From an optimization exercise on the open Yosys and OpenROAD flow, aimed at a short achievable clock period and few clock cycles; shortcuts taken in it are not production practice.
Where RTL was checked, it was by simulation tests only, not by an equivalence proof against the original.
Some runs may be left out. An edit can pass the tests and still lose a function that they never use.
Function not checked in runs 2 and 4 to 6: the RTL went through the layout flow alone.
Power and IR drop assume default switching activity.

Figure 1. Power grid (run 1).
Pins as bars on the die edge. Tap cells in gray.
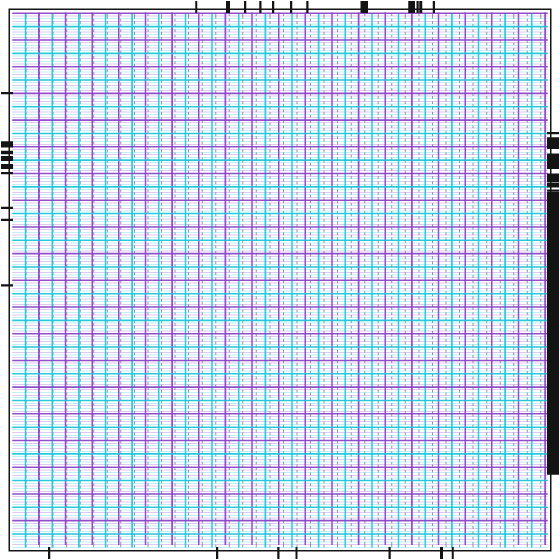
Figure 2. Placement by cell class (run 1).
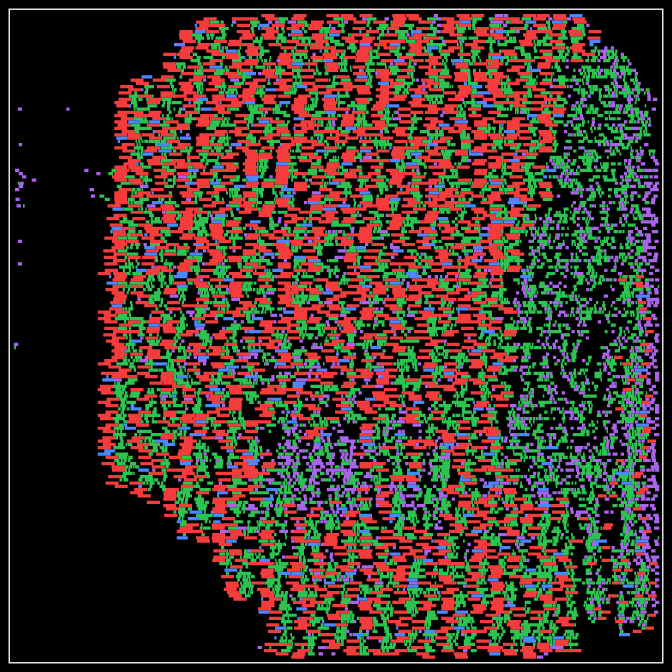
Figure 3. Clock distribution (run 1).
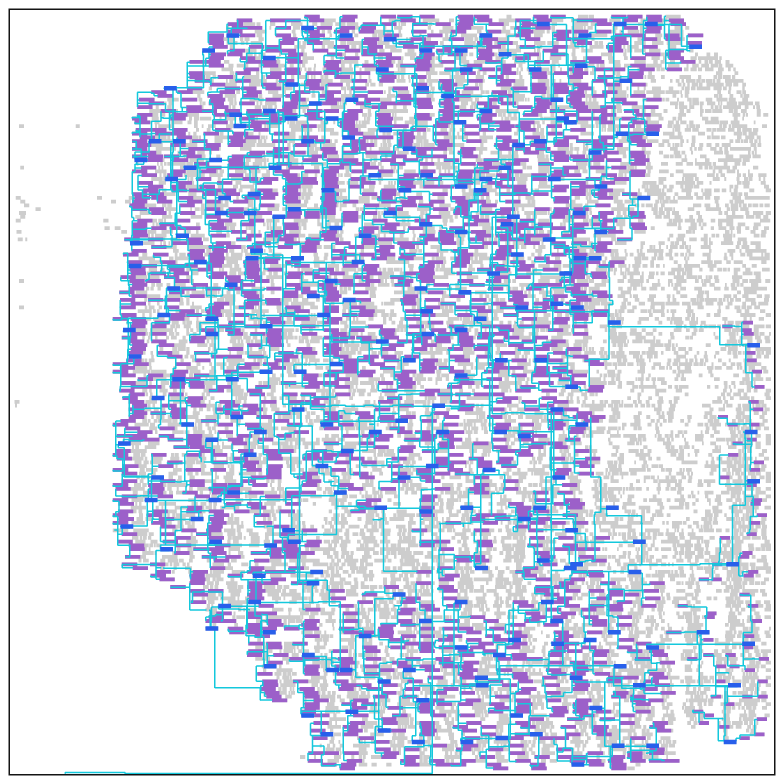
Figure 4. Routed metal, one color a layer (run 1).
Two of the layers only.
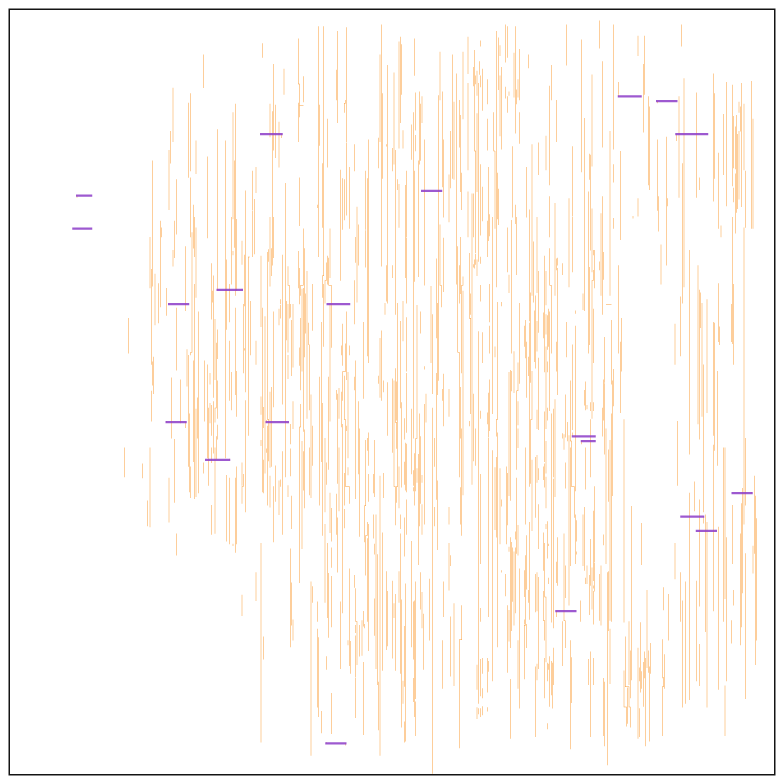
==> design.v <==
module ControlUnit(
  input [10 : 0] OpCode,
  output Reg2Loc,
  output Branch,
  output MemRead,
  output MemtoReg,
  output [1:0]Aluop,
  output MemWrite,
  output AluSrc,
  output RegWrite
);
reg [8:0] outcome;
assign  {Reg2Loc ,AluSrc ,MemtoReg ,RegWrite ,MemRead ,MemWrite ,Branch } = outcome[8:2];
assign Aluop = outcome[1:0];
always @( OpCode )
casex(OpCode)
	11'b10001011000: outcome = 9'b000100010;  
	11'b11001011000: outcome = 9'b000100010;  
	11'b10001010000: outcome = 9'b000100010;  
	11'b10101010000: outcome = 9'b000100010;  
        11'b11111000010: outcome = 9'b011110000;
        11'b11111000000: outcome = 9'b110001000;
        11'b10110100xxx: outcome = 9'b101000101;
	default: outcome = 9'b000000000;
endcase
endmodule
module ALUControl (ALUOp, instruction, code);
    input [1:0] ALUOp;
    input [10:0] instruction;
    output reg [3:0] code;
    always @ (ALUOp, instruction) begin
        casex(ALUOp)
            2'b00: code = 4'b0010;
            2'bx1: code = 4'b0111;
            2'b1x: 
                casex(instruction)
                    11'b10001011000: code = 4'b0010;
                    11'b11001011000: code = 4'b0110;
                    11'b10001010000: code = 4'b0000;
                    11'b10101010000: code = 4'b0001;
                    default: code = 4'b0010;
                endcase
		default: code = 4'b0010;
        endcase
    end
endmodule 
module alu(
	input [63:0] A,B,   
        input [3:0] ALU_Sel, 
        output [63:0] ALU_Out,  
        output z  
	);
    	reg [63:0] ALU_Result;
    	assign ALU_Out = ALU_Result;
	reg z_Result;
	assign z = z_Result; 
    	always @(A,B,ALU_Sel)	
    	begin
        case(ALU_Sel) 
		4'b0000:  
        		ALU_Result = A & B ;
        	4'b0001:  
        		ALU_Result = A | B ;
        	4'b0010:  
           		ALU_Result = A + B;
         	4'b0110:  
           		ALU_Result = A - B;
         	4'b0111:  
           		ALU_Result = B;
          	4'b1100:  
           		ALU_Result = ~(A | B);
		default:
			ALU_Result = 64'b0;
        endcase
	if(ALU_Result == 64'b0)
	begin 
		z_Result = 1;
	end
	else
	begin
		z_Result = 0;
	end
    end
endmodule
module registerBank(register1 ,register2 ,register3 ,datain ,clk ,regwrite ,dataout1 ,dataout2);
input[4:0] register1;
input[4:0] register2;
input[4:0] register3;
input[63:0] datain;
input clk;
input regwrite;
output[63:0] dataout1;
output[63:0] dataout2;
reg [63:0] Bank [0:31];
always @ (posedge clk ) 
begin
	if (regwrite == 1'b1)
		Bank[register3] <= datain;
end
assign dataout1 = Bank[register1];
assign dataout2 = Bank[register2];
endmodule 
module SignExtend( extend, extended );
input[31:0] extend;
output[63:0] extended;
reg[63:0] extended;
always@(extend)
begin
    if (extend[31:26] == 6'b000101)  
	begin
        extended[25:0] = extend[25:0];
        extended[63:26] = {38{extended[25]}};
    end 
	else if (extend[31:24] == 8'b10110100) 
	begin 
        extended[18:0] = extend[23:5];
        extended[63:19] = {45{extended[18]}};
    end 
	else 
	begin 
        extended[8:0] = extend[20:12];
        extended[63:9] = {55{extended[8]}};
    end
end
endmodule 
module ShiftUnit #(parameter n = 64) (input_data, output_data);
    input [n - 1 : 0] input_data;
    output[n - 1 : 0] output_data;
    assign output_data = input_data << 2;
endmodule 
module adder(a,b,out);
	parameter size = 64;
	input [size - 1:0] a;
	input [size - 1:0] b;
	output [size - 1:0] out;
	assign out = a+b ;
endmodule 
module multiplexer(a,b,select,result);
	parameter size = 64;
    input [size -1:0] a;
    input [size -1:0] b;
    input select;
    output[size -1:0] result;
     assign result = (select)? b : a;
endmodule 
module pc(clk, rst, oldpc,newpc);
parameter size = 64;
input clk;
input rst;
input [size-1:0] oldpc;
output reg [size-1:0] newpc;
always @(posedge clk)
begin
if(rst)
	newpc<=0;
else
	newpc <= oldpc;
end
endmodule
module arm_core (
    input  wire        clk,
    input  wire        rst,
    output wire [63:0] imem_addr,
    input  wire [31:0] imem_rdata,
    output wire [63:0] dmem_addr,
    output wire [63:0] dmem_wdata,
    output wire        dmem_we,
    input  wire [63:0] dmem_rdata
);
wire [63:0] oldpc;
wire [63:0] newpc;
wire [31 : 0] instruction;
wire reg_to_loc;
wire branch;
wire mem_read;
wire mem_to_reg;
wire [1:0] Alu_Op;
wire mem_write;
wire alu_src;
wire reg_write;
wire [4 : 0] output_register_bank_multiplexer;
wire zero_alu;
wire [3 : 0] alu_opcode;
wire [63 : 0] output_pc_adder, output_data_memory, output_alu, reg_data_1, reg_data_2, output_alu_multiplexer, input_data_register, output_sign_extend, output_shift_unit, output_shift_unit_adder;
assign imem_addr = oldpc;
assign instruction = imem_rdata;
assign dmem_addr = output_alu;
assign dmem_wdata = reg_data_2;
assign dmem_we = mem_write;
assign output_data_memory = dmem_rdata;
pc pc0(clk,rst,newpc,oldpc);
adder adder0(oldpc,64'b100,output_pc_adder);
ControlUnit control_unit (instruction[31 : 21],reg_to_loc,branch,mem_read,mem_to_reg,Alu_Op,mem_write,alu_src,reg_write);
multiplexer #(.size(5)) RB_multiplexer(instruction[20 : 16],instruction[4 : 0],reg_to_loc,output_register_bank_multiplexer);
registerBank register_bank (instruction[9 : 5],output_register_bank_multiplexer,instruction[4 : 0],input_data_register,clk,reg_write,reg_data_1,reg_data_2);
multiplexer alu_multiplexer(reg_data_2,output_sign_extend,alu_src,output_alu_multiplexer);
alu alu1 (reg_data_1,output_alu_multiplexer,alu_opcode,output_alu,zero_alu);
ShiftUnit shift_unit (output_sign_extend,output_shift_unit);
SignExtend sign_extend (instruction,output_sign_extend);
adder shift_unit_adder(oldpc,output_shift_unit,output_shift_unit_adder);
multiplexer shift_unit_multiplexer (output_pc_adder,output_shift_unit_adder,branch & zero_alu,newpc);
multiplexer data_memory_multiplexer (output_alu,output_data_memory,mem_to_reg,input_data_register);
ALUControl alu_control_unit (Alu_Op,instruction[31 : 21],alu_opcode);
endmodule
==> run.sh <==
#!/bin/bash
# synth_recipe.tcl (not shown) runs the flow's synth.tcl, then flattens the netlist and writes it again
# the make line also repeats each setting of config.mk as NAME=value (left out here)
make -C /OpenROAD-flow-scripts/flow DESIGN_CONFIG=/design/flow/config.mk WORK_HOME=/design/flow/orfs CLKGATE_MAP_FILE= SYNTH_SCRIPT=/design/flow/synth_recipe.tcl finish
==> config.mk <==
export PLATFORM = sky130hd
export DESIGN_NAME = arm_core
export DESIGN_NICKNAME = arm_core
export VERILOG_FILES = /design/flow/design.v
export SDC_FILE = /design/flow/constraint.sdc
export NUM_CORES = 8
export LEC_CHECK = 0
export CAP_MARGIN = 20
export CORE_MARGIN = 2
export CORE_UTILIZATION = 40
export SETUP_SLACK_MARGIN = 1.0
export SLEW_MARGIN = 20
==> constraint.sdc <==
create_clock -name core_clock -period 18.0 [get_ports {clk}]
set_input_delay 3.6000 -clock core_clock [delete_from_list [all_inputs] [get_ports {clk}]]
set_output_delay 3.6000 -clock core_clock [all_outputs]
set_load 0.01 [all_outputs]
==> notes.md, run 1 <==
| Item | Value |
| --- | --- |
| Most frequent cell after synthesis | edfxtp_1 |
| Worst slack at placement | -420 ps |
| Worst VDD drop | 0.0901 mV |
| Max capacitance violation total | 0 |
| Cell area after placement | 135,000 um2 |
| Combinational group power | 3.76 mW |
| Total Power | 14.9 mW |
| Crit-path leading delay family | simple AND/OR/NAND/NOR gates |
| Number of iterations in the first detailed-routing pass | 8 |
| TAP cells | 3,939 |
| Total Negative Setup Slacks | 0 ps |
| Flops & latches, synth | 2,110 |
| Share of the synthesized netlist area taken by xor and xnor gates | 0.0120 |
| Result of the run | finished clean |
| Part of the power in the clock network | 0.334 |
| Reg2Reg Depth | 55 |
| CTS tree | yes |
| Launching element of the worst setup path | imem_rdata[25] |
| Slew at the pin closest to its max-slew limit | 1200 ps |
| Layout fillers | 25,900 |
| Critical path peak fanout | 25 |
| Met1 track utilization from global routing | 0.451 |
| Largest area class, layout | sequential cells |
| Number of multi-input logic gates | 6,668 |
| Max stage delay on crit path | 610 ps |
| Fraction of the mapped netlist area in adder cells | 0.0153 |
| Power attributed to sequential cells | 6.17 mW |
| Share of the synthesized area in the top cell type | 0.516 |
| Critical Path Stages | 59 |
| Boundary Pins | 291 |
| Net switching share of the total power | 0.311 |
| Number of antenna violations at the first check in global routing | 58 |
| Number of buffers created by CTS | 226 |
| Mean cell area of the mapped netlist | 12.3 um2 |
| Final period demand of the worst path | 16,660 ps |
| Post-Synth Simple-Gate Area | 0.124 |
| Number of synthesis warnings | 6 |
| Achievable frequency | 60.0 MHz |
| Number of signal-net inverters in the final layout | 89 |
| Finished Layout Cells | 14,900 |
| Die area | 303,000 um2 |
| Hold Startpoint | pc0.newpc[63]$_SDFF_PP0_ |
| Total length of routed met2 wires | 231,000 um |
| Leakage power | 50.7 nW |
| Ratio of cells with drive above 1 in the final layout | 0.250 |
| Critical path's slowest cell | or4b_2 |
| Largest net degree at the start of global routing | 134 |
| Setup fix buffers added after clock tree synthesis | 3 |
| Data-path buffer share of cell area in the final layout | 0.100 |
Testbench counts for the RTL of run 1, summed over its fixed seeds: cycles 44,493.
## Picture notes: Figure 1
VDD: in purple. VSS: in cyan.
201 met1 rails follow the rows. 40 straps on met4. 291 signal pins sit on the boundary. 40 straps on met5.
width of the die: 550 um
vertical die dimension: 550 um

## Picture notes: Figure 2
clock drivers and dummy loads: in blue, cells 410. all other logic: in green, cells 6,757. flip-flops: in red, cells 2,110. other buffers and delay cells: in purple, cells 1,657.
Core ar.: 297,000 um2
std cell rows: 200
Non-Filler Cell Area, Final: 144,000 um2

## Picture notes: Figure 3
cells driving clock nets: in blue, count 226. clock wires: in cyan, length 27.7 mm. flip-flops: in purple, count 2,110.
There are 227 routed clock nets.
clk latency of the worst-skew pair: 960 ps
Power Clock: 4.97 mW
worst-case clock skew: 140 ps

## Picture notes: Figure 4
met5: in purple, wire length 291 um. met4: in orange, wire length 39.3 mm.
detail-routed net length per standard cell: 37.2 um
vias after detailed routing: 103,000
total track usage: 0.354
aggregate routed wire length: 554,000 um

## run 1: cells in the final DEF (no fill, tap or decap), types with 36 or more instances in the layout
cell / synthesis / layout
a211o_1: 46 / 45
a211oi_1: 554 / 547
a21o_1: 92 / 91
a21oi_1: 355 / 349
a221oi_1: 39 / 36
a22oi_1: 222 / 220
a311oi_1: 76 / 74
a31oi_1: 136 / 133
and3_1: 289 / 285
buf_12: 0 / 86
buf_4: 52 / 1259
bufinv_16: 0 / 39
clkbuf_16: 0 / 229
clkdlybuf4s50_1: 0 / 271
clkinv_2: 0 / 58
dfxtp_1: 62 / 62
diode_2: 0 / 42
edfxtp_1: 2048 / 2048
ha_1: 127 / 123
inv_1: 88 / 87
mux2_2: 88 / 87
mux2i_1: 227 / 223
mux4_2: 643 / 643
nand2_1: 1122 / 1119
nand2b_1: 466 / 466
nand3_1: 416 / 412
nand4_1: 73 / 73
nor2_1: 339 / 286
nor2_4: 2 / 47
nor3_1: 49 / 45
o211ai_1: 40 / 40
o21ai_0: 377 / 353
o22ai_1: 133 / 125
xnor2_1: 85 / 85
xor2_1: 78 / 78
## run 1: sequential cells by signal, summed over array words and instances (netlist names)
name                cells
pc0.newpc              62
register_bank.Bank   2048
==> run 2: a larger rewrite; changed files in full <==
removed: run.sh
==> design.v <==
module ControlUnit(
  input [10 : 0] OpCode,
  output Reg2Loc,
  output Branch,
  output MemRead,
  output MemtoReg,
  output [1:0]Aluop,
  output MemWrite,
  output AluSrc,
  output RegWrite
);
reg [8:0] outcome;
assign  {Reg2Loc ,AluSrc ,MemtoReg ,RegWrite ,MemRead ,MemWrite ,Branch } = outcome[8:2];
assign Aluop = outcome[1:0];
always @( OpCode )
casex(OpCode)
	11'b10001011000: outcome = 9'b000100010;  
	11'b11001011000: outcome = 9'b000100010;  
	11'b10001010000: outcome = 9'b000100010;  
	11'b10101010000: outcome = 9'b000100010;  
        11'b11111000010: outcome = 9'b011110000;
        11'b11111000000: outcome = 9'b110001000;
        11'b10110100xxx: outcome = 9'b101000101;
	default: outcome = 9'b000000000;
endcase
endmodule
module ALUControl (ALUOp, instruction, code);
    input [1:0] ALUOp;
    input [10:0] instruction;
    output reg [3:0] code;
    always @ (ALUOp, instruction) begin
        casex(ALUOp)
            2'b00: code = 4'b0010;
            2'bx1: code = 4'b0111;
            2'b1x: 
                casex(instruction)
                    11'b10001011000: code = 4'b0010;
                    11'b11001011000: code = 4'b0110;
                    11'b10001010000: code = 4'b0000;
                    11'b10101010000: code = 4'b0001;
                    default: code = 4'b0010;
                endcase
		default: code = 4'b0010;
        endcase
    end
endmodule 
module alu(
	input [63:0] A,B,   
        input [3:0] ALU_Sel, 
        output [63:0] ALU_Out,  
        output z  
	);
    	reg [63:0] ALU_Result;
    	assign ALU_Out = ALU_Result;
	reg z_Result;
	assign z = z_Result; 
    	always @(A,B,ALU_Sel)	
    	begin
        case(ALU_Sel) 
		4'b0000:  
        		ALU_Result = A & B ;
        	4'b0001:  
        		ALU_Result = A | B ;
        	4'b0010:  
           		ALU_Result = A + B;
         	4'b0110:  
           		ALU_Result = A - B;
         	4'b0111:  
           		ALU_Result = B;
          	4'b1100:  
           		ALU_Result = ~(A | B);
		default:
			ALU_Result = 64'b0;
        endcase
	if(ALU_Result == 64'b0)
	begin 
		z_Result = 1;
	end
	else
	begin
		z_Result = 0;
	end
    end
endmodule
module registerBank(register1 ,register2 ,register3 ,datain ,clk ,regwrite ,dataout1 ,dataout2);
input[4:0] register1;
input[4:0] register2;
input[4:0] register3;
input[63:0] datain;
input clk;
input regwrite;
output[63:0] dataout1;
output[63:0] dataout2;
reg [63:0] Bank [0:31];
always @ (posedge clk ) 
begin
	if (regwrite == 1'b1)
		Bank[register3] <= datain;
end
assign dataout1 = Bank[register1];
assign dataout2 = Bank[register2];
endmodule 
module SignExtend( extend, extended );
input[31:0] extend;
output[63:0] extended;
reg[63:0] extended;
always@(extend)
begin
    if (extend[31:26] == 6'b000101)  
	begin
        extended[25:0] = extend[25:0];
        extended[63:26] = {38{extended[25]}};
    end 
	else if (extend[31:24] == 8'b10110100) 
	begin 
        extended[18:0] = extend[23:5];
        extended[63:19] = {45{extended[18]}};
    end 
	else 
	begin 
        extended[8:0] = extend[20:12];
        extended[63:9] = {55{extended[8]}};
    end
end
endmodule 
module ShiftUnit #(parameter n = 64) (input_data, output_data);
    input [n - 1 : 0] input_data;
    output[n - 1 : 0] output_data;
    assign output_data = input_data << 2;
endmodule 
module adder(a,b,out);
	parameter size = 64;
	input [size - 1:0] a;
	input [size - 1:0] b;
	output [size - 1:0] out;
	assign out = a+b ;
endmodule 
module multiplexer(a,b,select,result);
	parameter size = 64;
    input [size -1:0] a;
    input [size -1:0] b;
    input select;
    output[size -1:0] result;
     assign result = (select)? b : a;
endmodule 
module pc(clk, rst, oldpc,newpc);
parameter size = 64;
input clk;
input rst;
input [size-1:0] oldpc;
output reg [size-1:0] newpc;
always @(posedge clk)
begin
if(rst)
	newpc<=0;
else
	newpc <= oldpc;
end
endmodule
module arm_core (
    input  wire        clk,
    input  wire        rst,
    output wire [63:0] imem_addr,
    input  wire [31:0] imem_rdata,
    output wire [63:0] dmem_addr,
    output wire [63:0] dmem_wdata,
    output wire        dmem_we,
    input  wire [63:0] dmem_rdata
);
localparam [10:0] OP_ADD  = 11'b10001011000;
localparam [10:0] OP_SUB  = 11'b11001011000;
localparam [10:0] OP_AND  = 11'b10001010000;
localparam [10:0] OP_ORR  = 11'b10101010000;
localparam [10:0] OP_LDUR = 11'b11111000010;
localparam [10:0] OP_STUR = 11'b11111000000;
localparam [7:0]  OP_CBZ  = 8'b10110100;
reg  [63:2] pcF;
reg         vD;
reg  [31:0] irD;
reg  [63:2] pcD, pc4D;
reg         predD;
reg  [18:0] poffD;
reg         aluD, ldD, stD, cbzD;
reg  [1:0]  fnD;             
reg         vE, ldE, stE, weE;
reg  [1:0]  fnE;
reg  [4:0]  rdE;
reg  [63:0] aE, bE, sE;
reg         fAM, fAW, fBM, fBW, fSM, fSW;
reg         weM, ldM;
reg  [4:0]  rdM;
reg  [63:0] resM, sdM;
reg         zM;
reg         stOut;
reg         weW;
reg  [4:0]  rdW;
reg  [63:0] dataW;
reg  [63:0] rf [0:31];
reg  [31:0] zf;
reg  [31:0] bv;
reg  [11:7] btag [0:31];
reg  [18:0] boff [0:31];
assign imem_addr  = {pcF, 2'b00};
assign dmem_addr  = resM;
assign dmem_wdata = sdM;
assign dmem_we    = stOut;
wire [63:2] pc4F = pcF + 62'd1;
wire [4:0]  biF  = pcF[6:2];
wire        hitF = bv[biF] & (btag[biF] == pcF[11:7]);
wire [18:0] offF = boff[biF];
wire [63:2] tgtF = pcF + {{43{offF[18]}}, offF};
wire [10:0] opF  = imem_rdata[31:21];
wire        aluF = (opF == OP_ADD) | (opF == OP_SUB) | (opF == OP_AND) | (opF == OP_ORR);
wire        ldF  = (opF == OP_LDUR);
wire        stF  = (opF == OP_STUR);
wire        cbzF = (imem_rdata[31:24] == OP_CBZ);
wire [1:0]  fnF  = {~imem_rdata[24], imem_rdata[24] ? imem_rdata[30] : imem_rdata[29]};
wire [4:0] rn = irD[9:5];
wire [4:0] rm = irD[20:16];
wire [4:0] rt = irD[4:0];
wire [4:0] rb = aluD ? rm : rt;
wire useA = aluD | ldD | stD;
wire useB = aluD | stD;
wire wE = vE & weE;
wire wM = weM;
wire wW = weW;
wire stall_ld  = vE & ldE & ((useA & rdE == rn) | (useB & rdE == rb) | (cbzD & rdE == rt));
wire stall_cbz = cbzD & wM & ldM & (rdM == rt) & ~(wE & rdE == rt);
wire stallD    = vD & (stall_ld | stall_cbz);
wire [63:0] rfA = (wW & rdW == rn) ? dataW : rf[rn];
wire [63:0] rfB = (wW & rdW == rb) ? dataW : rf[rb];
wire [63:0] immD = {{55{irD[20]}}, irD[20:12]};
wire [63:2] tgtD = pcD + {{45{irD[23]}}, irD[23:5]};
wire zE;
wire zW = (dataW == 64'd0);
wire zD = (wE & rdE == rt) ? zE :
          (wM & rdM == rt) ? zM :
          (wW & rdW == rt) ? zW : zf[rt];
wire takenD   = cbzD & zD;
wire redirect = vD & ~stallD & ((takenD != predD) | (takenD & (poffD != irD[23:5])));
wire [63:2] redirPC = takenD ? tgtD : pc4D;
wire [63:0] opA = fAM ? resM : fAW ? dataW : aE;
wire [63:0] opB = fBM ? resM : fBW ? dataW : bE;
wire [63:0] opS = fSM ? resM : fSW ? dataW : sE;
wire [63:0] sumE = opA + (fnE[0] ? ~opB : opB) + {63'd0, fnE[0]};
wire [63:0] resE = fnE[1] ? (fnE[0] ? (opA | opB) : (opA & opB)) : sumE;
wire zAdd = (((opA ^ opB) ^ {(opA | opB), 1'b0}) == 64'd0);
wire zSub = (opA == opB);
wire zAnd = ((opA & opB) == 64'd0);
wire zOrr = ((opA | opB) == 64'd0);
assign zE = fnE[1] ? (fnE[0] ? zOrr : zAnd) : (fnE[0] ? zSub : zAdd);
integer i;
always @(posedge clk) begin
    if (rst)            pcF <= 62'd0;
    else if (redirect)  pcF <= redirPC;
    else if (stallD)    pcF <= pcF;
    else if (hitF)      pcF <= tgtF;
    else                pcF <= pc4F;
    if (rst | redirect) vD <= 1'b0;
    else if (!stallD) begin
        vD    <= 1'b1;
        irD   <= imem_rdata;
        pcD   <= pcF;
        pc4D  <= pc4F;
        predD <= hitF;
        poffD <= offF;
        aluD  <= aluF;
        ldD   <= ldF;
        stD   <= stF;
        cbzD  <= cbzF;
        fnD   <= fnF;
    end
    if (rst) bv <= 32'd0;
    else if (vD & ~stallD & (cbzD | predD)) begin
        if (takenD) begin
            bv[pcD[6:2]]   <= 1'b1;
            btag[pcD[6:2]] <= pcD[11:7];
            boff[pcD[6:2]] <= irD[23:5];
        end else if (predD)
            bv[pcD[6:2]]   <= 1'b0;
    end
    vE  <= ~rst & vD & ~stallD & (aluD | ldD | stD);
    ldE <= ldD;
    stE <= stD;
    weE <= aluD | ldD;
    fnE <= aluD ? fnD : 2'b00;
    rdE <= rt;
    aE  <= rfA;
    bE  <= aluD ? rfB : immD;
    sE  <= rfB;
    fAM <= wE & ~ldE & rdE == rn;
    fAW <= ~(wE & rdE == rn) & wM & rdM == rn;
    fBM <= aluD & wE & ~ldE & rdE == rm;
    fBW <= aluD & ~(wE & rdE == rm) & wM & rdM == rm;
    fSM <= wE & ~ldE & rdE == rt;
    fSW <= ~(wE & rdE == rt) & wM & rdM == rt;
    weM   <= ~rst & vE & weE;
    ldM   <= ldE;
    rdM   <= rdE;
    resM  <= resE;
    sdM   <= opS;
    zM    <= zE;
    stOut <= ~rst & vE & stE;
    weW   <= ~rst & weM;
    rdW   <= rdM;
    dataW <= ldM ? dmem_rdata : resM;
    if (weW) begin
        rf[rdW] <= dataW;
        zf[rdW] <= zW;
    end
end
endmodule
==> flow/run.sh <==
#!/bin/bash
# Standard ORFS layout, with timing repair asked to aim for a large setup
# slack so that the design is optimised well below the design's period.
set -euo pipefail
MARGIN=${MARGIN:-13.3}
bash standard.sh SETUP_SLACK_MARGIN=$MARGIN finish > make_finish.log 2>&1
==> standard.sh <==
#!/bin/bash
# synth_recipe.tcl (not shown) runs the flow's synth.tcl, then flattens the netlist and writes it again
# the make line also repeats each setting of config.mk as NAME=value (left out here)
make -C /OpenROAD-flow-scripts/flow DESIGN_CONFIG=/design/flow/config.mk WORK_HOME=/design/flow/orfs CLKGATE_MAP_FILE= SYNTH_SCRIPT=/design/flow/synth_recipe.tcl "${@:-finish}"
==> config.mk <==
export PLATFORM = sky130hd
export DESIGN_NAME = arm_core
export DESIGN_NICKNAME = arm_core
export VERILOG_FILES = /design/flow/design.v
export SDC_FILE = /design/flow/constraint.sdc
export NUM_CORES = 8
export LEC_CHECK = 0
export ABC_CLOCK_PERIOD_IN_PS = 3000
export CAP_MARGIN = 20
export CORE_MARGIN = 2
export CORE_UTILIZATION = 40
export SLEW_MARGIN = 20
Figure 5. Power grid (run 2).
Pins as bars on the die edge. Tap cells in gray.
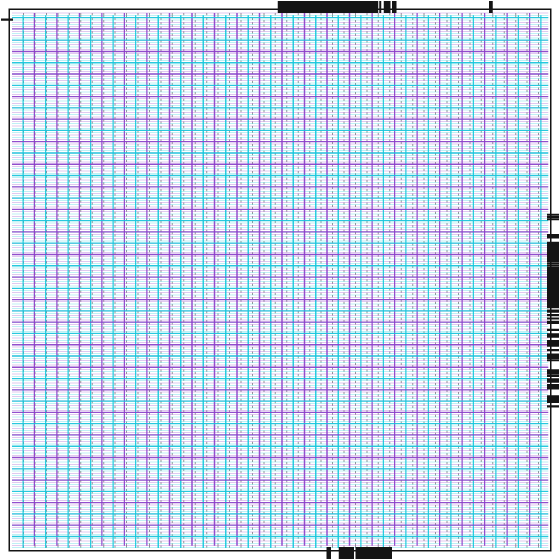
VDD: in purple. VSS: in cyan.
47 straps on met4. The core has 237 rows. 291 signal pins sit on the boundary. 238 met1 rails follow the rows.
width of the die: 651 um
vertical die dimension: 651 um
Core ar.: 417,000 um2

Figure 6. Routed metal, one color a layer (run 2).
Two of the layers only.
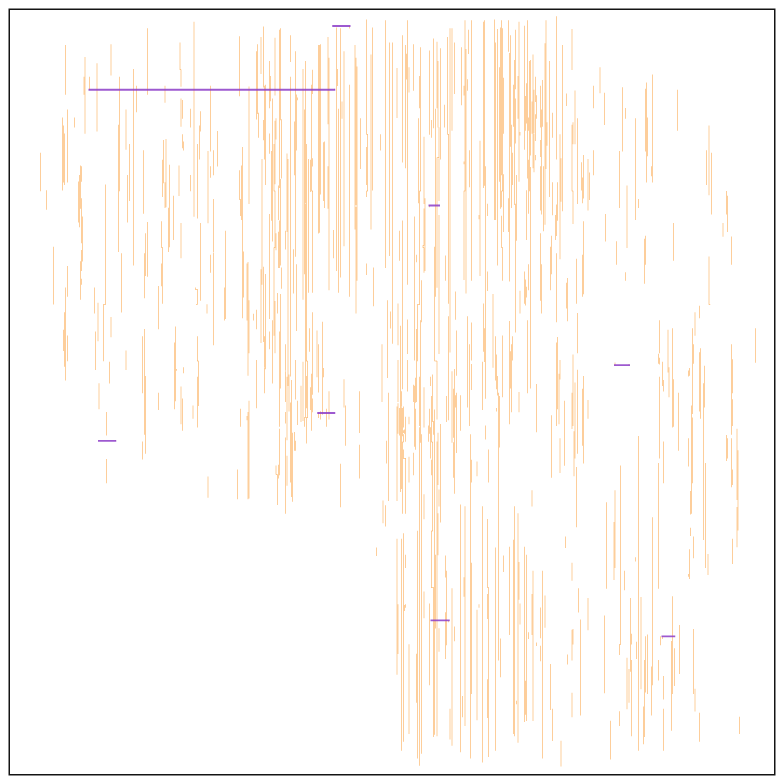
met4: in orange, wire length 38.9 mm. met5: in purple, wire length 295 um.
total track usage: 0.288
vias after detailed routing: 114,000
detail-routed net length per standard cell: 35.9 um
aggregate routed wire length: 631,000 um

==> run 2 against run 1 <==
Against the previous run:
- still clean
- clock skew grew 6.5 ps
- count of clock-buffer cells in the layout grew 236
- critical path depth decreased by 27
- critical endpoint is now boff[29][0]$_DFFE_PP_
==> notes.md, run 2 <==
| Item | Value | Change |
| --- | --- | --- |
| Power attributed to sequential cells | 10.2 mW | +65% |
| Worst slack at placement | 7750 ps | +8170 ps |
| Ratio of cells with drive above 1 in the final layout | 0.327 | +0.0764 |
| Largest net degree at the start of global routing | 94 | -30% |
| Cell area after placement | 178,000 um2 | +32% |
| Total Negative Setup Slacks | 0 ps | unchanged |
| Power Clock | 7.91 mW | +59% |
| Leakage power | 68.7 nW | +35% |
| Max stage delay on crit path | 480 ps | -130 ps |
| Fraction of the mapped netlist area in adder cells | 0.0245 | +0.00923 |
| Total Power | 25.8 mW | +73% |
| Critical path's slowest cell | mux4_2 |  |
| Slew at the pin closest to its max-slew limit | 1250 ps | +49.1 ps |
| Share of the synthesized area in the top cell type | 0.542 | +0.0262 |
| Leading cell type in the layout, fill and taps excluded | edfxtp_1 |  |
| Most frequent cell after synthesis | edfxtp_1 |  |
| Std cell rows | 237 | +19% |
| Layout fillers | 34,500 | +33% |
| Part of the power in the clock network | 0.306 | -0.028 |
| Result of the run | finished clean |  |
| Boundary Pins | 291 | unchanged |
| CTS tree | yes |  |
| Max capacitance violation total | 0 | unchanged |
| Total length of routed met2 wires | 283,000 um | +22% |
| Worst VDD drop | 0.105 mV | +16% |
| Number of synthesis warnings | 1 | -5 |
| Top library cells by usage in the layout, fill and taps aside | edfxtp_1 (3,022), mux4_2 (1,386), nand2_1 (979) |  |
Figure 7. The clock network (run 2).
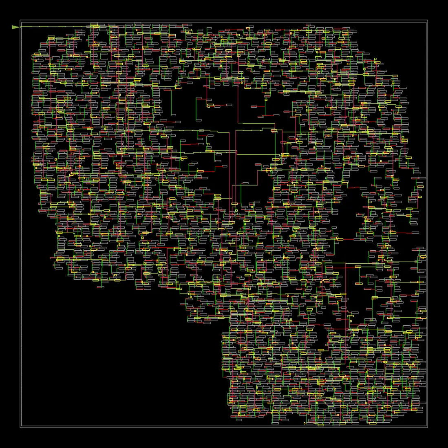
final-layout clock buffer total: 487
num sequential: 3,479
worst-case clock skew: 146 ps
clk latency of the worst-skew pair: 1040 ps
number of buffers created by CTS: 378

==> run 2: cell count changes in the layout (fill, tap and decap cells not counted), moves of 175 or more <==
cell	before	now
nand3_1	412	205
and3_1	285	95
buf_6	21	350
nand2b_1	466	25
a22oi_1	220	9
mux4_2	643	1386
a211oi_1	547	53
buf_4	1259	466
dfxtp_1	62	250
clkbuf_16	229	407
clkdlybuf4s50_1	271	96
edfxtp_1	2048	3022
==> run 2: area by class of cell <==
cell class / instances / area [um2] / area share
well taps: 5497 / 6880 / 0.0337
inverters: 208 / 802 / 0.00394
repair inverters: 2 / 17.5 / 0.0000860
clock buffers: 487 / 10300 / 0.0505
repair buffers: 1212 / 15300 / 0.0752
multi-input cells: 6463 / 67700 / 0.332
flip-flops and latches: 3479 / 101000 / 0.493
diodes: 26 / 65.1 / 0.000319
clock inverters: 213 / 2210 / 0.0108
==> run 2: worst paths after layout <==
path | from | endpoint | slack (ps) | cells after the start
max | register | boff[29][0]$_DFFE_PP_ | 11360 | 32
max reg2reg | register | boff[29][0]$_DFFE_PP_ | 11360 | 32
min | stE$_DFF_P_ | stOut$_DFF_P_ | 430 | 1
min reg2reg | stE$_DFF_P_ | stOut$_DFF_P_ | 430 | 1
==> inputs of run 3 (changes only) <==
--- a/design.v
+++ b/design.v
@@ -182,11 +182,15 @@
 reg  [18:0] poffD;
 reg         aluD, ldD, stD, cbzD;
 reg  [1:0]  fnD;             
-reg         vE, ldE, stE, weE;
+reg         vE, ldE, stE, weE, cbzE;
 reg  [1:0]  fnE;
 reg  [4:0]  rdE;
 reg  [63:0] aE, bE, sE;
 reg         fAM, fAW, fBM, fBW, fSM, fSW;
+reg         predE, offokE;
+reg  [63:2] tgtE, pc4E;
+reg  [11:2] pcE;
+reg  [18:0] offE;
 reg         weM, ldM;
 reg  [4:0]  rdM;
 reg  [63:0] resM, sdM;
@@ -195,11 +199,20 @@
 reg         weW;
 reg  [4:0]  rdW;
 reg  [63:0] dataW;
+reg         zW;
 reg  [63:0] rf [0:31];
 reg  [31:0] zf;
 reg  [31:0] bv;
 reg  [11:7] btag [0:31];
 reg  [18:0] boff [0:31];
+reg         bu_set, bu_clr;
+reg  [4:0]  bu_idx;
+reg  [11:7] bu_tag;
+reg  [18:0] bu_off;
+reg         bue_set, bue_clr;
+reg  [4:0]  bue_idx;
+reg  [11:7] bue_tag;
+reg  [18:0] bue_off;
 assign imem_addr  = {pcF, 2'b00};
 assign dmem_addr  = resM;
 assign dmem_wdata = sdM;
@@ -231,14 +244,13 @@
 wire [63:0] rfB = (wW & rdW == rb) ? dataW : rf[rb];
 wire [63:0] immD = {{55{irD[20]}}, irD[20:12]};
 wire [63:2] tgtD = pcD + {{45{irD[23]}}, irD[23:5]};
-wire zE;
-wire zW = (dataW == 64'd0);
-wire zD = (wE & rdE == rt) ? zE :
-          (wM & rdM == rt) ? zM :
+wire        offokD = (poffD == irD[23:5]);
+wire lateD  = cbzD & wE & (rdE == rt);
+wire zD = (wM & rdM == rt) ? zM :
           (wW & rdW == rt) ? zW : zf[rt];
-wire takenD   = cbzD & zD;
-wire redirect = vD & ~stallD & ((takenD != predD) | (takenD & (poffD != irD[23:5])));
-wire [63:2] redirPC = takenD ? tgtD : pc4D;
+wire takenD    = cbzD & zD;
+wire redirectD = vD & ~stallD & ~lateD & ((takenD != predD) | (takenD & ~offokD));
+wire [63:2] redirPCD = takenD ? tgtD : pc4D;
 wire [63:0] opA = fAM ? resM : fAW ? dataW : aE;
 wire [63:0] opB = fBM ? resM : fBW ? dataW : bE;
 wire [63:0] opS = fSM ? resM : fSW ? dataW : sE;
@@ -248,11 +260,15 @@
 wire zSub = (opA == opB);
 wire zAnd = ((opA & opB) == 64'd0);
 wire zOrr = ((opA | opB) == 64'd0);
-assign zE = fnE[1] ? (fnE[0] ? zOrr : zAnd) : (fnE[0] ? zSub : zAdd);
-integer i;
+wire zE   = fnE[1] ? (fnE[0] ? zOrr : zAnd) : (fnE[0] ? zSub : zAdd);
+wire takenE    = zM;
+wire redirectE = vE & cbzE & ((takenE != predE) | (takenE & ~offokE));
+wire [63:2] redirPCE = takenE ? tgtE : pc4E;
+wire redirect = redirectE | redirectD;
 always @(posedge clk) begin
     if (rst)            pcF <= 62'd0;
-    else if (redirect)  pcF <= redirPC;
+    else if (redirectE) pcF <= redirPCE;
+    else if (redirectD) pcF <= redirPCD;
     else if (stallD)    pcF <= pcF;
     else if (hitF)      pcF <= tgtF;
     else                pcF <= pc4F;
@@ -270,30 +286,53 @@
         cbzD  <= cbzF;
         fnD   <= fnF;
     end
+    bu_set  <= ~rst & ~redirectE & vD & ~stallD & ~lateD & takenD;
+    bu_clr  <= ~rst & ~redirectE & vD & ~stallD & ~lateD & ~takenD & predD;
+    bu_idx  <= pcD[6:2];
+    bu_tag  <= pcD[11:7];
+    bu_off  <= irD[23:5];
+    bue_set <= ~rst & vE & cbzE & takenE;
+    bue_clr <= ~rst & vE & cbzE & ~takenE & predE;
+    bue_idx <= pcE[6:2];
+    bue_tag <= pcE[11:7];
+    bue_off <= offE;
     if (rst) bv <= 32'd0;
-    else if (vD & ~stallD & (cbzD | predD)) begin
-        if (takenD) begin
-            bv[pcD[6:2]]   <= 1'b1;
-            btag[pcD[6:2]] <= pcD[11:7];
-            boff[pcD[6:2]] <= irD[23:5];
-        end else if (predD)
-            bv[pcD[6:2]]   <= 1'b0;
+    else begin
+        if (bue_set) begin
+            bv[bue_idx]   <= 1'b1;
+            btag[bue_idx] <= bue_tag;
+            boff[bue_idx] <= bue_off;
+        end else if (bue_clr)
+            bv[bue_idx]   <= 1'b0;
+        if (bu_set) begin
+            bv[bu_idx]    <= 1'b1;
+            btag[bu_idx]  <= bu_tag;
+            boff[bu_idx]  <= bu_off;
+        end else if (bu_clr)
+            bv[bu_idx]    <= 1'b0;
     end
-    vE  <= ~rst & vD & ~stallD & (aluD | ldD | stD);
-    ldE <= ldD;
-    stE <= stD;
-    weE <= aluD | ldD;
-    fnE <= aluD ? fnD : 2'b00;
-    rdE <= rt;
-    aE  <= rfA;
-    bE  <= aluD ? rfB : immD;
-    sE  <= rfB;
-    fAM <= wE & ~ldE & rdE == rn;
-    fAW <= ~(wE & rdE == rn) & wM & rdM == rn;
-    fBM <= aluD & wE & ~ldE & rdE == rm;
-    fBW <= aluD & ~(wE & rdE == rm) & wM & rdM == rm;
-    fSM <= wE & ~ldE & rdE == rt;
-    fSW <= ~(wE & rdE == rt) & wM & rdM == rt;
+    vE     <= ~rst & ~redirectE & vD & ~stallD & (aluD | ldD | stD | lateD);
+    ldE    <= ldD;
+    stE    <= stD;
+    cbzE   <= cbzD;
+    weE    <= aluD | ldD;
+    fnE    <= aluD ? fnD : 2'b00;
+    rdE    <= rt;
+    aE     <= rfA;
+    bE     <= aluD ? rfB : immD;
+    sE     <= rfB;
+    fAM    <= wE & ~ldE & rdE == rn;
+    fAW    <= ~(wE & rdE == rn) & wM & rdM == rn;
+    fBM    <= aluD & wE & ~ldE & rdE == rm;
+    fBW    <= aluD & ~(wE & rdE == rm) & wM & rdM == rm;
+    fSM    <= wE & ~ldE & rdE == rt;
+    fSW    <= ~(wE & rdE == rt) & wM & rdM == rt;
+    predE  <= predD;
+    offokE <= offokD;
+    tgtE   <= tgtD;
+    pc4E   <= pc4D;
+    pcE    <= pcD[11:2];
+    offE   <= irD[23:5];
     weM   <= ~rst & vE & weE;
     ldM   <= ldE;
     rdM   <= rdE;
@@ -304,6 +343,7 @@
     weW   <= ~rst & weM;
     rdW   <= rdM;
     dataW <= ldM ? dmem_rdata : resM;
+    zW    <= ldM ? (dmem_rdata == 64'd0) : zM;
     if (weW) begin
         rf[rdW] <= dataW;
         zf[rdW] <= zW;
==> run 3 against run 2 <==
Against the previous run:
- sequential power is essentially flat
- design area grew 7.6%
- utilization down 0.71 points
- power shrank 2.6%
- count of clock-buffer cells in the layout grew 44
- non-clock buffer count rose by 19
- critical path type unchanged
==> notes.md, run 3 <==
| Item | Value | Change |
| --- | --- | --- |
| Largest area class, layout | sequential cells |  |
| Worst slack at placement | 9430 ps | +1680 ps |
| Slew at the pin closest to its max-slew limit | 1310 ps | +63.9 ps |
| Area taken by flip-flops and latches | 104,000 um2 | +3.6% |
| Boundary Pins | 291 | unchanged |
| Largest net degree at the start of global routing | 83 | -12% |
| Top library cells by usage in the layout, fill and taps aside | edfxtp_1 (3,022), mux4_2 (1,398), nand2_1 (1,058) |  |
| Final-layout clock buffer total | 531 | +9.0% |
| Data-path buffer share of cell area in the final layout | 0.0652 | -0.0101 |
| Reg2Reg Depth | 24 | -25% |
| Ratio of cells with drive above 1 in the final layout | 0.369 | +0.0425 |
| Multi-input logic portion of the cell area | 0.362 | +0.0295 |
| Reg-to-Reg Start | offE[0]$_DFF_P_ |  |
| Share of the synthesized area in the top cell type | 0.497 | -0.0446 |
| CTS tree | yes |  |
| Core ar. | 455,000 um2 | +9.2% |
| Critical path's slowest cell | mux4_2 |  |
| Vertical die dimension | 679 um | +4.4% |
| Vias after detailed routing | 126,000 | +9.9% |
| Total Negative Setup Slacks | 0 ps | unchanged |
| Critical Path Stages | 24 | -25% |
| Most frequent cell after synthesis | edfxtp_1 |  |
| Max stage delay on crit path | 510 ps | +30 ps |
| Capturing point of the worst reg2reg path | resM[54]$_DFF_P_ |  |
| Launching element of the worst setup path | offE[0]$_DFF_P_ |  |
| End of the worst hold path | pc4E[45]$_DFF_P_ |  |
| Buffers excl. clock | 1,231 | +1.6% |
| R2R setup slack | 12,270 ps | +910 ps |
| Worst VDD drop | 0.0880 mV | -16% |
| Max capacitance violation total | 0 | unchanged |
| Multi-input logic area | 79,300 um2 | +17% |
| Cell area after placement | 194,000 um2 | +9.0% |
| Leading cell type in the layout, fill and taps excluded | edfxtp_1 |  |
| Number of signal-net inverters in the final layout | 225 | +7.1% |
| Result of the run | finished clean |  |
| Worst hold path depth | 0 | -1 |
| Number of multi-input logic gates | 7,427 | +15% |
| Total Power | 25.2 mW | -2.6% |
| Inserted Diodes | 58 | +120% |
| Layout fillers | 38,200 | +11% |
| Width of the die | 679 um | +4.4% |
| Number of buffers created by CTS | 395 | +4.5% |
| TAP cells | 6,000 | +9.2% |
| CP endpoint | resM[54]$_DFF_P_ |  |
| Number of synthesis warnings | 1 | unchanged |
| Num sequential | 3,664 | +5.3% |
| Clk cell area share | 0.0593 | -0.00205 |
Testbench counts for the RTL of run 3, summed over its fixed seeds: cycles 47,175.
[run 3: layer usage]
| layer | global-route usage | vias to the layer above | wire (um) |
|---|---|---|---|
| li1 | - | 50000 | - |
| met1 | 0.378 | 65100 | 254000 |
| met2 | 0.455 | 8742 | 318000 |
| met3 | 0.0687 | 1784 | 77800 |
| met4 | 0.182 | 28 | 52300 |
| met5 | 0 | - | 223 |
[run 3: repair_timing]
| action | CTS | global route |
|---|---|---|
| pin swaps | 217 | 254 |
| gates resized for setup | 2040 | 340 |
| buffers inserted | 403 | 137 |
| cloned | 70 | 13 |
| endpoints found under the setup margin | 2161 | 608 |
[run 3: kinds of logic (layout without fill, tap and decap cells)]
logic type,after synthesis,count (layout),synth area share
AO/OA/AOI/OAI,1693,1694,0.0606
buffers and inverters,1189,2188,0.0255
flip-flops,3664,3664,0.568
XOR/XNOR,444,444,0.0214
adder cells (fa/ha/maj),329,329,0.0227
multiplexers,2552,2557,0.242
AND/OR/NAND/NOR,2388,2401,0.0602
other,1,60,0.0000205
[run 3: power breakdown]
group	internal, mW	total [mW]	switching (mW)
clock	4.71	8.29	3.57
combinational	2.60	6.34	3.74
sequential	10.1	10.5	0.470
total	17.4	25.2	7.79
Figure 8. Routed metal, one color a layer (run 3).
Two of the layers only.
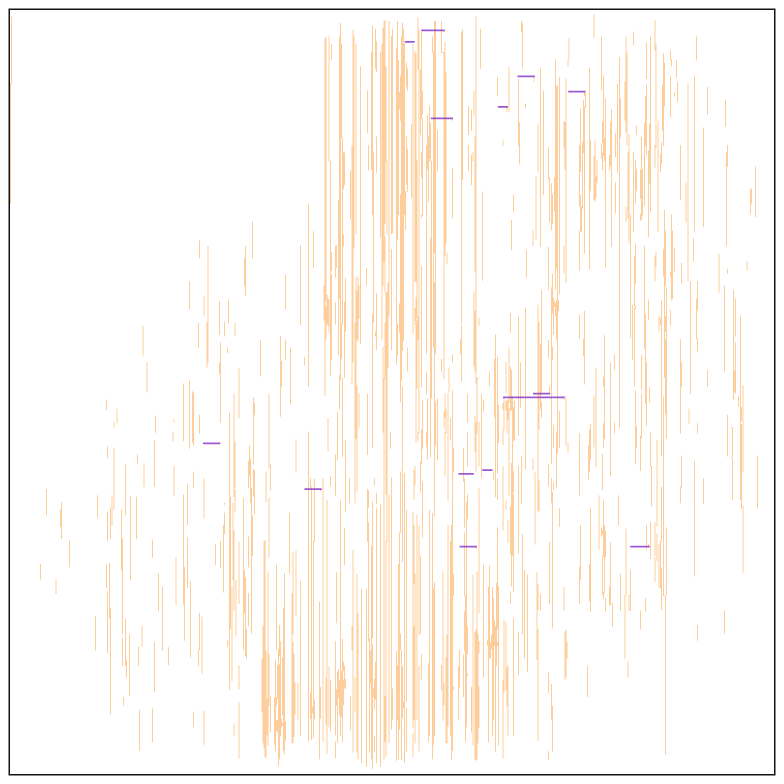
met5: in purple, wire length 224 um. met4: in orange, wire length 52.3 mm.
aggregate routed wire length: 703,000 um
detail-routed net length per standard cell: 36.4 um
total track usage: 0.295

Figure 9. Placement by cell class (run 3).
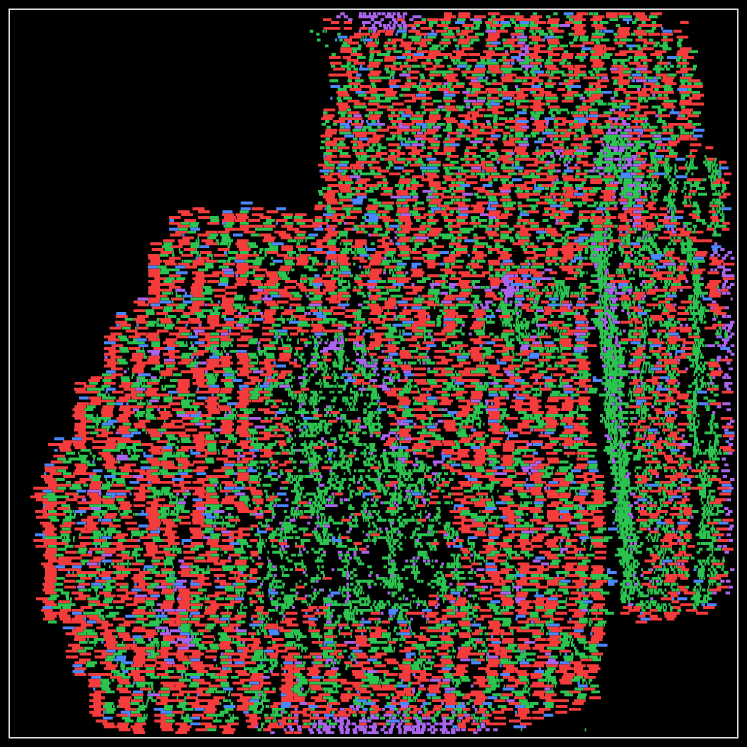
other buffers and delay cells: in purple, cells 1,231. clock drivers and dummy loads: in blue, cells 732. flip-flops: in red, cells 3,664. all other logic: in green, cells 7,652.
Non-Filler Cell Area, Final: 219,000 um2
core occupancy in the finished layout: 0.482
sequential cell area share: 0.475
std cell rows: 248

Figure 10. The clock network (run 3).
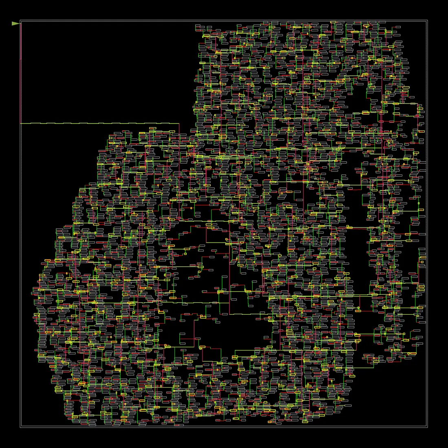
clk latency of the worst-skew pair: 1060 ps
worst-case clock skew: 122 ps

--- run 4 (changed files replaced; the others as in run 3) ---
==> design.v <==
module ControlUnit(
  input [10 : 0] OpCode,
  output Reg2Loc,
  output Branch,
  output MemRead,
  output MemtoReg,
  output [1:0]Aluop,
  output MemWrite,
  output AluSrc,
  output RegWrite
);
reg [8:0] outcome;
assign  {Reg2Loc ,AluSrc ,MemtoReg ,RegWrite ,MemRead ,MemWrite ,Branch } = outcome[8:2];
assign Aluop = outcome[1:0];
always @( OpCode )
casex(OpCode)
	11'b10001011000: outcome = 9'b000100010;  
	11'b11001011000: outcome = 9'b000100010;  
	11'b10001010000: outcome = 9'b000100010;  
	11'b10101010000: outcome = 9'b000100010;  
        11'b11111000010: outcome = 9'b011110000;
        11'b11111000000: outcome = 9'b110001000;
        11'b10110100xxx: outcome = 9'b101000101;
	default: outcome = 9'b000000000;
endcase
endmodule
module ALUControl (ALUOp, instruction, code);
    input [1:0] ALUOp;
    input [10:0] instruction;
    output reg [3:0] code;
    always @ (ALUOp, instruction) begin
        casex(ALUOp)
            2'b00: code = 4'b0010;
            2'bx1: code = 4'b0111;
            2'b1x: 
                casex(instruction)
                    11'b10001011000: code = 4'b0010;
                    11'b11001011000: code = 4'b0110;
                    11'b10001010000: code = 4'b0000;
                    11'b10101010000: code = 4'b0001;
                    default: code = 4'b0010;
                endcase
		default: code = 4'b0010;
        endcase
    end
endmodule 
module alu(
	input [63:0] A,B,   
        input [3:0] ALU_Sel, 
        output [63:0] ALU_Out,  
        output z  
	);
    	reg [63:0] ALU_Result;
    	assign ALU_Out = ALU_Result;
	reg z_Result;
	assign z = z_Result; 
    	always @(A,B,ALU_Sel)	
    	begin
        case(ALU_Sel) 
		4'b0000:  
        		ALU_Result = A & B ;
        	4'b0001:  
        		ALU_Result = A | B ;
        	4'b0010:  
           		ALU_Result = A + B;
         	4'b0110:  
           		ALU_Result = A - B;
         	4'b0111:  
           		ALU_Result = B;
          	4'b1100:  
           		ALU_Result = ~(A | B);
		default:
			ALU_Result = 64'b0;
        endcase
	if(ALU_Result == 64'b0)
	begin 
		z_Result = 1;
	end
	else
	begin
		z_Result = 0;
	end
    end
endmodule
module registerBank(register1 ,register2 ,register3 ,datain ,clk ,regwrite ,dataout1 ,dataout2);
input[4:0] register1;
input[4:0] register2;
input[4:0] register3;
input[63:0] datain;
input clk;
input regwrite;
output[63:0] dataout1;
output[63:0] dataout2;
reg [63:0] Bank [0:31];
always @ (posedge clk ) 
begin
	if (regwrite == 1'b1)
		Bank[register3] <= datain;
end
assign dataout1 = Bank[register1];
assign dataout2 = Bank[register2];
endmodule 
module SignExtend( extend, extended );
input[31:0] extend;
output[63:0] extended;
reg[63:0] extended;
always@(extend)
begin
    if (extend[31:26] == 6'b000101)  
	begin
        extended[25:0] = extend[25:0];
        extended[63:26] = {38{extended[25]}};
    end 
	else if (extend[31:24] == 8'b10110100) 
	begin 
        extended[18:0] = extend[23:5];
        extended[63:19] = {45{extended[18]}};
    end 
	else 
	begin 
        extended[8:0] = extend[20:12];
        extended[63:9] = {55{extended[8]}};
    end
end
endmodule 
module ShiftUnit #(parameter n = 64) (input_data, output_data);
    input [n - 1 : 0] input_data;
    output[n - 1 : 0] output_data;
    assign output_data = input_data << 2;
endmodule 
module adder(a,b,out);
	parameter size = 64;
	input [size - 1:0] a;
	input [size - 1:0] b;
	output [size - 1:0] out;
	assign out = a+b ;
endmodule 
module ksadd #(parameter N = 64) (input [N-1:0] a, input [N-1:0] b, input cin, output [N-1:0] s);
    localparam L = $clog2(N);
    wire [N-1:0] p0 = a ^ b;
    wire [N-1:0] g [0:L];
    wire [N-1:0] p [0:L];
    assign g[0] = (a & b) | {{(N-1){1'b0}}, cin & p0[0]};
    assign p[0] = p0;
    genvar k, i;
    generate
        for (k = 0; k < L; k = k + 1) begin : lvl
            for (i = 0; i < N; i = i + 1) begin : bt
                if (i >= (1 << k)) begin : op
                    assign g[k+1][i] = g[k][i] | (p[k][i] & g[k][i - (1 << k)]);
                    assign p[k+1][i] = p[k][i] & p[k][i - (1 << k)];
                end else begin : pass
                    assign g[k+1][i] = g[k][i];
                    assign p[k+1][i] = p[k][i];
                end
            end
        end
    endgenerate
    assign s = p0 ^ {g[L][N-2:0], cin};
endmodule
module multiplexer(a,b,select,result);
	parameter size = 64;
    input [size -1:0] a;
    input [size -1:0] b;
    input select;
    output[size -1:0] result;
     assign result = (select)? b : a;
endmodule 
module pc(clk, rst, oldpc,newpc);
parameter size = 64;
input clk;
input rst;
input [size-1:0] oldpc;
output reg [size-1:0] newpc;
always @(posedge clk)
begin
if(rst)
	newpc<=0;
else
	newpc <= oldpc;
end
endmodule
module arm_core (
    input  wire        clk,
    input  wire        rst,
    output wire [63:0] imem_addr,
    input  wire [31:0] imem_rdata,
    output wire [63:0] dmem_addr,
    output wire [63:0] dmem_wdata,
    output wire        dmem_we,
    input  wire [63:0] dmem_rdata
);
localparam [10:0] OP_ADD  = 11'b10001011000;
localparam [10:0] OP_SUB  = 11'b11001011000;
localparam [10:0] OP_AND  = 11'b10001010000;
localparam [10:0] OP_ORR  = 11'b10101010000;
localparam [10:0] OP_LDUR = 11'b11111000010;
localparam [10:0] OP_STUR = 11'b11111000000;
localparam [7:0]  OP_CBZ  = 8'b10110100;
reg  [63:2] pcF;
reg         vD;
reg         fixV;            
reg  [63:2] fixPC;
reg  [31:0] irD;
reg  [63:2] pcD, pc4D;
reg         predD;
reg         aluD, ldD, stD, cbzD;
reg  [1:0]  fnD;             
reg         vE, ldE, stE, weE;
reg         lateE, lAE, lBE;     
reg  [1:0]  fnE;
reg  [4:0]  rdE;
reg  [63:0] aE, bE, sE;
reg         weM, ldM;
reg         lateM, lAM, lBM;
reg  [1:0]  fnM;
reg  [63:0] aM, bM;
reg  [4:0]  rdM;
reg  [63:0] resM, addrM, sdM;
reg         zM;
reg         stOut;
reg         weW;
reg  [4:0]  rdW;
reg  [63:0] dataW;
reg         zWi, ldW;          
reg  [63:0] rf [0:31];
reg  [31:0] zf;
reg  [31:0] bv;
reg  [11:7] btag [0:31];
reg  [20:2] btlo [0:31];    
reg  [1:0]  bsel [0:31];    
reg         bu_set, bu_clr;
reg  [4:0]  bu_idx;
reg  [11:7] bu_tag;
reg  [20:2] bu_tlo;
reg  [1:0]  bu_sel;
assign imem_addr  = {pcF, 2'b00};
assign dmem_addr  = addrM;
assign dmem_wdata = sdM;
assign dmem_we    = stOut;
wire [63:2] pc4F = pcF + 62'd1;
wire [4:0]  biF  = pcF[6:2];
wire        hitF = bv[biF] & (btag[biF] == pcF[11:7]);
wire [20:2]  tloF = btlo[biF];
wire [1:0]   selF = bsel[biF];
wire [63:21] phF = pcF[63:21];
wire [63:21] phIncF = phF + 43'd1;
wire [63:21] phDecF = phF - 43'd1;
wire [63:2]  tgtF = {selF[0] ? phIncF : selF[1] ? phDecF : phF, tloF};
wire [10:0] opF  = imem_rdata[31:21];
wire        aluF = (opF == OP_ADD) | (opF == OP_SUB) | (opF == OP_AND) | (opF == OP_ORR);
wire        ldF  = (opF == OP_LDUR);
wire        stF  = (opF == OP_STUR);
wire        cbzF = (imem_rdata[31:24] == OP_CBZ);
wire [1:0]  fnF  = {~imem_rdata[24], imem_rdata[24] ? imem_rdata[30] : imem_rdata[29]};
wire [63:0] opB  = fnE[0] ? ~bE : bE;
wire [63:0] sumE;
ksadd #(64) alu_add (.a(aE), .b(opB), .cin(fnE[0]), .s(sumE));
wire [63:0] resE = fnE[1] ? (fnE[0] ? (aE | bE) : (aE & bE)) : sumE;
wire zAdd = (((aE ^ bE) ^ {(aE | bE), 1'b0}) == 64'd0);
wire zSub = (aE == bE);
wire zAnd = ((aE & bE) == 64'd0);
wire zOrr = ((aE | bE) == 64'd0);
wire zE   = fnE[1] ? (fnE[0] ? zOrr : zAnd) : (fnE[0] ? zSub : zAdd);
wire [63:0] laA  = lAM ? dataW : aM;
wire [63:0] laB  = lBM ? dataW : bM;
wire [63:0] laBs = fnM[0] ? ~laB : laB;
wire [63:0] sumL;
ksadd #(64) late_add (.a(laA), .b(laBs), .cin(fnM[0]), .s(sumL));
wire [63:0] resL = fnM[1] ? (fnM[0] ? (laA | laB) : (laA & laB)) : sumL;
wire zlAdd = (((laA ^ laB) ^ {(laA | laB), 1'b0}) == 64'd0);
wire zlSub = (laA == laB);
wire zlAnd = ((laA & laB) == 64'd0);
wire zlOrr = ((laA | laB) == 64'd0);
wire zL    = fnM[1] ? (fnM[0] ? zlOrr : zlAnd) : (fnM[0] ? zlSub : zlAdd);
wire [4:0] rn = irD[9:5];
wire [4:0] rm = irD[20:16];
wire [4:0] rt = irD[4:0];
wire [4:0] rb = aluD ? rm : rt;
wire useA = aluD | ldD | stD;
wire useB = aluD | stD;
wire wE = vE & weE;
wire wM = weM;
wire wW = weW;
wire pE  = vE & (ldE | lateE);
wire pA  = pE & rdE == rn;
wire pB  = pE & rdE == rb;
wire pT  = pE & rdE == rt;
wire lateD     = aluD & (pA | pB);
wire stall_ld  = ((ldD | stD) & pA) | (stD & pB) | (cbzD & pT);
wire stall_cbz = cbzD & wM & ldM & (rdM == rt) & ~(wE & rdE == rt);
wire vDe       = vD & ~fixV;
wire stallD    = vDe & (stall_ld | stall_cbz);
wire [63:0] intM = lateM ? resL : resM;
wire        mA = wM & rdM == rn;
wire        mB = wM & rdM == rb;
wire [63:0] erlA = (mA & ~ldM) ? intM : (wW & rdW == rn) ? dataW : rf[rn];
wire [63:0] erlB = (mB & ~ldM) ? intM : (wW & rdW == rb) ? dataW : rf[rb];
wire [63:0] immD = {{55{irD[20]}}, irD[20:12]};
wire [63:0] valA = eA ? resE : (mA & ldM) ? dmem_rdata : erlA;
wire [63:0] valB = eB ? resE : (mB & ldM) ? dmem_rdata : erlB;
wire [63:0] valBI = (aluD & eB) ? resE : (aluD & mB & ldM) ? dmem_rdata : aluD ? erlB : immD;
wire        eA = wE & rdE == rn;
wire        eB = wE & rdE == rb;
wire [18:0] tloD;
wire        tcD;
ksadd #(20) tgt_lo_D (.a({1'b0, pcD[20:2]}), .b({1'b0, irD[23:5]}), .cin(1'b0), .s({tcD, tloD}));
wire [63:21] phD = pcD[63:21];
wire [63:21] phIncD = phD + 43'd1;
wire [63:21] phDecD = phD - 43'd1;
wire [1:0]   selD = (tcD == irD[23]) ? 2'b00 : tcD ? 2'b01 : 2'b10;
wire [63:2]  tgtD = {selD[0] ? phIncD : selD[1] ? phDecD : phD, tloD};
wire         tgtokD = (pcF == tgtD);
wire zW = ldW ? (dataW == 64'd0) : zWi;
wire zD = (wE & rdE == rt) ? zE :
          (wM & rdM == rt) ? (lateM ? zL : zM) :
          (wW & rdW == rt) ? zW : zf[rt];
wire takenD    = cbzD & zD;
wire redirect  = vDe & ~stallD & (takenD != predD);
wire [63:2] redirPC = takenD ? tgtD : pc4D;
always @(posedge clk) begin
    if (rst)            pcF <= 62'd0;
    else if (fixV)      pcF <= fixPC;
    else if (redirect)  pcF <= redirPC;
    else if (stallD)    pcF <= pcF;
    else if (hitF)      pcF <= tgtF;
    else                pcF <= pc4F;
    vD    <= ~(rst | redirect | fixV);
    fixV  <= ~rst & vDe & ~stallD & takenD & predD & ~tgtokD;
    fixPC <= tgtD;
    if (!stallD) begin
        irD   <= imem_rdata;
        pcD   <= pcF;
        pc4D  <= pc4F;
        predD <= hitF;
        aluD  <= aluF;
        ldD   <= ldF;
        stD   <= stF;
        cbzD  <= cbzF;
        fnD   <= fnF;
    end
    bu_set <= ~rst & vDe & ~stallD & takenD;
    bu_clr <= ~rst & vDe & ~stallD & ~takenD & predD;
    bu_idx <= pcD[6:2];
    bu_tag <= pcD[11:7];
    bu_tlo <= tloD;
    bu_sel <= selD;
    if (rst) bv <= 32'd0;
    else if (bu_set) begin
        bv[bu_idx]   <= 1'b1;
        btag[bu_idx] <= bu_tag;
        btlo[bu_idx] <= bu_tlo;
        bsel[bu_idx] <= bu_sel;
    end else if (bu_clr)
        bv[bu_idx]   <= 1'b0;
    vE     <= ~rst & vDe & ~stallD & (aluD | ldD | stD);
    lateE  <= lateD;
    lAE    <= pA;
    lBE    <= pB;
    ldE    <= ldD;
    stE    <= stD;
    weE    <= aluD | ldD;
    fnE    <= aluD ? fnD : 2'b00;
    rdE    <= rt;
    aE     <= valA;
    bE     <= valBI;
    sE     <= valB;
    weM   <= ~rst & vE & weE;
    ldM   <= ldE;
    rdM   <= rdE;
    addrM <= resE;
    if (weE & ~ldE & ~lateE) resM <= resE;
    lateM <= lateE;
    lAM   <= lAE;
    lBM   <= lBE;
    fnM   <= fnE;
    aM    <= aE;
    bM    <= bE;
    sdM   <= sE;
    zM    <= zE;
    stOut <= ~rst & vE & stE;
    weW   <= ~rst & weM;
    rdW   <= rdM;
    dataW <= ldM ? dmem_rdata : intM;
    zWi   <= lateM ? zL : zM;
    ldW   <= ldM;
    if (weW) begin
        rf[rdW] <= dataW;
        zf[rdW] <= zW;
    end
end
endmodule
==> flow/run.sh <==
#!/bin/bash
# Standard ORFS layout, with two changes:
# * timing repair aims for a large setup slack, so that the design is
#   optimised well below the design's period (the SDC is unchanged);
# * synthesis leaves adders to ABC instead of mapping them to full- and
#   half-adder cells (ADDER_MAP_FILE empty); registers are unaffected.
set -euo pipefail
MARGIN=${MARGIN:-13.3}
bash standard.sh SETUP_SLACK_MARGIN=$MARGIN ADDER_MAP_FILE= finish > make_finish.log 2>&1
Figure 11. Placement by cell class (run 4).
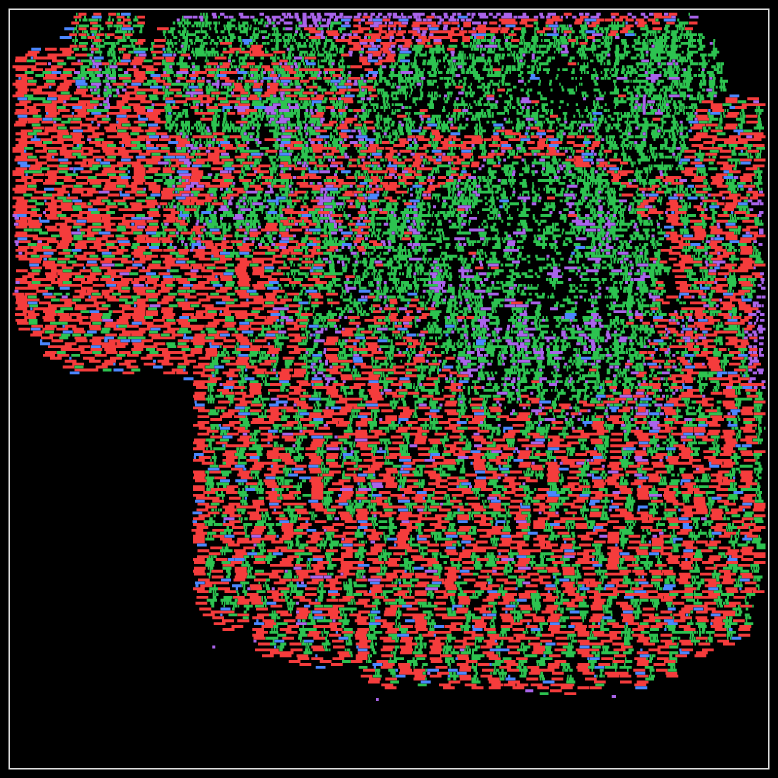
all other logic: in green, cells 11,860. other buffers and delay cells: in purple, cells 1,556. clock drivers and dummy loads: in blue, cells 744. flip-flops: in red, cells 3,861.
core occupancy in the finished layout: 0.486
sequential cell area share: 0.456

Figure 12. Power grid (run 4).
Pins as bars on the die edge. Tap cells in gray.
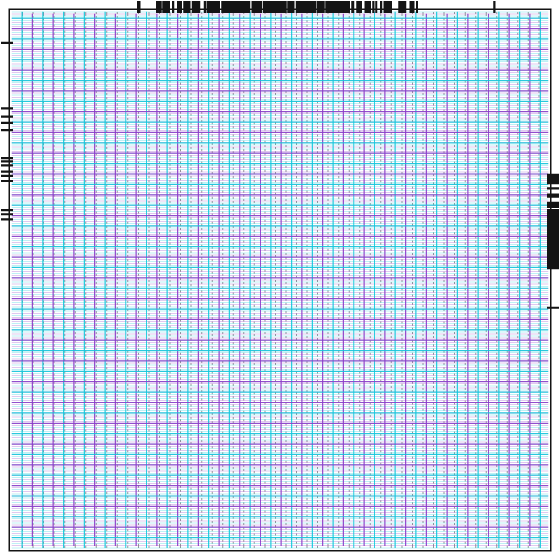
VDD: in purple. VSS: in cyan.
51 straps on met4. The core has 258 rows. 291 signal pins sit on the boundary. 6,500 tap cells. 259 met1 rails follow the rows.
width of the die: 707 um
vertical die dimension: 707 um
Worst VDD drop: 0.0982 mV

Figure 13. Clock distribution (run 4).
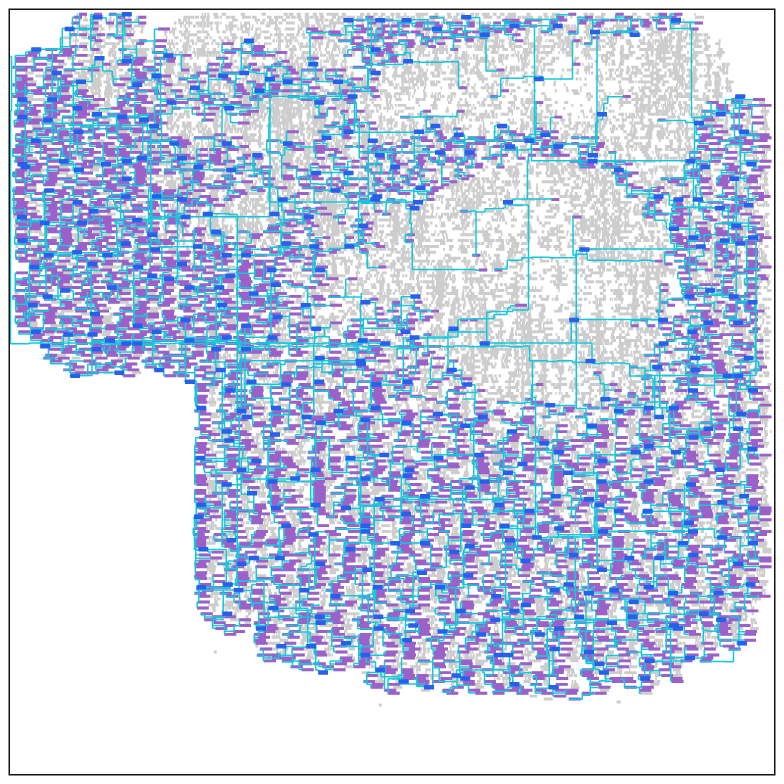
clock wires: in cyan, length 48.4 mm. cells driving clock nets: in blue, count 403. flip-flops: in purple, count 3,861.
There are 404 routed clock nets.
worst-case clock skew: 126 ps
part of the power in the clock network: 0.381
Power Clock: 8.49 mW

==> run 4 against run 3 <==
Against the previous run:
- sequential power is 5% lower
- register-to-register slack better by 500 ps
- maximum frequency is 8.9% higher
- first-iteration DRC count is 42% higher
- largest power group unchanged
- synthesized area is 8.3% higher
- critical path depth is 22 lower
- sequential cell count is 197 higher
- critical endpoint is now imem_addr[2]
- clock skew is 3.2 ps higher
- design area is 9.2% higher
- via count is 29% higher
- utilization is 0.39 points higher
- largest cell class unchanged
- power is 12% lower
==> notes.md, run 4 <==
| Item | Value | Change |
| --- | --- | --- |
| Combinational group power | 3.80 mW | -40% |
| Total length of routed met2 wires | 365,000 um | +15% |
| Aggregate routed wire length | 849,000 um | +21% |
| Busiest grt layer | met2 |  |
| Total track usage | 0.325 | +0.0295 |
| Critical Path Stages | 2 | -92% |
| Top library cells by usage in the layout, fill and taps aside | edfxtp_1 (3,131), nand2_1 (2,875), mux4_2 (933) |  |
| Multi-input logic portion of the cell area | 0.379 | +0.0178 |
| Power attributed to sequential cells | 9.99 mW | -5% |
| Leading power group | sequential cells |  |
| Result of the run | finished clean |  |
| Number of multi-input logic gates | 11,600 | +56% |
| Data-path buffer share of cell area in the final layout | 0.0714 | +0.00624 |
| Layout fillers | 42,900 | +12% |
| Post-CTS Resized | 2,439 | +20% |
| Final-layout clock buffer total | 509 | -4.1% |
| Inserted Diodes | 26 | -55% |
| R2R setup slack | 12,770 ps | +500 ps |
| Number of synthesis warnings | 3 | +2 |
| Reg2Reg Depth | 26 | +8.3% |
| Met1 track utilization from global routing | 0.414 | +0.0356 |
| Std cell rows | 258 | +4.0% |
| Vias after detailed routing | 162,000 | +29% |
| Capturing point of the worst reg2reg path | bE[57]$_DFF_P_ |  |
| Fraction of the mapped netlist area in adder cells | 0.00263 | -0.0200 |
| Grt met2 use | 0.485 | +0.0294 |
| Max capacitance violation total | 0 | unchanged |
| Core ar. | 493,000 um2 | +8.3% |
| Critical path's slowest cell | dfxtp_4 |  |
| Post-Synth Simple-Gate Area | 0.138 | +0.0774 |
| Buffers excl. clock | 1,556 | +26% |
| Launching element of the worst setup path | pcF[2]$_SDFFE_PP0N_ |  |
| Area taken by flip-flops and latches | 109,000 um2 | +4.7% |
| Reg-to-Reg Start | lBM$_DFF_P_ |  |
| Share of the synthesized area in compound gates (AO/OA/AOI/OAI) | 0.120 | +0.0589 |
| Non-Filler Cell Area, Final | 239,000 um2 | +9.2% |
| Slew at the pin closest to its max-slew limit | 1250 ps | -63.7 ps |
| CP endpoint | imem_addr[2] |  |
| Worst slack at placement | 10,010 ps | +580 ps |
| Share of the synthesized netlist area taken by xor and xnor gates | 0.0291 | +0.00767 |
| Multi-input logic area | 90,800 um2 | +15% |
| Relative contribution of combinational cells to total power | 0.171 | -0.081 |
| Share of power burned in registers | 0.448 | +0.029 |
| Global-route met3 utilization | 0.0719 | +0.00320 |
| Combinational family with the most area after synthesis | simple AND/OR/NAND/NOR gates |  |
| Largest net degree at the start of global routing | 125 | +51% |
| Number of signal-net inverters in the final layout | 239 | +6.2% |
| Detail-routed net length per standard cell | 34.6 um | -4.8% |
| Setup fix buffers added after clock tree synthesis | 449 | +11% |
| Ratio of cells with drive above 1 in the final layout | 0.254 | -0.115 |
| Num sequential | 3,861 | +5.4% |
| Cell area after placement | 208,000 um2 | +7.4% |
| DR top layer | met5 |  |
| Net switching share of the total power | 0.284 | -0.0256 |
| Most frequent cell after synthesis | edfxtp_1 |  |
| Leading cell type in the layout, fill and taps excluded | edfxtp_1 |  |
| Share of the synthesized area in the top cell type | 0.476 | -0.0217 |
run 4: cell types whose count changed in the layout (fill, tap and decap cells not counted), sizes merged, moves of 274 or more:
cell / change
mux4: -467
nand2: +1798
nand3: +536
buf: +311
nor2: +640
a311oi: +376
a21oi: +330
o21ai: +274
mux2: -761
ha: -326
run 4: through the flow:
stage               cells  hold WS [ps]   util  total power [mW]
finish              24500           316  0.486              22.3
global route        24500           299  0.485              22.8
CTS                 24300           287  0.474              21.9
detailed placement  23000           312  0.422              13.2
global placement    23000           311  0.422              13.2
floorplan           17100           310      -              11.9
run 4: how the worst min path moves through the flow:
stage | startpoint | to | slack (ps) | depth (start not counted)
final | sE[21]$_DFF_P_ | sdM[21]$_DFF_P_ | 320 | 0
after global routing | sE[21]$_DFF_P_ | sdM[21]$_DFF_P_ | 300 | 0
after CTS | sE[21]$_DFF_P_ | sdM[21]$_DFF_P_ | 290 | 0
after detailed placement | sE[31]$_DFF_P_ | sdM[31]$_DFF_P_ | 310 | 0
after global placement | sE[39]$_DFF_P_ | sdM[39]$_DFF_P_ | 310 | 0
after floorplan | lAE$_DFF_P_ | lAM$_DFF_P_ | 310 | 0
Figure 14. Routed metal, one color a layer (run 4).
Two of the layers only.
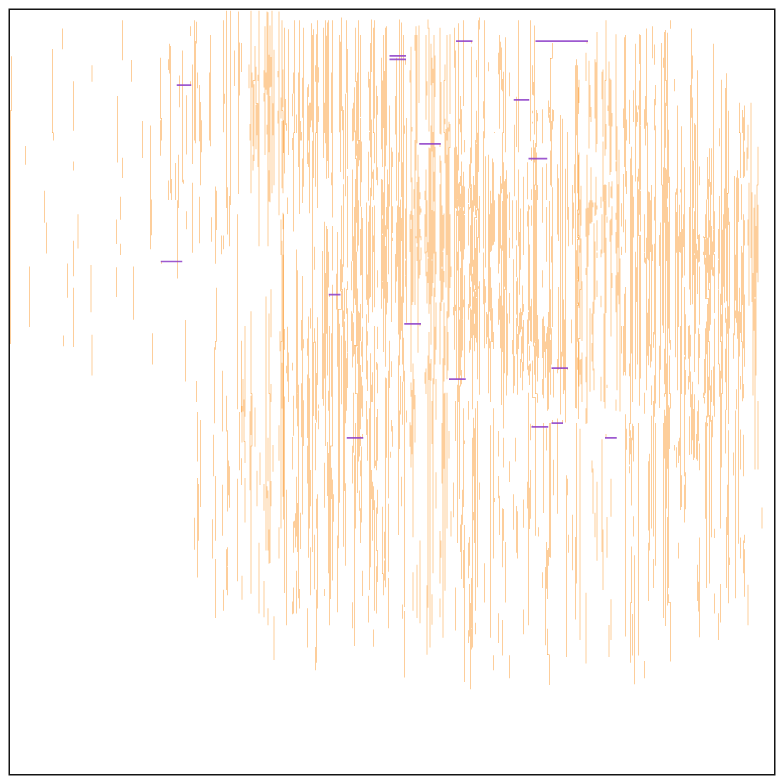

==> inputs of run 5 (changes only) <==
--- a/design.v
+++ b/design.v
@@ -198,6 +198,7 @@
 localparam [10:0] OP_STUR = 11'b11111000000;
 localparam [7:0]  OP_CBZ  = 8'b10110100;
 reg  [63:2] pcF;
+reg  [63:2] pcOut;           
 reg         vD;
 reg         fixV;            
 reg  [63:2] fixPC;
@@ -234,7 +235,7 @@
 reg  [11:7] bu_tag;
 reg  [20:2] bu_tlo;
 reg  [1:0]  bu_sel;
-assign imem_addr  = {pcF, 2'b00};
+assign imem_addr  = {pcOut, 2'b00};
 assign dmem_addr  = addrM;
 assign dmem_wdata = sdM;
 assign dmem_we    = stOut;
@@ -325,6 +326,12 @@
     else if (stallD)    pcF <= pcF;
     else if (hitF)      pcF <= tgtF;
     else                pcF <= pc4F;
+    if (rst)            pcOut <= 62'd0;
+    else if (fixV)      pcOut <= fixPC;
+    else if (redirect)  pcOut <= redirPC;
+    else if (stallD)    pcOut <= pcF;
+    else if (hitF)      pcOut <= tgtF;
+    else                pcOut <= pc4F;
     vD    <= ~(rst | redirect | fixV);
     fixV  <= ~rst & vDe & ~stallD & takenD & predD & ~tgtokD;
     fixPC <= tgtD;
Figure 15. Routed metal, one color a layer (run 5).
Two of the layers only.
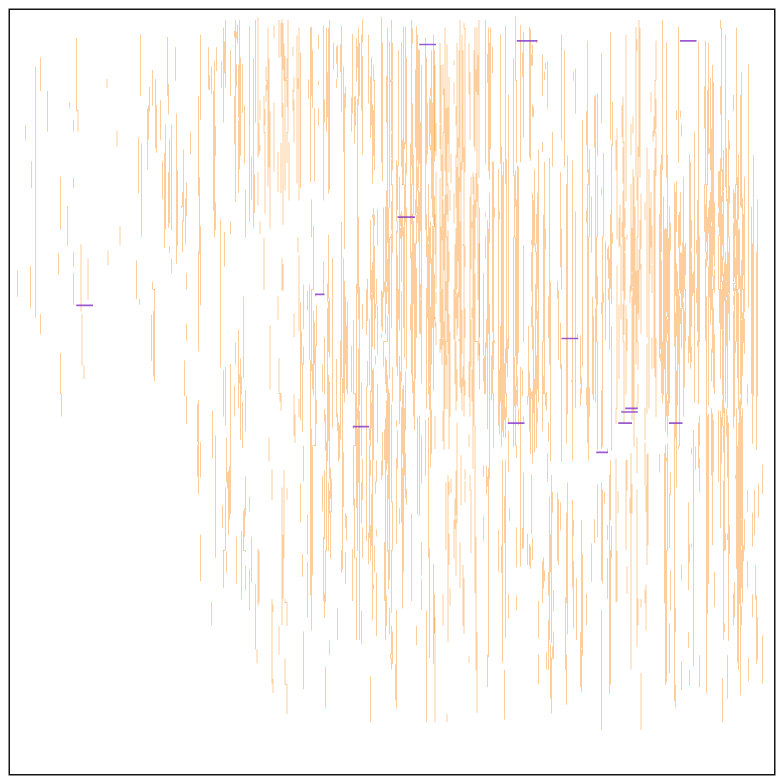
met5: in purple, wire length 178 um. met4: in orange, wire length 80.4 mm.
detail-routed net length per standard cell: 35.9 um
vias after detailed routing: 162,000
aggregate routed wire length: 882,000 um
total track usage: 0.336

Figure 16. Clock distribution (run 5).
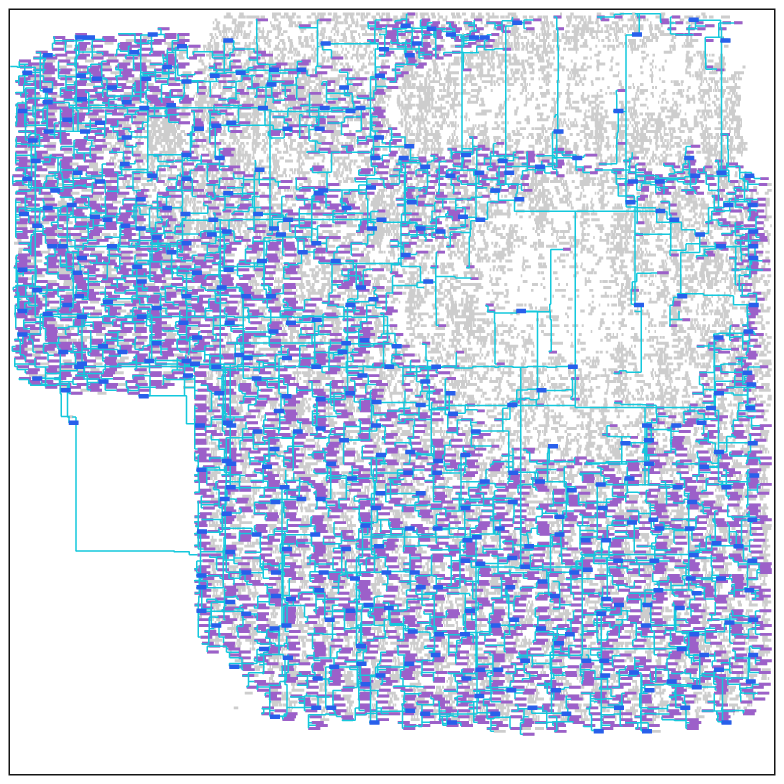
cells driving clock nets: in blue, count 407. clock wires: in cyan, length 49.5 mm. flip-flops: in purple, count 3,861.
Position of the flops: widely spread.
clk latency of the worst-skew pair: 1070 ps
Power Clock: 8.69 mW

==> run 5 against run 4 <==
Against the previous run:
- count of clock-buffer cells in the layout grew 2
- still clean on timing, DRC and antenna
- critical endpoint is now pcOut[39]$_SDFFE_PP0P_
- critical path type is now reg -> reg
- largest power group unchanged
- maximum frequency shrank 5.9%
- critical path depth is 22 higher
- setup slack got worse by 330 ps
- combinational power about the same
- global-route usage grew 1.1 points
- register-to-register slack lost 360 ps
- sequential cell count did not move
==> notes.md, run 5 <==
| Item | Value | Change |
| --- | --- | --- |
| Result of the run | finished clean |  |
| Power attributed to sequential cells | 9.98 mW | about the same |
| Most frequent cell after synthesis | edfxtp_1 |  |
| R2R setup slack | 12,410 ps | -360 ps |
| Layout fillers | 43,400 | +1.1% |
| Net switching share of the total power | 0.286 | +0.00222 |
| Critical path, cell by cell | or2_4, buf_12, buf_4, buf_12, bufbuf_16, a221oi_2, nand2_1, nor4_1, nand4_1, o31ai_2, a31oi_1, o32a_1, o41ai_4, buf_12, a31oi_4, xor2_4, buf_6, o21ai_4, buf_12, o21ai_4, buf_12, clkbuf_16, a211oi_1, nor3_1 |  |
| Top library cells by usage in the layout, fill and taps aside | edfxtp_1 (3,131), nand2_1 (2,922), nand3_1 (1,233) |  |
| Num sequential | 3,861 | unchanged |
| Reg-to-Reg Start | lBM$_DFF_P_ |  |
| Worst slack at placement | 9190 ps | -821 ps |
| Number of buffers inserted by port buffering | 288 |  |
| Leading cell type in the layout, fill and taps excluded | edfxtp_1 |  |
| Multi-input logic area | 89,200 um2 | -1.8% |
| Largest net degree at the start of global routing | 147 | +18% |
| Vertical die dimension | 707 um | about the same |
| Number of multi-input logic gates | 11,700 | +0.65% |
| Worst hold path depth | 0 | unchanged |
| Launching element of the worst setup path | lBM$_DFF_P_ |  |
| Worst-case clock skew | 153 ps | +27.5 ps |
| Max capacitance violation total | 0 | unchanged |
| Leading power group | sequential cells |  |
| Finished Layout Cells | 24,600 | +0.14% |
| Data-path buffer share of cell area in the final layout | 0.0709 | -0.000555 |
| End of the worst hold path | sdM[11]$_DFF_P_ |  |
| CP endpoint | pcOut[39]$_SDFFE_PP0P_ |  |
| Width of the die | 707 um | about the same |
| Worst hold slack | 324 ps | +7.87 ps |
| Slew at the pin closest to its max-slew limit | 1280 ps | +27.3 ps |
| Worst VDD drop | 0.0969 mV | -1.3% |
| Number of signal-net inverters in the final layout | 232 | -2.9% |
| Critical Path Stages | 24 | +22 |
| Cell area after placement | 208,000 um2 | about the same |
| Buffers excl. clock | 1,503 | -3.4% |
| Combinational group power | 3.80 mW | about the same |
| Multi-input logic portion of the cell area | 0.375 | -0.00435 |
| Setup fix buffers added after clock tree synthesis | 307 | -32% |
| Clock edge transition at the registers on the reported setup and hold paths | 60 ps |  |
| Post-CTS Resized | 2,161 | -11% |
| Final-layout clock buffer total | 511 | +0.39% |
| Hold Startpoint | sE[11]$_DFF_P_ |  |
| Start-to-end type of the worst setup path | reg -> reg |  |
| Reg2Reg Depth | 24 | -7.7% |
| Worst path bufs/invs | 9 |  |
| Total Power | 22.5 mW | +0.90% |
| Nets | 17,800 |  |
| Num Clock Sinks | 3,861 |  |
| Number of antenna violations at the first check in global routing | 58 |  |
| Critical path endpoint category | register |  |
| Inserted Diodes | 36 | +38% |
| Ratio of cells with drive above 1 in the final layout | 0.245 | -0.00859 |
| Share of the synthesized area in the top cell type | 0.476 | about the same |
| Library cell used as clock root buffer | clkbuf_16 |  |
| Capturing point of the worst reg2reg path | pcOut[39]$_SDFFE_PP0P_ |  |
| Inst Count DP | 23,100 | +0.56% |
| Relative contribution of combinational cells to total power | 0.169 | -0.002 |
| Share of power burned in registers | 0.444 | -0.004 |
| Area taken by flip-flops and latches | 109,000 um2 | about the same |
| Part of the power in the clock network | 0.387 | +0.006 |
Figure 17. Placement by cell class (run 5).
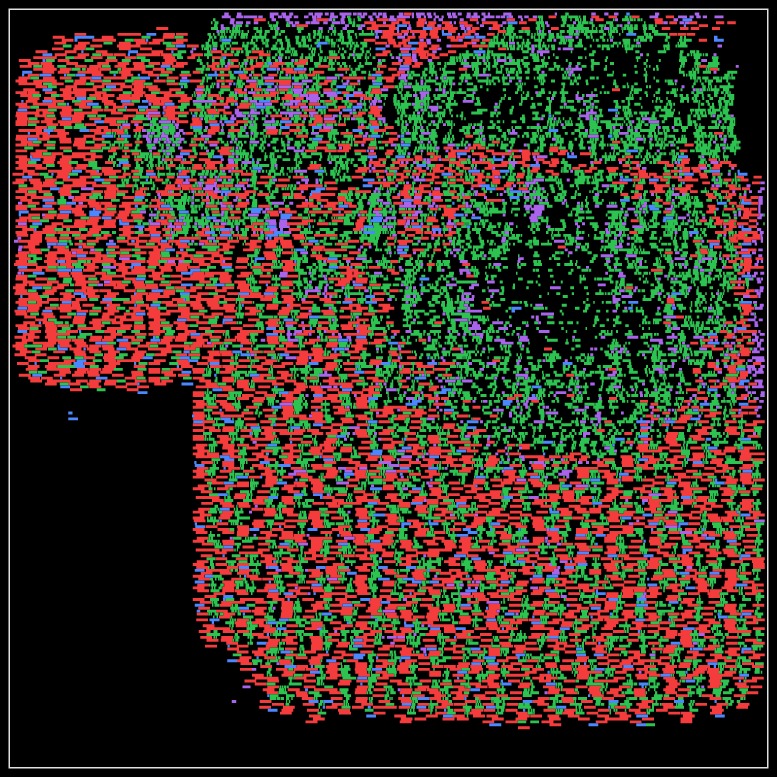
clock drivers and dummy loads: in blue, cells 752. flip-flops: in red, cells 3,861. other buffers and delay cells: in purple, cells 1,503. all other logic: in green, cells 11,929.
sequential cell area share: 0.459
Core ar.: 493,000 um2
Non-Filler Cell Area, Final: 238,000 um2
std cell rows: 258
core occupancy in the finished layout: 0.482

## run 5: cell types whose count changed after synthesis, moves of 25 or more
cell      delta
a311oi_1    -98
and3_1     -139
o21ai_1     +26
nand3_1    +505
nand2_1     +33
nor3_1      -25
a21oi_1     -66
nor2_1      -86
## run 5: metal layers
layer	global-route usage	vias to the layer above	part of all wire
li1	-	66300	-
met1	0.434	81200	0.37
met2	0.498	11600	0.43
met3	0.0755	2610	0.11
met4	0.245	28	0.091
met5	0	-	0.00020
## run 5: cells by family (layout without fill, tap and decap cells)
| group | count (synthesis) | count (layout) | synth area share |
|---|---|---|---|
| other | 1 | 38 | 0.0000190 |
| AND/OR/NAND/NOR | 6450 | 6454 | 0.147 |
| multiplexers | 1357 | 1360 | 0.128 |
| XOR/XNOR | 637 | 637 | 0.0283 |
| flip-flops | 3861 | 3861 | 0.550 |
| AO/OA/AOI/OAI | 3193 | 3194 | 0.110 |
| buffers and inverters | 1629 | 2487 | 0.0338 |
| adder cells (fa/ha/maj) | 50 | 50 | 0.00256 |
Figure 18. The clock network (run 5).
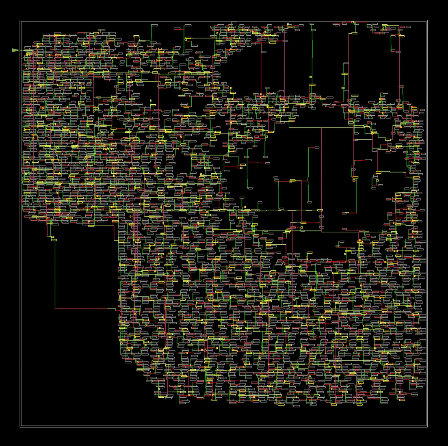

==> inputs of run 6 (changes only) <==
--- a/design.v
+++ b/design.v
@@ -213,7 +213,7 @@
 reg  [4:0]  rdE;
 reg  [63:0] aE, bE, sE;
 reg         weM, ldM;
-reg         lateM, lAM, lBM;
+reg         lateM;
 reg  [1:0]  fnM;
 reg  [63:0] aM, bM;
 reg  [4:0]  rdM;
@@ -263,8 +263,8 @@
 wire zAnd = ((aE & bE) == 64'd0);
 wire zOrr = ((aE | bE) == 64'd0);
 wire zE   = fnE[1] ? (fnE[0] ? zOrr : zAnd) : (fnE[0] ? zSub : zAdd);
-wire [63:0] laA  = lAM ? dataW : aM;
-wire [63:0] laB  = lBM ? dataW : bM;
+wire [63:0] laA  = aM;
+wire [63:0] laB  = bM;
 wire [63:0] laBs = fnM[0] ? ~laB : laB;
 wire [63:0] sumL;
 ksadd #(64) late_add (.a(laA), .b(laBs), .cin(fnM[0]), .s(sumL));
@@ -378,11 +378,9 @@
     addrM <= resE;
     if (weE & ~ldE & ~lateE) resM <= resE;
     lateM <= lateE;
-    lAM   <= lAE;
-    lBM   <= lBE;
     fnM   <= fnE;
-    aM    <= aE;
-    bM    <= bE;
+    aM    <= lAE ? (ldM ? dmem_rdata : intM) : aE;
+    bM    <= lBE ? (ldM ? dmem_rdata : intM) : bE;
     sdM   <= sE;
     zM    <= zE;
     stOut <= ~rst & vE & stE;
Figure 19. The clock network (run 6).
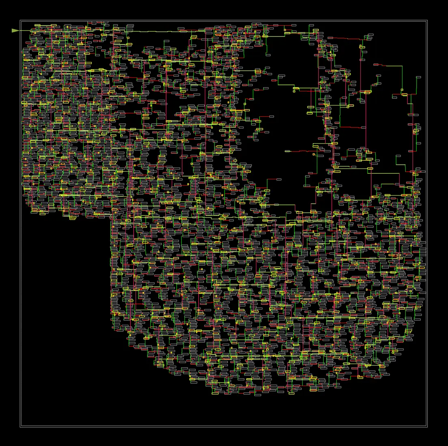
worst-case clock skew: 165 ps
Num Clock Sinks: 3,859

Figure 20. Routed metal, one color a layer (run 6).
Two of the layers only.
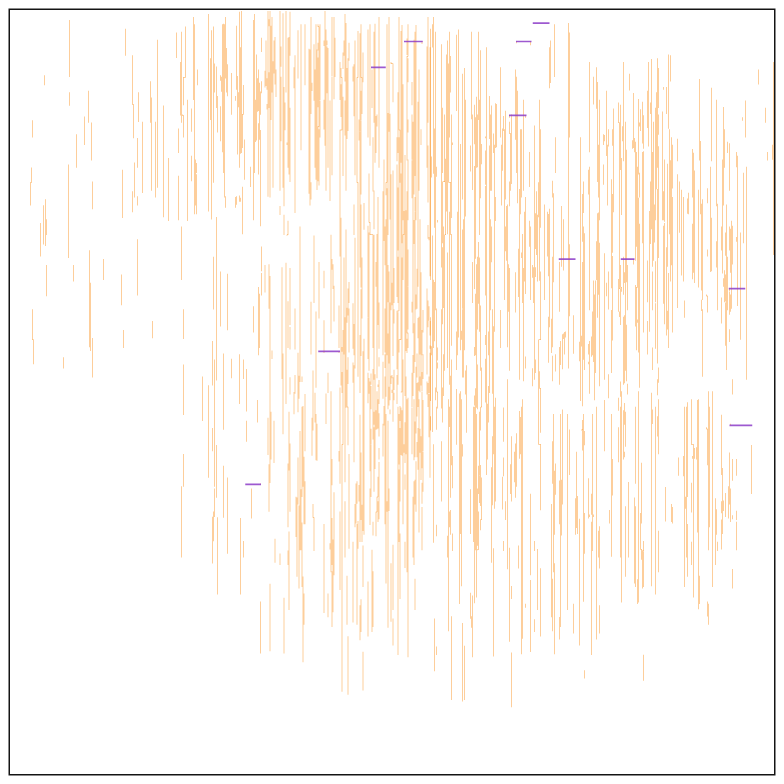
met5: in purple, wire length 158 um. met4: in orange, wire length 66.8 mm.
total track usage: 0.312
vias after detailed routing: 156,000
detail-routed net length per standard cell: 33.8 um
aggregate routed wire length: 813,000 um

Figure 21. Placement by cell class (run 6).
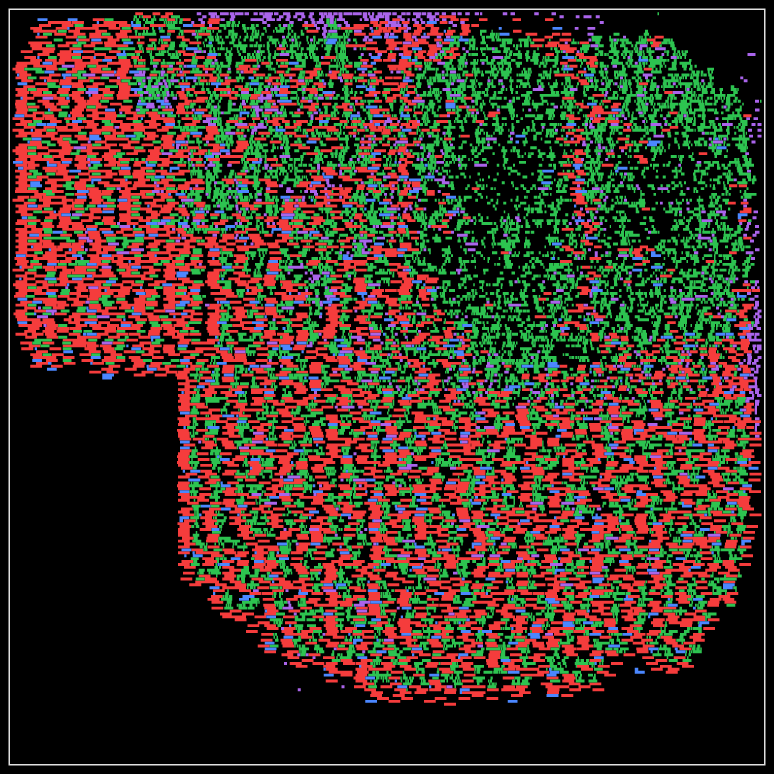
all other logic: in green, cells 11,722. flip-flops: in red, cells 3,859. other buffers and delay cells: in purple, cells 1,184. clock drivers and dummy loads: in blue, cells 758.
core occupancy in the finished layout: 0.472
Non-Filler Cell Area, Final: 231,000 um2
sequential cell area share: 0.474
Core ar.: 489,000 um2

==> run 6 against run 5 <==
Against the previous run:
- critical path depth fell by 22
- die area is 0.81% lower
- setup slack improved by 320 ps
- synthesized area shrank 0.82%
- synthesized cell count decreased by 0.87%
- design area decreased by 3.0%
- largest cell class unchanged
- utilization is 1.1 points lower
- power down 1.1%
- maximum frequency is 6.0% higher
- cell count shrank 2.1%
- first-iteration DRC count fell by 3.9%
- sequential power hardly changed
==> notes.md, run 6 <==
| Item | Value | Change |
| --- | --- | --- |
| Max capacitance violation total | 0 | unchanged |
| Post-Synth Simple-Gate Area | 0.141 | -0.00631 |
| Number of buffers inserted by port buffering | 288 | unchanged |
| End of the worst hold path | sdM[18]$_DFF_P_ |  |
| Library cell used as clock root buffer | clkbuf_16 |  |
| Leakage power | 79.1 nW |  |
| Fraction of the mapped netlist area in adder cells | 0.00101 | -0.00155 |
| Worst path bufs/invs | 2 | -7 |
| Setup fix buffers added after clock tree synthesis | 207 | -33% |
| Share of the synthesized area in the top cell type | 0.480 | +0.00393 |
| Critical path endpoint category | output pin |  |
| Ratio of cells with drive above 1 in the final layout | 0.216 | -0.0291 |
| Launching element of the worst setup path | pcOut[2]$_SDFFE_PP0N_ |  |
| Reg2Reg Depth | 20 | -17% |
| Number of antenna violations at the first check in global routing | 64 | +10% |
| Worst hold path depth | 0 | unchanged |
| Number of max-slew violations in the final report | 0 |  |
| Combinational family with the most area after synthesis | simple AND/OR/NAND/NOR gates |  |
| Multi-input logic area | 85,100 um2 | -4.6% |
| Capturing point of the worst reg2reg path | bE[31]$_DFF_P_ |  |
| Start-to-end type of the worst setup path | reg -> out |  |
| Total Power | 22.2 mW | -1.1% |
| Layout fillers | 43,200 | -0.53% |
| Worst slack at placement | 10,600 ps | +1410 ps |
| Clk latency of the worst-skew pair | 1080 ps | about the same |
| Std cell rows | 257 | -0.39% |
| Critical Path Stages | 2 | -92% |
| Startpoint class of the critical path | register |  |
| Nets | 17,300 | -3.0% |
| Most frequent cell after synthesis | edfxtp_1 |  |
| Vertical die dimension | 704 um | -0.41% |
| Share of the synthesized netlist area taken by xor and xnor gates | 0.0296 | +0.00135 |
| Critical path, cell by cell | buf_12, buf_6 |  |
| Share of the synthesized area in compound gates (AO/OA/AOI/OAI) | 0.117 | +0.00727 |
| Area taken by flip-flops and latches | 109,000 um2 | +0.12% |
| Clock edge transition at the registers on the reported setup and hold paths | 70 ps | about the same |
| Mux cell area share after synthesis | 0.123 | -0.00565 |
| CP endpoint | imem_addr[2] |  |
| Top library cells by usage in the layout, fill and taps aside | edfxtp_1 (3,131), nand2_1 (2,885), mux4_2 (920) |  |
| Worst VDD drop | 0.112 mV | +16% |
| Largest net degree at the start of global routing | 167 | +14% |
| Post-CTS Resized | 1,991 | -7.9% |
| Slew at the pin closest to its max-slew limit | 1300 ps | +21.1 ps |
| Width of the die | 704 um | -0.41% |
| Number of iterations in the first detailed-routing pass | 7 |  |
| P&R area growth vs syn | 17.7% |  |
| Finished Layout Cells | 24,100 | -2.1% |
| DP Wirelength | 495,000 um |  |
| Inst Count DP | 22,800 | -1.3% |
| Result of the run | finished clean |  |
run 6: per-layer routing:
metal | track usage | wire length [um] | vias to the layer above
met1 | 0.402 | 296000 | 78100
li1 | - | - | 64900
met3 | 0.0718 | 94100 | 2371
met5 | 0 | 158 | -
met4 | 0.211 | 66800 | 22
met2 | 0.471 | 356000 | 10700
run 6: through the flow:
step                      instance area (um2)  hold WS [ps]
after floorplan                        196000           310
after global placement                 206000           314
after detailed placement               206000           312
after CTS                              227000           326
after global routing                   231000           331
final                                  231000           321
run 6: worst reg2reg max path, delay by kind of cell (launching register included):
family	cells	cell delay [ps]
buffers and inverters	4	650
DFF	1	400
AOI/OAI and AO/OA	14	3140
and+or+nand+nor	2	670
run 6: area by class of cell:
cell class | instances | area share
sequential | 3859 | 0.474
inverter | 241 | 0.00412
clock inverter | 274 | 0.0132
clock buffer | 484 | 0.0463
tap | 6475 | 0.0351
timing repair buffer | 1184 | 0.0582
multi-input combinational | 11500 | 0.369
antenna | 64 | 0.000694
run 6: where the power goes:
| group | switching, mW | internal [mW] |
|---|---|---|
| logic | 2.09 | 1.31 |
| registers | 0.368 | 9.73 |
| clock network | 3.78 | 4.96 |
| total | 6.24 | 16.0 |
Figure 22. Clock distribution (run 6).
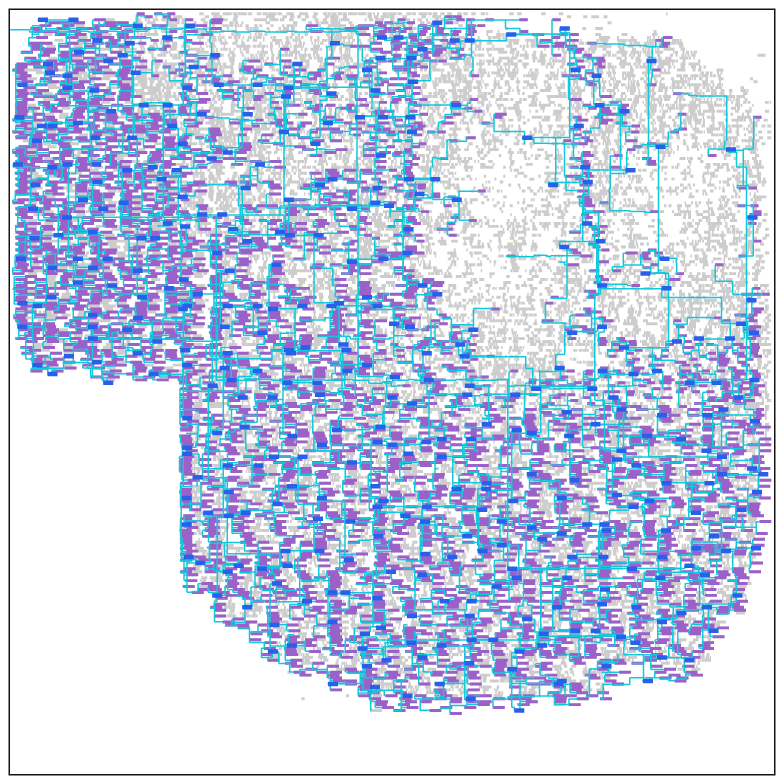

==> inputs of run 7 (changes only) <==
--- a/design.v
+++ b/design.v
@@ -136,7 +136,7 @@
 	assign out = a+b ;
 endmodule 
 module ksadd #(parameter N = 64) (input [N-1:0] a, input [N-1:0] b, input cin, output [N-1:0] s);
-    localparam L = $clog2(N);
+    localparam L = (N <= 2) ? 1 : (N <= 4) ? 2 : (N <= 8) ? 3 : (N <= 16) ? 4 : (N <= 32) ? 5 : (N <= 64) ? 6 : 7;
     wire [N-1:0] p0 = a ^ b;
     wire [N-1:0] g [0:L];
     wire [N-1:0] p [0:L];
@@ -224,12 +224,10 @@
 reg  [4:0]  rdW;
 reg  [63:0] dataW;
 reg         zWi, ldW;          
-reg  [63:0] rf [0:31];
+reg  [32*64-1:0] rf;         
 reg  [31:0] zf;
 reg  [31:0] bv;
-reg  [11:7] btag [0:31];
-reg  [20:2] btlo [0:31];    
-reg  [1:0]  bsel [0:31];    
+reg  [32*26-1:0] btb;
 reg         bu_set, bu_clr;
 reg  [4:0]  bu_idx;
 reg  [11:7] bu_tag;
@@ -241,9 +239,10 @@
 assign dmem_we    = stOut;
 wire [63:2] pc4F = pcF + 62'd1;
 wire [4:0]  biF  = pcF[6:2];
-wire        hitF = bv[biF] & (btag[biF] == pcF[11:7]);
-wire [20:2]  tloF = btlo[biF];
-wire [1:0]   selF = bsel[biF];
+wire [25:0]  bentF = btb[biF*26 +: 26];
+wire        hitF = bv[biF] & (bentF[25:21] == pcF[11:7]);
+wire [20:2]  tloF = bentF[20:2];
+wire [1:0]   selF = bentF[1:0];
 wire [63:21] phF = pcF[63:21];
 wire [63:21] phIncF = phF + 43'd1;
 wire [63:21] phDecF = phF - 43'd1;
@@ -295,8 +294,8 @@
 wire [63:0] intM = lateM ? resL : resM;
 wire        mA = wM & rdM == rn;
 wire        mB = wM & rdM == rb;
-wire [63:0] erlA = (mA & ~ldM) ? intM : (wW & rdW == rn) ? dataW : rf[rn];
-wire [63:0] erlB = (mB & ~ldM) ? intM : (wW & rdW == rb) ? dataW : rf[rb];
+wire [63:0] erlA = (mA & ~ldM) ? intM : (wW & rdW == rn) ? dataW : rf[rn*64 +: 64];
+wire [63:0] erlB = (mB & ~ldM) ? intM : (wW & rdW == rb) ? dataW : rf[rb*64 +: 64];
 wire [63:0] immD = {{55{irD[20]}}, irD[20:12]};
 wire [63:0] valA = eA ? resE : (mA & ldM) ? dmem_rdata : erlA;
 wire [63:0] valB = eB ? resE : (mB & ldM) ? dmem_rdata : erlB;
@@ -319,6 +318,7 @@
 wire takenD    = cbzD & zD;
 wire redirect  = vDe & ~stallD & (takenD != predD);
 wire [63:2] redirPC = takenD ? tgtD : pc4D;
+integer i;
 always @(posedge clk) begin
     if (rst)            pcF <= 62'd0;
     else if (fixV)      pcF <= fixPC;
@@ -352,14 +352,12 @@
     bu_tag <= pcD[11:7];
     bu_tlo <= tloD;
     bu_sel <= selD;
-    if (rst) bv <= 32'd0;
-    else if (bu_set) begin
-        bv[bu_idx]   <= 1'b1;
-        btag[bu_idx] <= bu_tag;
-        btlo[bu_idx] <= bu_tlo;
-        bsel[bu_idx] <= bu_sel;
-    end else if (bu_clr)
-        bv[bu_idx]   <= 1'b0;
+    for (i = 0; i < 32; i = i + 1)
+        if (rst || (bu_idx == i && (bu_set || bu_clr))) bv[i] <= ~rst & bu_set;
+    for (i = 0; i < 32; i = i + 1)
+        if (weW && rdW == i) rf[i*64 +: 64] <= dataW;
+    for (i = 0; i < 32; i = i + 1)
+        if (bu_set && bu_idx == i) btb[i*26 +: 26] <= {bu_tag, bu_tlo, bu_sel};
     vE     <= ~rst & vDe & ~stallD & (aluD | ldD | stD);
     lateE  <= lateD;
     lAE    <= pA;
@@ -390,7 +388,6 @@
     zWi   <= lateM ? zL : zM;
     ldW   <= ldM;
     if (weW) begin
-        rf[rdW] <= dataW;
         zf[rdW] <= zW;
     end
 end
Figure 23. Clock distribution (run 7).
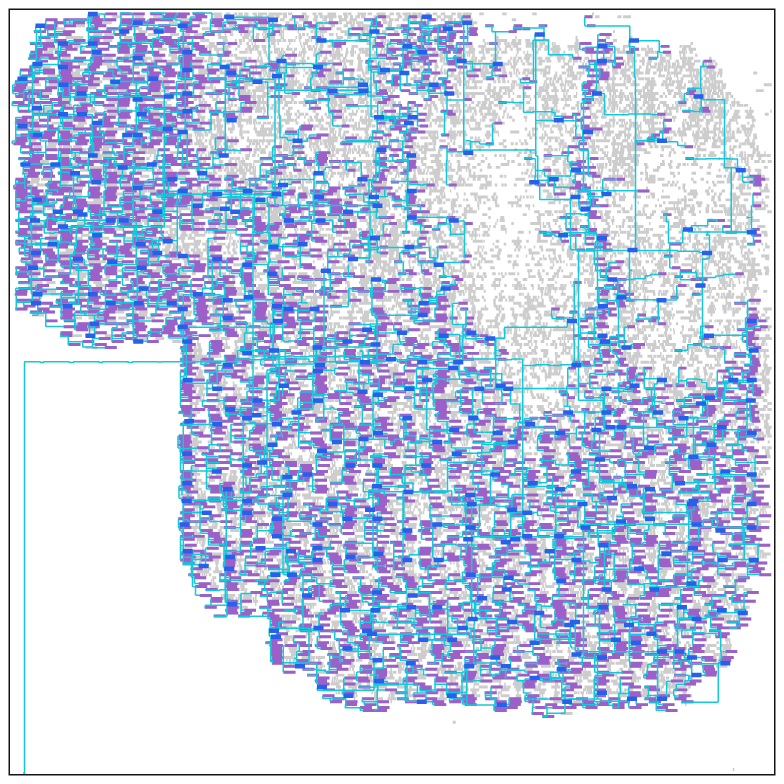
flip-flops: in purple, count 3,849. cells driving clock nets: in blue, count 405. clock wires: in cyan, length 48.8 mm.
Position of the flops: widely spread.
Power Clock: 8.73 mW
part of the power in the clock network: 0.380
worst-case clock skew: 147 ps

Figure 24. Routed metal, one color a layer (run 7).
Two of the layers only.
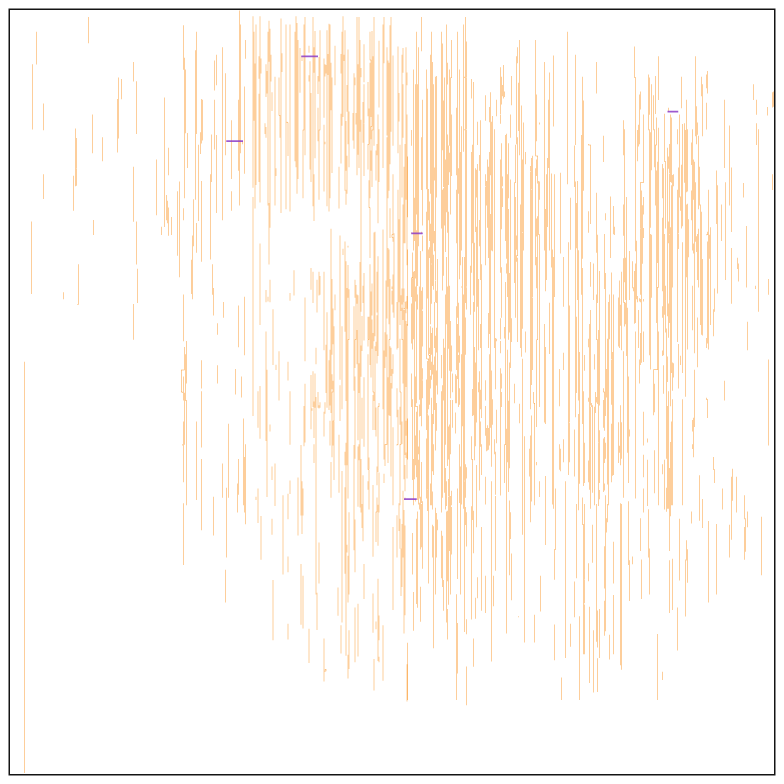
met4: in orange, wire length 68.2 mm. met5: in purple, wire length 55.0 um.
detail-routed net length per standard cell: 34.4 um
total track usage: 0.315

==> run 7 against run 6 <==
Against the previous run:
- still clean
- utilization hardly changed
- maximum frequency is 0.15% lower
- design area hardly changed
- sequential power hardly changed
- highest routed layer unchanged
- critical endpoint is now imem_addr[5]
- largest power group unchanged
- sequential share of layout area is 0.12 points higher
- largest cell class unchanged
- power is 3.2% higher
- cell count is 0.62% lower
- setup slack worse by 7.9 ps
==> notes.md, run 7 <==
| Item | Value | Change |
| --- | --- | --- |
| DR top layer | met5 |  |
| Core ar. | 489,000 um2 | about the same |
| DP Wirelength | 491,000 um | -0.83% |
| Total Power | 23.0 mW | +3.2% |
| Result of the run | finished clean |  |
| Largest area class, layout | sequential cells |  |
| Internal power | 16.3 mW | +1.9% |
| Width of the die | 704 um | about the same |
| Total length of routed met2 wires | 357,000 um | +0.32% |
| Max capacitance violation total | 0 | unchanged |
| Top library cells by usage in the layout, fill and taps aside | edfxtp_1 (3,163), nand2_1 (2,811), nand3_1 (1,034) |  |
| Inst Count DP | 22,700 | -0.72% |
| Startpoint class of the critical path | register |  |
| Switching power total | 6.66 mW | +6.8% |
| Busiest grt layer | met2 |  |
| Number of signal-net inverters in the final layout | 246 | +2.1% |
| Share of power burned in registers | 0.447 | -0.007 |
| Final-layout clock buffer total | 515 | +6.4% |
| Leading power group | sequential cells |  |
| Nets | 17,100 | -0.73% |
| P&R area growth vs syn | 17.6% | about the same |
| Buffers excl. clock | 1,170 | -1.2% |
| Vertical die dimension | 704 um | about the same |
| Combinational group power | 3.96 mW | +16% |
| Number of max-slew violations in the final report | 0 | unchanged |
| Multi-input logic area | 85,100 um2 | about the same |
| Number of iterations in the first detailed-routing pass | 7 | unchanged |
| Global-route met3 utilization | 0.0692 | -0.00255 |
| Multi-input logic portion of the cell area | 0.369 | about the same |
| Slew at the pin closest to its max-slew limit | 1320 ps | +23.4 ps |
| Largest net degree at the start of global routing | 124 | -26% |
| Number of buffers inserted by port buffering | 288 | unchanged |
| Relative contribution of combinational cells to total power | 0.172 | +0.019 |
| Data-path buffer share of cell area in the final layout | 0.0573 | -0.000871 |
| Start-to-end type of the worst setup path | reg -> out |  |
| Vias after detailed routing | 157,000 | +0.45% |
| Ratio of cells with drive above 1 in the final layout | 0.224 | +0.00759 |
| TAP cells | 6,475 | unchanged |
| Sequential cell area share | 0.475 | +0.00116 |
| Num sequential | 3,849 | -0.26% |
| Num Clock Sinks | 3,849 | -0.26% |
| Met3 Routed Length | 96,100 um | +2.2% |
| Clk latency of the worst-skew pair | 1070 ps | about the same |
| Clock edge transition at the registers on the reported setup and hold paths | 60 ps | about the same |
| Finished Layout Cells | 23,900 | -0.62% |
Testbench counts for the RTL of run 7, summed over its fixed seeds: cycles 46,001.
Figure 25. Placement by cell class (run 7).
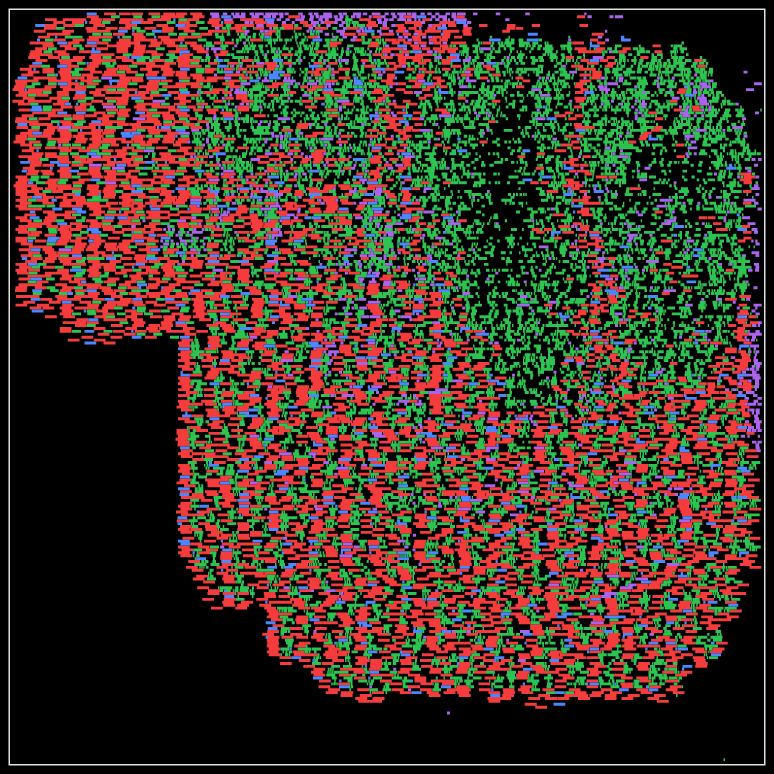
clock drivers and dummy loads: in blue, cells 761. flip-flops: in red, cells 3,849. all other logic: in green, cells 11,618. other buffers and delay cells: in purple, cells 1,170.
std cell rows: 257
core occupancy in the finished layout: 0.471

[run 7: kinds of logic (layout without fill, tap and decap cells)]
kind of cell / after synthesis / count (layout) / synth area share
other: 1 / 41 / 0.0000191
adder cells (fa/ha/maj): 17 / 17 / 0.000875
AND/OR/NAND/NOR: 6210 / 6215 / 0.144
AO/OA/AOI/OAI: 3230 / 3230 / 0.114
multiplexers: 1238 / 1245 / 0.123
flip-flops: 3849 / 3849 / 0.555
buffers and inverters: 1689 / 2177 / 0.0347
XOR/XNOR: 663 / 663 / 0.0298
[run 7: worst paths after layout]
check             slack (ps)                   from                     end  depth (start not counted)
setup reg to reg       13130         bE[48]$_DFF_P_  pcOut[26]$_SDFFE_PP0P_                         18
hold / removal           280         sE[19]$_DFF_P_         sdM[19]$_DFF_P_                          0
setup / recovery       12720  pcOut[5]$_SDFFE_PP0P_            imem_addr[5]                          2
hold reg to reg          280         sE[19]$_DFF_P_         sdM[19]$_DFF_P_                          0
[run 7: critical path, delay by kind of cell (launching register included)]
family	cells	cell delay, ps
buffers and inverters	2	250
DFF	1	370
[run 7: timing repair]
item	CTS	global route
pin swaps	95	137
setup buffers	209	157
endpoints found under the setup margin	911	545
resized for setup	1901	506
gates cloned	52	32
Figure 26. The clock network (run 7).
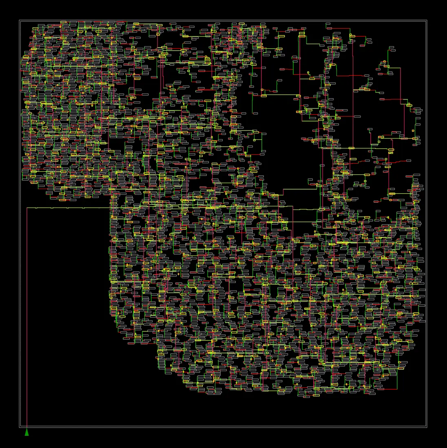

==> inputs of run 8 (changes only) <==
--- a/design.v
+++ b/design.v
@@ -198,7 +198,7 @@
 localparam [10:0] OP_STUR = 11'b11111000000;
 localparam [7:0]  OP_CBZ  = 8'b10110100;
 reg  [63:2] pcF;
-reg  [63:2] pcOut;           
+reg  [63:2] pcOut;
 reg         vD;
 reg         fixV;            
 reg  [63:2] fixPC;
@@ -329,9 +329,9 @@
     if (rst)            pcOut <= 62'd0;
     else if (fixV)      pcOut <= fixPC;
     else if (redirect)  pcOut <= redirPC;
-    else if (stallD)    pcOut <= pcF;
+    else if (stallD)    pcOut <= pcOut;
     else if (hitF)      pcOut <= tgtF;
-    else                pcOut <= pc4F;
+    else                pcOut <= pcOut + 62'd1;
     vD    <= ~(rst | redirect | fixV);
     fixV  <= ~rst & vDe & ~stallD & takenD & predD & ~tgtokD;
     fixPC <= tgtD;
==> flow/run.sh (replaced) <==
#!/bin/bash
# Standard ORFS layout, with three changes:
# * timing repair aims for a large setup slack, so that the design is
#   optimised well below the design's period (the SDC is unchanged);
# * synthesis leaves adders to ABC instead of mapping them to full- and
#   half-adder cells (ADDER_MAP_FILE empty); registers are unaffected;
# * after global placement, the flip-flops that drive only an output port's
#   buffer are moved next to that buffer (io_flops.tcl).
set -euo pipefail
MARGIN=${MARGIN:-13.3}
bash standard.sh SETUP_SLACK_MARGIN=$MARGIN ADDER_MAP_FILE= \
  POST_GLOBAL_PLACE_TCL=$PWD/flow/io_flops.tcl finish > make_finish.log 2>&1
==> flow/io_flops.tcl (new file) <==
# POST_GLOBAL_PLACE hook: move each flip-flop that drives only an output
# port's buffer (dmem_addr, dmem_wdata, dmem_we) next to that buffer, which
# global placement put by its pin. Detailed placement legalizes them later.
set block [ord::get_db_block]
set moved 0
foreach bt [$block getBTerms] {
  if {![regexp {^dmem_(addr|wdata|we)} [$bt getName]]} continue
  set pnet [$bt getNet]
  if {$pnet eq "NULL"} continue
  set buf ""
  foreach it [$pnet getITerms] {
    if {[$it isOutputSignal]} { set buf [$it getInst] }
  }
  if {$buf eq ""} continue
  set inet ""
  foreach it [$buf getITerms] {
    if {[$it isInputSignal] && [$it getNet] ne "NULL"} { set inet [$it getNet] }
  }
  if {$inet eq ""} continue
  if {[llength [$inet getITerms]] != 2} continue
  set ff ""
  foreach it [$inet getITerms] {
    if {[$it isOutputSignal]} { set ff [$it getInst] }
  }
  if {$ff eq "" || ![string match "*dfxtp*" [[$ff getMaster] getName]]} continue
  set loc [$buf getLocation]
  $ff setLocation [lindex $loc 0] [lindex $loc 1]
  incr moved
}
puts "io_flops: moved $moved flip-flops next to their output buffers"
Figure 27. The clock network (run 8).
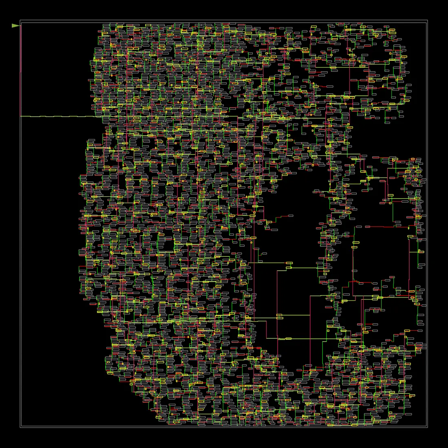
number of buffers created by CTS: 403
worst-case clock skew: 77.1 ps
Num Clock Sinks: 3,911

Figure 28. Routed metal, one color a layer (run 8).
Two of the layers only.
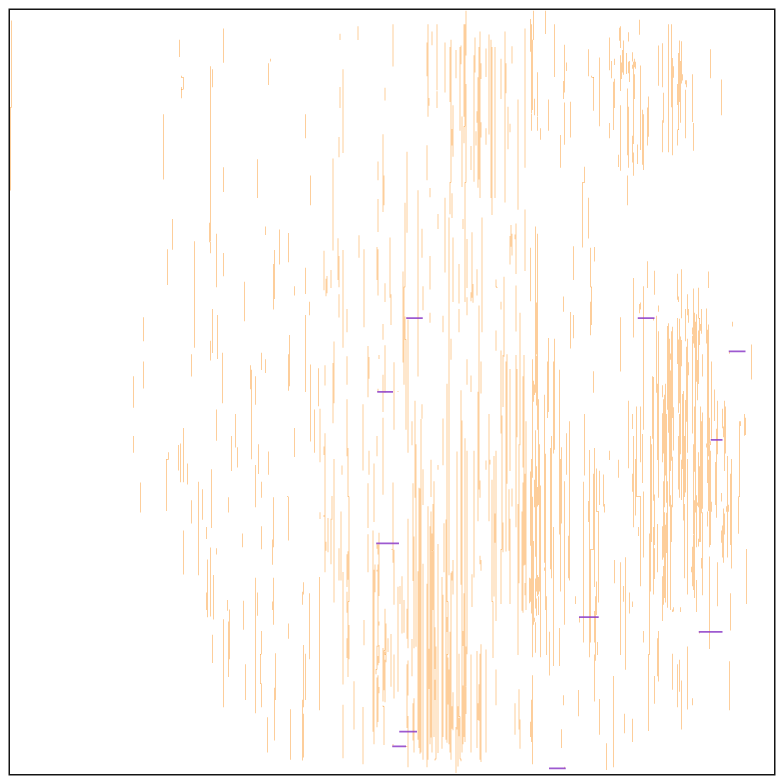
met4: in orange, wire length 40.8 mm. met5: in purple, wire length 159 um.
aggregate routed wire length: 765,000 um
total track usage: 0.296

==> run 8 against run 7 <==
Against the previous run:
- synthesized area about the same
- wire length down 6.9%
- utilization up 0.79 points
- power down 1.3%
- sequential cell count up 62
- register-to-register slack worse by 240 ps
==> notes.md, run 8 <==
| Item | Value | Change |
| --- | --- | --- |
| Result of the run | finished clean |  |
| Largest area class, layout | sequential cells |  |
| Share of power burned in registers | 0.457 | +0.010 |
| Total length of routed met2 wires | 328,000 um | -8.0% |
| Largest net degree at the start of global routing | 123 | -0.81% |
| Multi-input logic area | 86,300 um2 | +1.5% |
| Sequential cell area share | 0.475 | about the same |
| Number of iterations in the first detailed-routing pass | 8 | +1 |
| DP Wirelength | 469,000 um | -4.5% |
| Detail-routed net length per standard cell | 34.5 um | +0.43% |
| Nets | 15,400 | -10% |
| Startpoint class of the critical path | register |  |
| Vias after detailed routing | 145,000 | -7.4% |
| Inst Count DP | 20,800 | -8.2% |
| Reg2Reg Depth | 19 | +1 |
| Ratio of cells with drive above 1 in the final layout | 0.301 | +0.0772 |
| Slew at the pin closest to its max-slew limit | 1140 ps | -180 ps |
| Top library cells by usage in the layout, fill and taps aside | edfxtp_1 (3,163), mux4_2 (1,432), nand2_1 (1,282) |  |
| Data-path buffer share of cell area in the final layout | 0.0589 | +0.00157 |
| Std cell rows | 256 | -0.39% |
| Relative contribution of combinational cells to total power | 0.171 | about the same |
| Global-route met3 utilization | 0.0734 | +0.00413 |
| Switching power total | 6.43 mW | -3.5% |
| Finished Layout Cells | 22,200 | -7.3% |
| Launching element of the worst setup path | pcOut[51]$_SDFFE_PP0P_ |  |
| DR top layer | met5 |  |
| Start-to-end type of the worst setup path | reg -> out |  |
| Critical Path Stages | 1 | -1 |
Testbench counts for the RTL of run 8, summed over its fixed seeds: cycles 46,001.
Figure 29. Power grid (run 8).
Pins as bars on the die edge. Tap cells in gray.
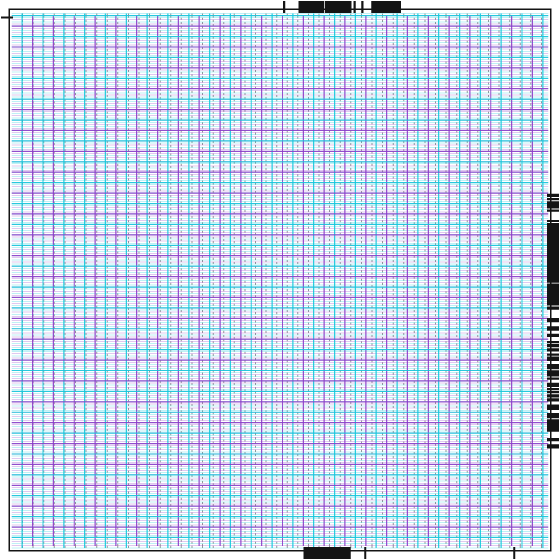
VDD: in purple. VSS: in cyan.
6,450 tap cells. 51 straps on met4. 257 met1 rails follow the rows. 51 straps on met5. The core has 256 rows.
Worst VDD drop: 0.0900 mV
vertical die dimension: 704 um
width of the die: 704 um
Core ar.: 487,000 um2

## run 8: power by group through the flow
| stage | clock [mW] | combinational [mW] | sequential [mW] |
|---|---|---|---|
| 4_1_cts | 8.52 | 3.51 | 10.3 |
| 6_report | 8.44 | 3.86 | 10.4 |
| 5_1_grt | 8.85 | 4.03 | 10.4 |
| 2_1_floorplan | 0 | 2.13 | 10.3 |
| 3_3_place_gp | 0 | 3.18 | 10.6 |
| 3_5_place_dp | 0 | 3.22 | 10.5 |
## run 8: cells by family (layout without fill, tap and decap cells)
kind of cell / count (synthesis) / after routing / synth area share
AO/OA/AOI/OAI: 2947 / 2947 / 0.0995
XOR/XNOR: 742 / 742 / 0.0332
adder cells (fa/ha/maj): 16 / 16 / 0.000869
buffers and inverters: 1531 / 2298 / 0.0312
flip-flops: 3911 / 3911 / 0.561
multiplexers: 1683 / 1687 / 0.178
other: 1 / 58 / 0.0000191
AND/OR/NAND/NOR: 4064 / 4065 / 0.0956
## run 8: final timing paths
kind | endpoint | slack, ps
setup reg to reg | pcF[10]$_SDFFE_PP0P_ | 12890
hold / removal | sdM[17]$_DFF_P_ | 330
setup / recovery | imem_addr[51] | 12840
hold reg to reg | sdM[17]$_DFF_P_ | 330

==> gallery <==
Clock distribution.
panel A
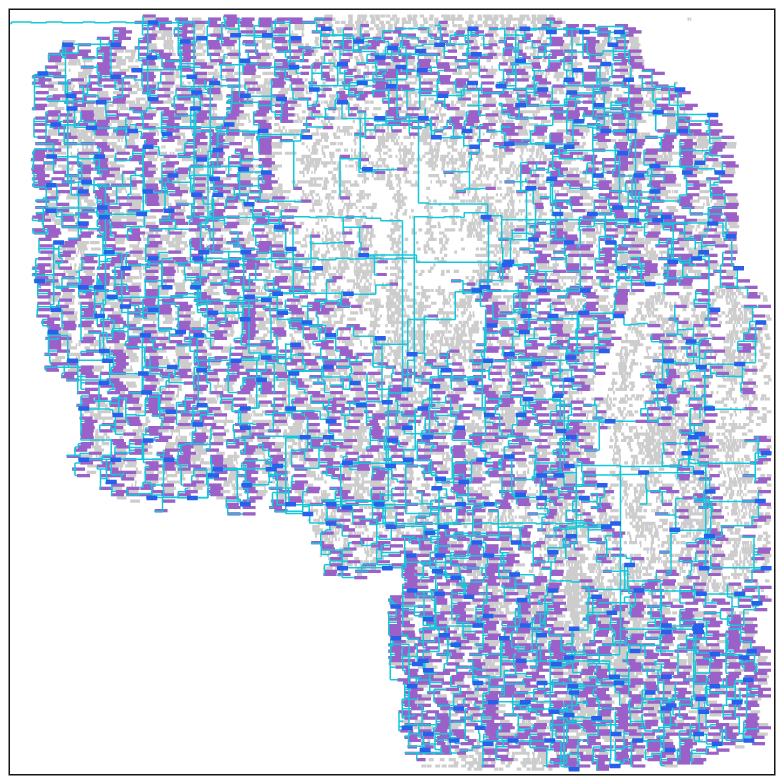
panel B
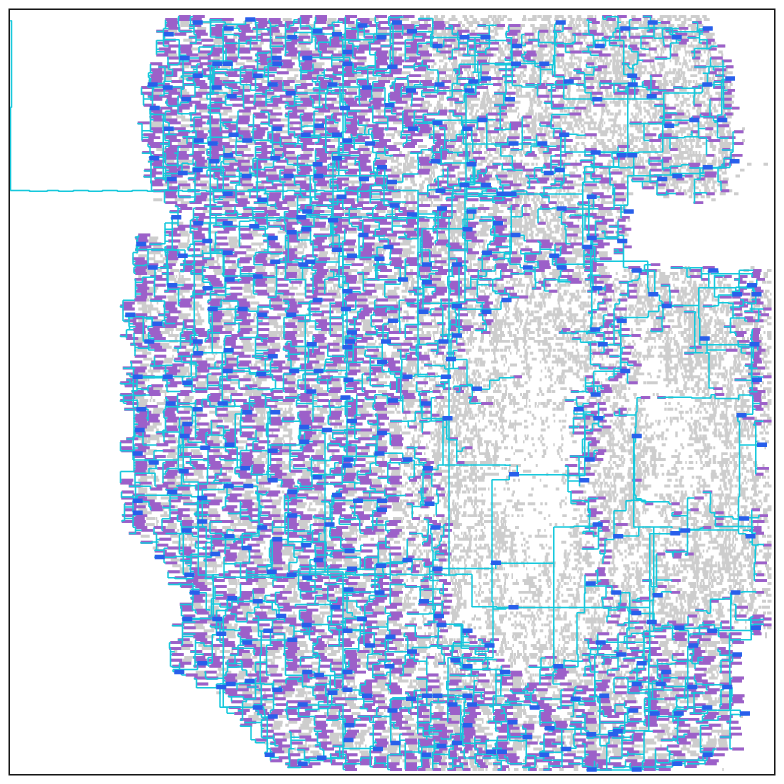
panel C
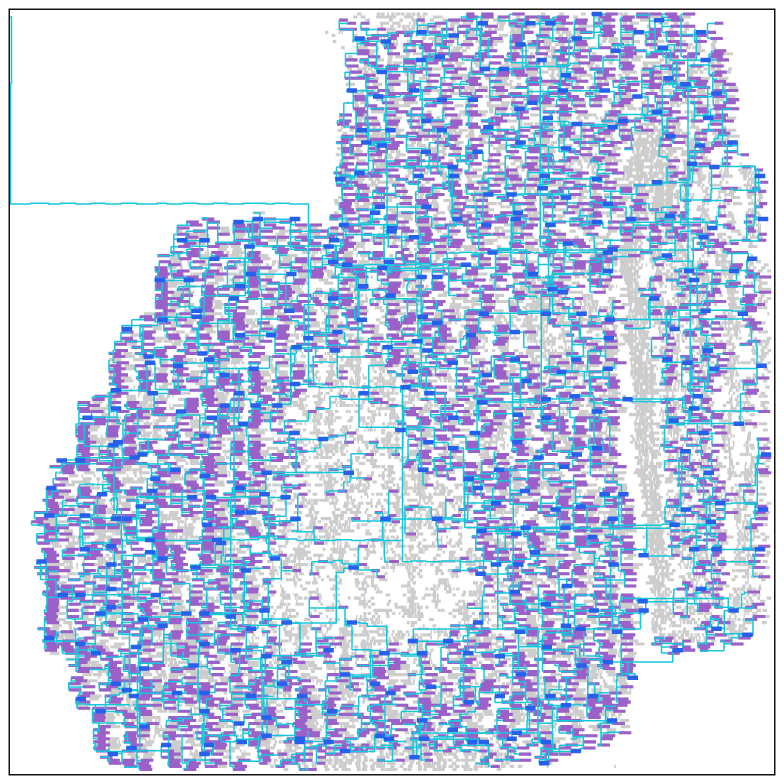
Run 3 is panel C.
Run 8 is panel B.
Run 2 is panel A.


==> gallery <==
Power grid.
Pins as bars on the die edge. Tap cells in gray.
Plate I
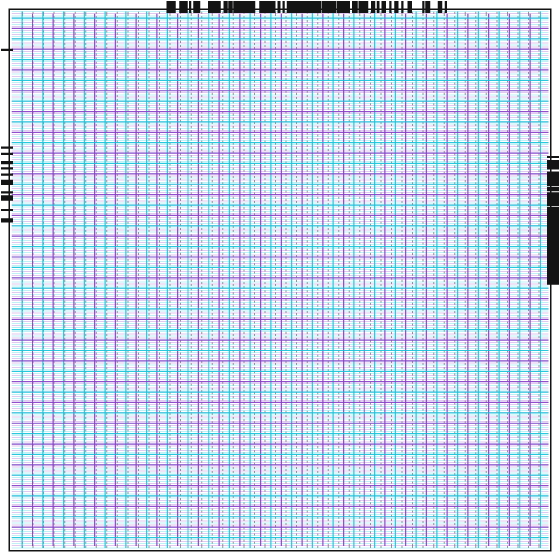
Plate II
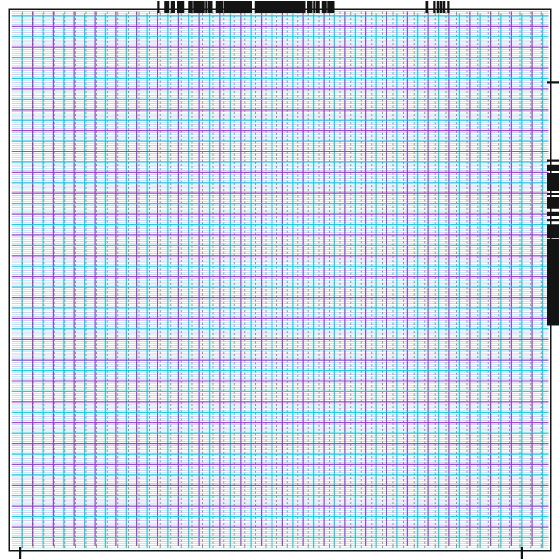
Plate III
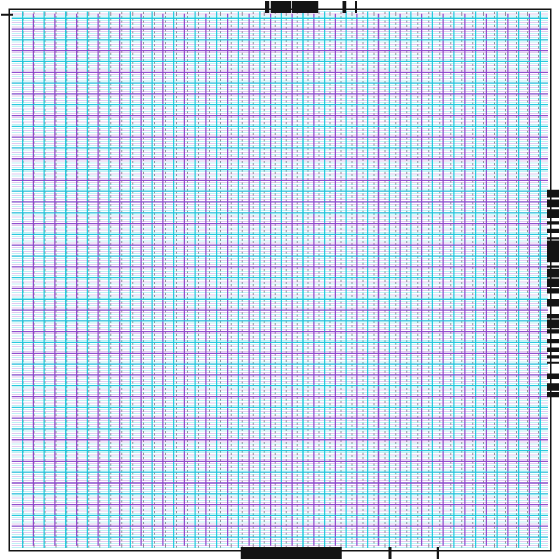
- Plate I = run 5
- Plate III = run 3
- Plate II = run 7

static timing again, ports no longer ideal:
The results above use ideal ports. As a check the final layouts listed here were re-extracted and re-timed, cells and wires unchanged.
Step 1 sets driving cells, clkbuf_16 on the clock port and buf_2 on the other inputs (assumed; they add their load-dependent delay and slew).
Step 2 times the ports against the registers' clock, not the clock port: input delays grow and output delays shrink by t, the midpoint of the rising clock arrivals with the driver on.
Three values: ideal, step 1, step 2; two values: the first two.
| run | t (ns) | setup WS [ns] | slew at the worst register clock pin (ns) |
|---|---|---|---|
| run 1 | 0.994 | 1.337 / 1.401 / 0.407 | 0.07 / 0.07 |
| run 2 | 1.100 | 11.361 / 11.361 / 11.361 | 0.07 / 0.07 |
| run 3 | 1.118 | 12.274 / 12.274 / 11.897 | 0.07 / 0.07 |
| run 4 | 1.115 | 12.741 / 12.628 / 11.872 | 0.08 / 0.08 |
| run 5 | 1.127 | 12.413 / 12.413 / 11.761 | 0.09 / 0.09 |
| run 6 | 1.143 | 12.730 / 12.584 / 12.170 | 0.08 / 0.08 |
| run 7 | 1.119 | 12.722 / 12.598 / 12.077 | 0.07 / 0.07 |
| run 8 | 1.112 | 12.842 / 12.714 / 12.188 | 0.08 / 0.08 |
After both steps setup and hold are still met in every run listed. For run 1, which loses most, drivers alone change the setup slack by +0.064 ns; drivers and shift together by -0.930 ns.
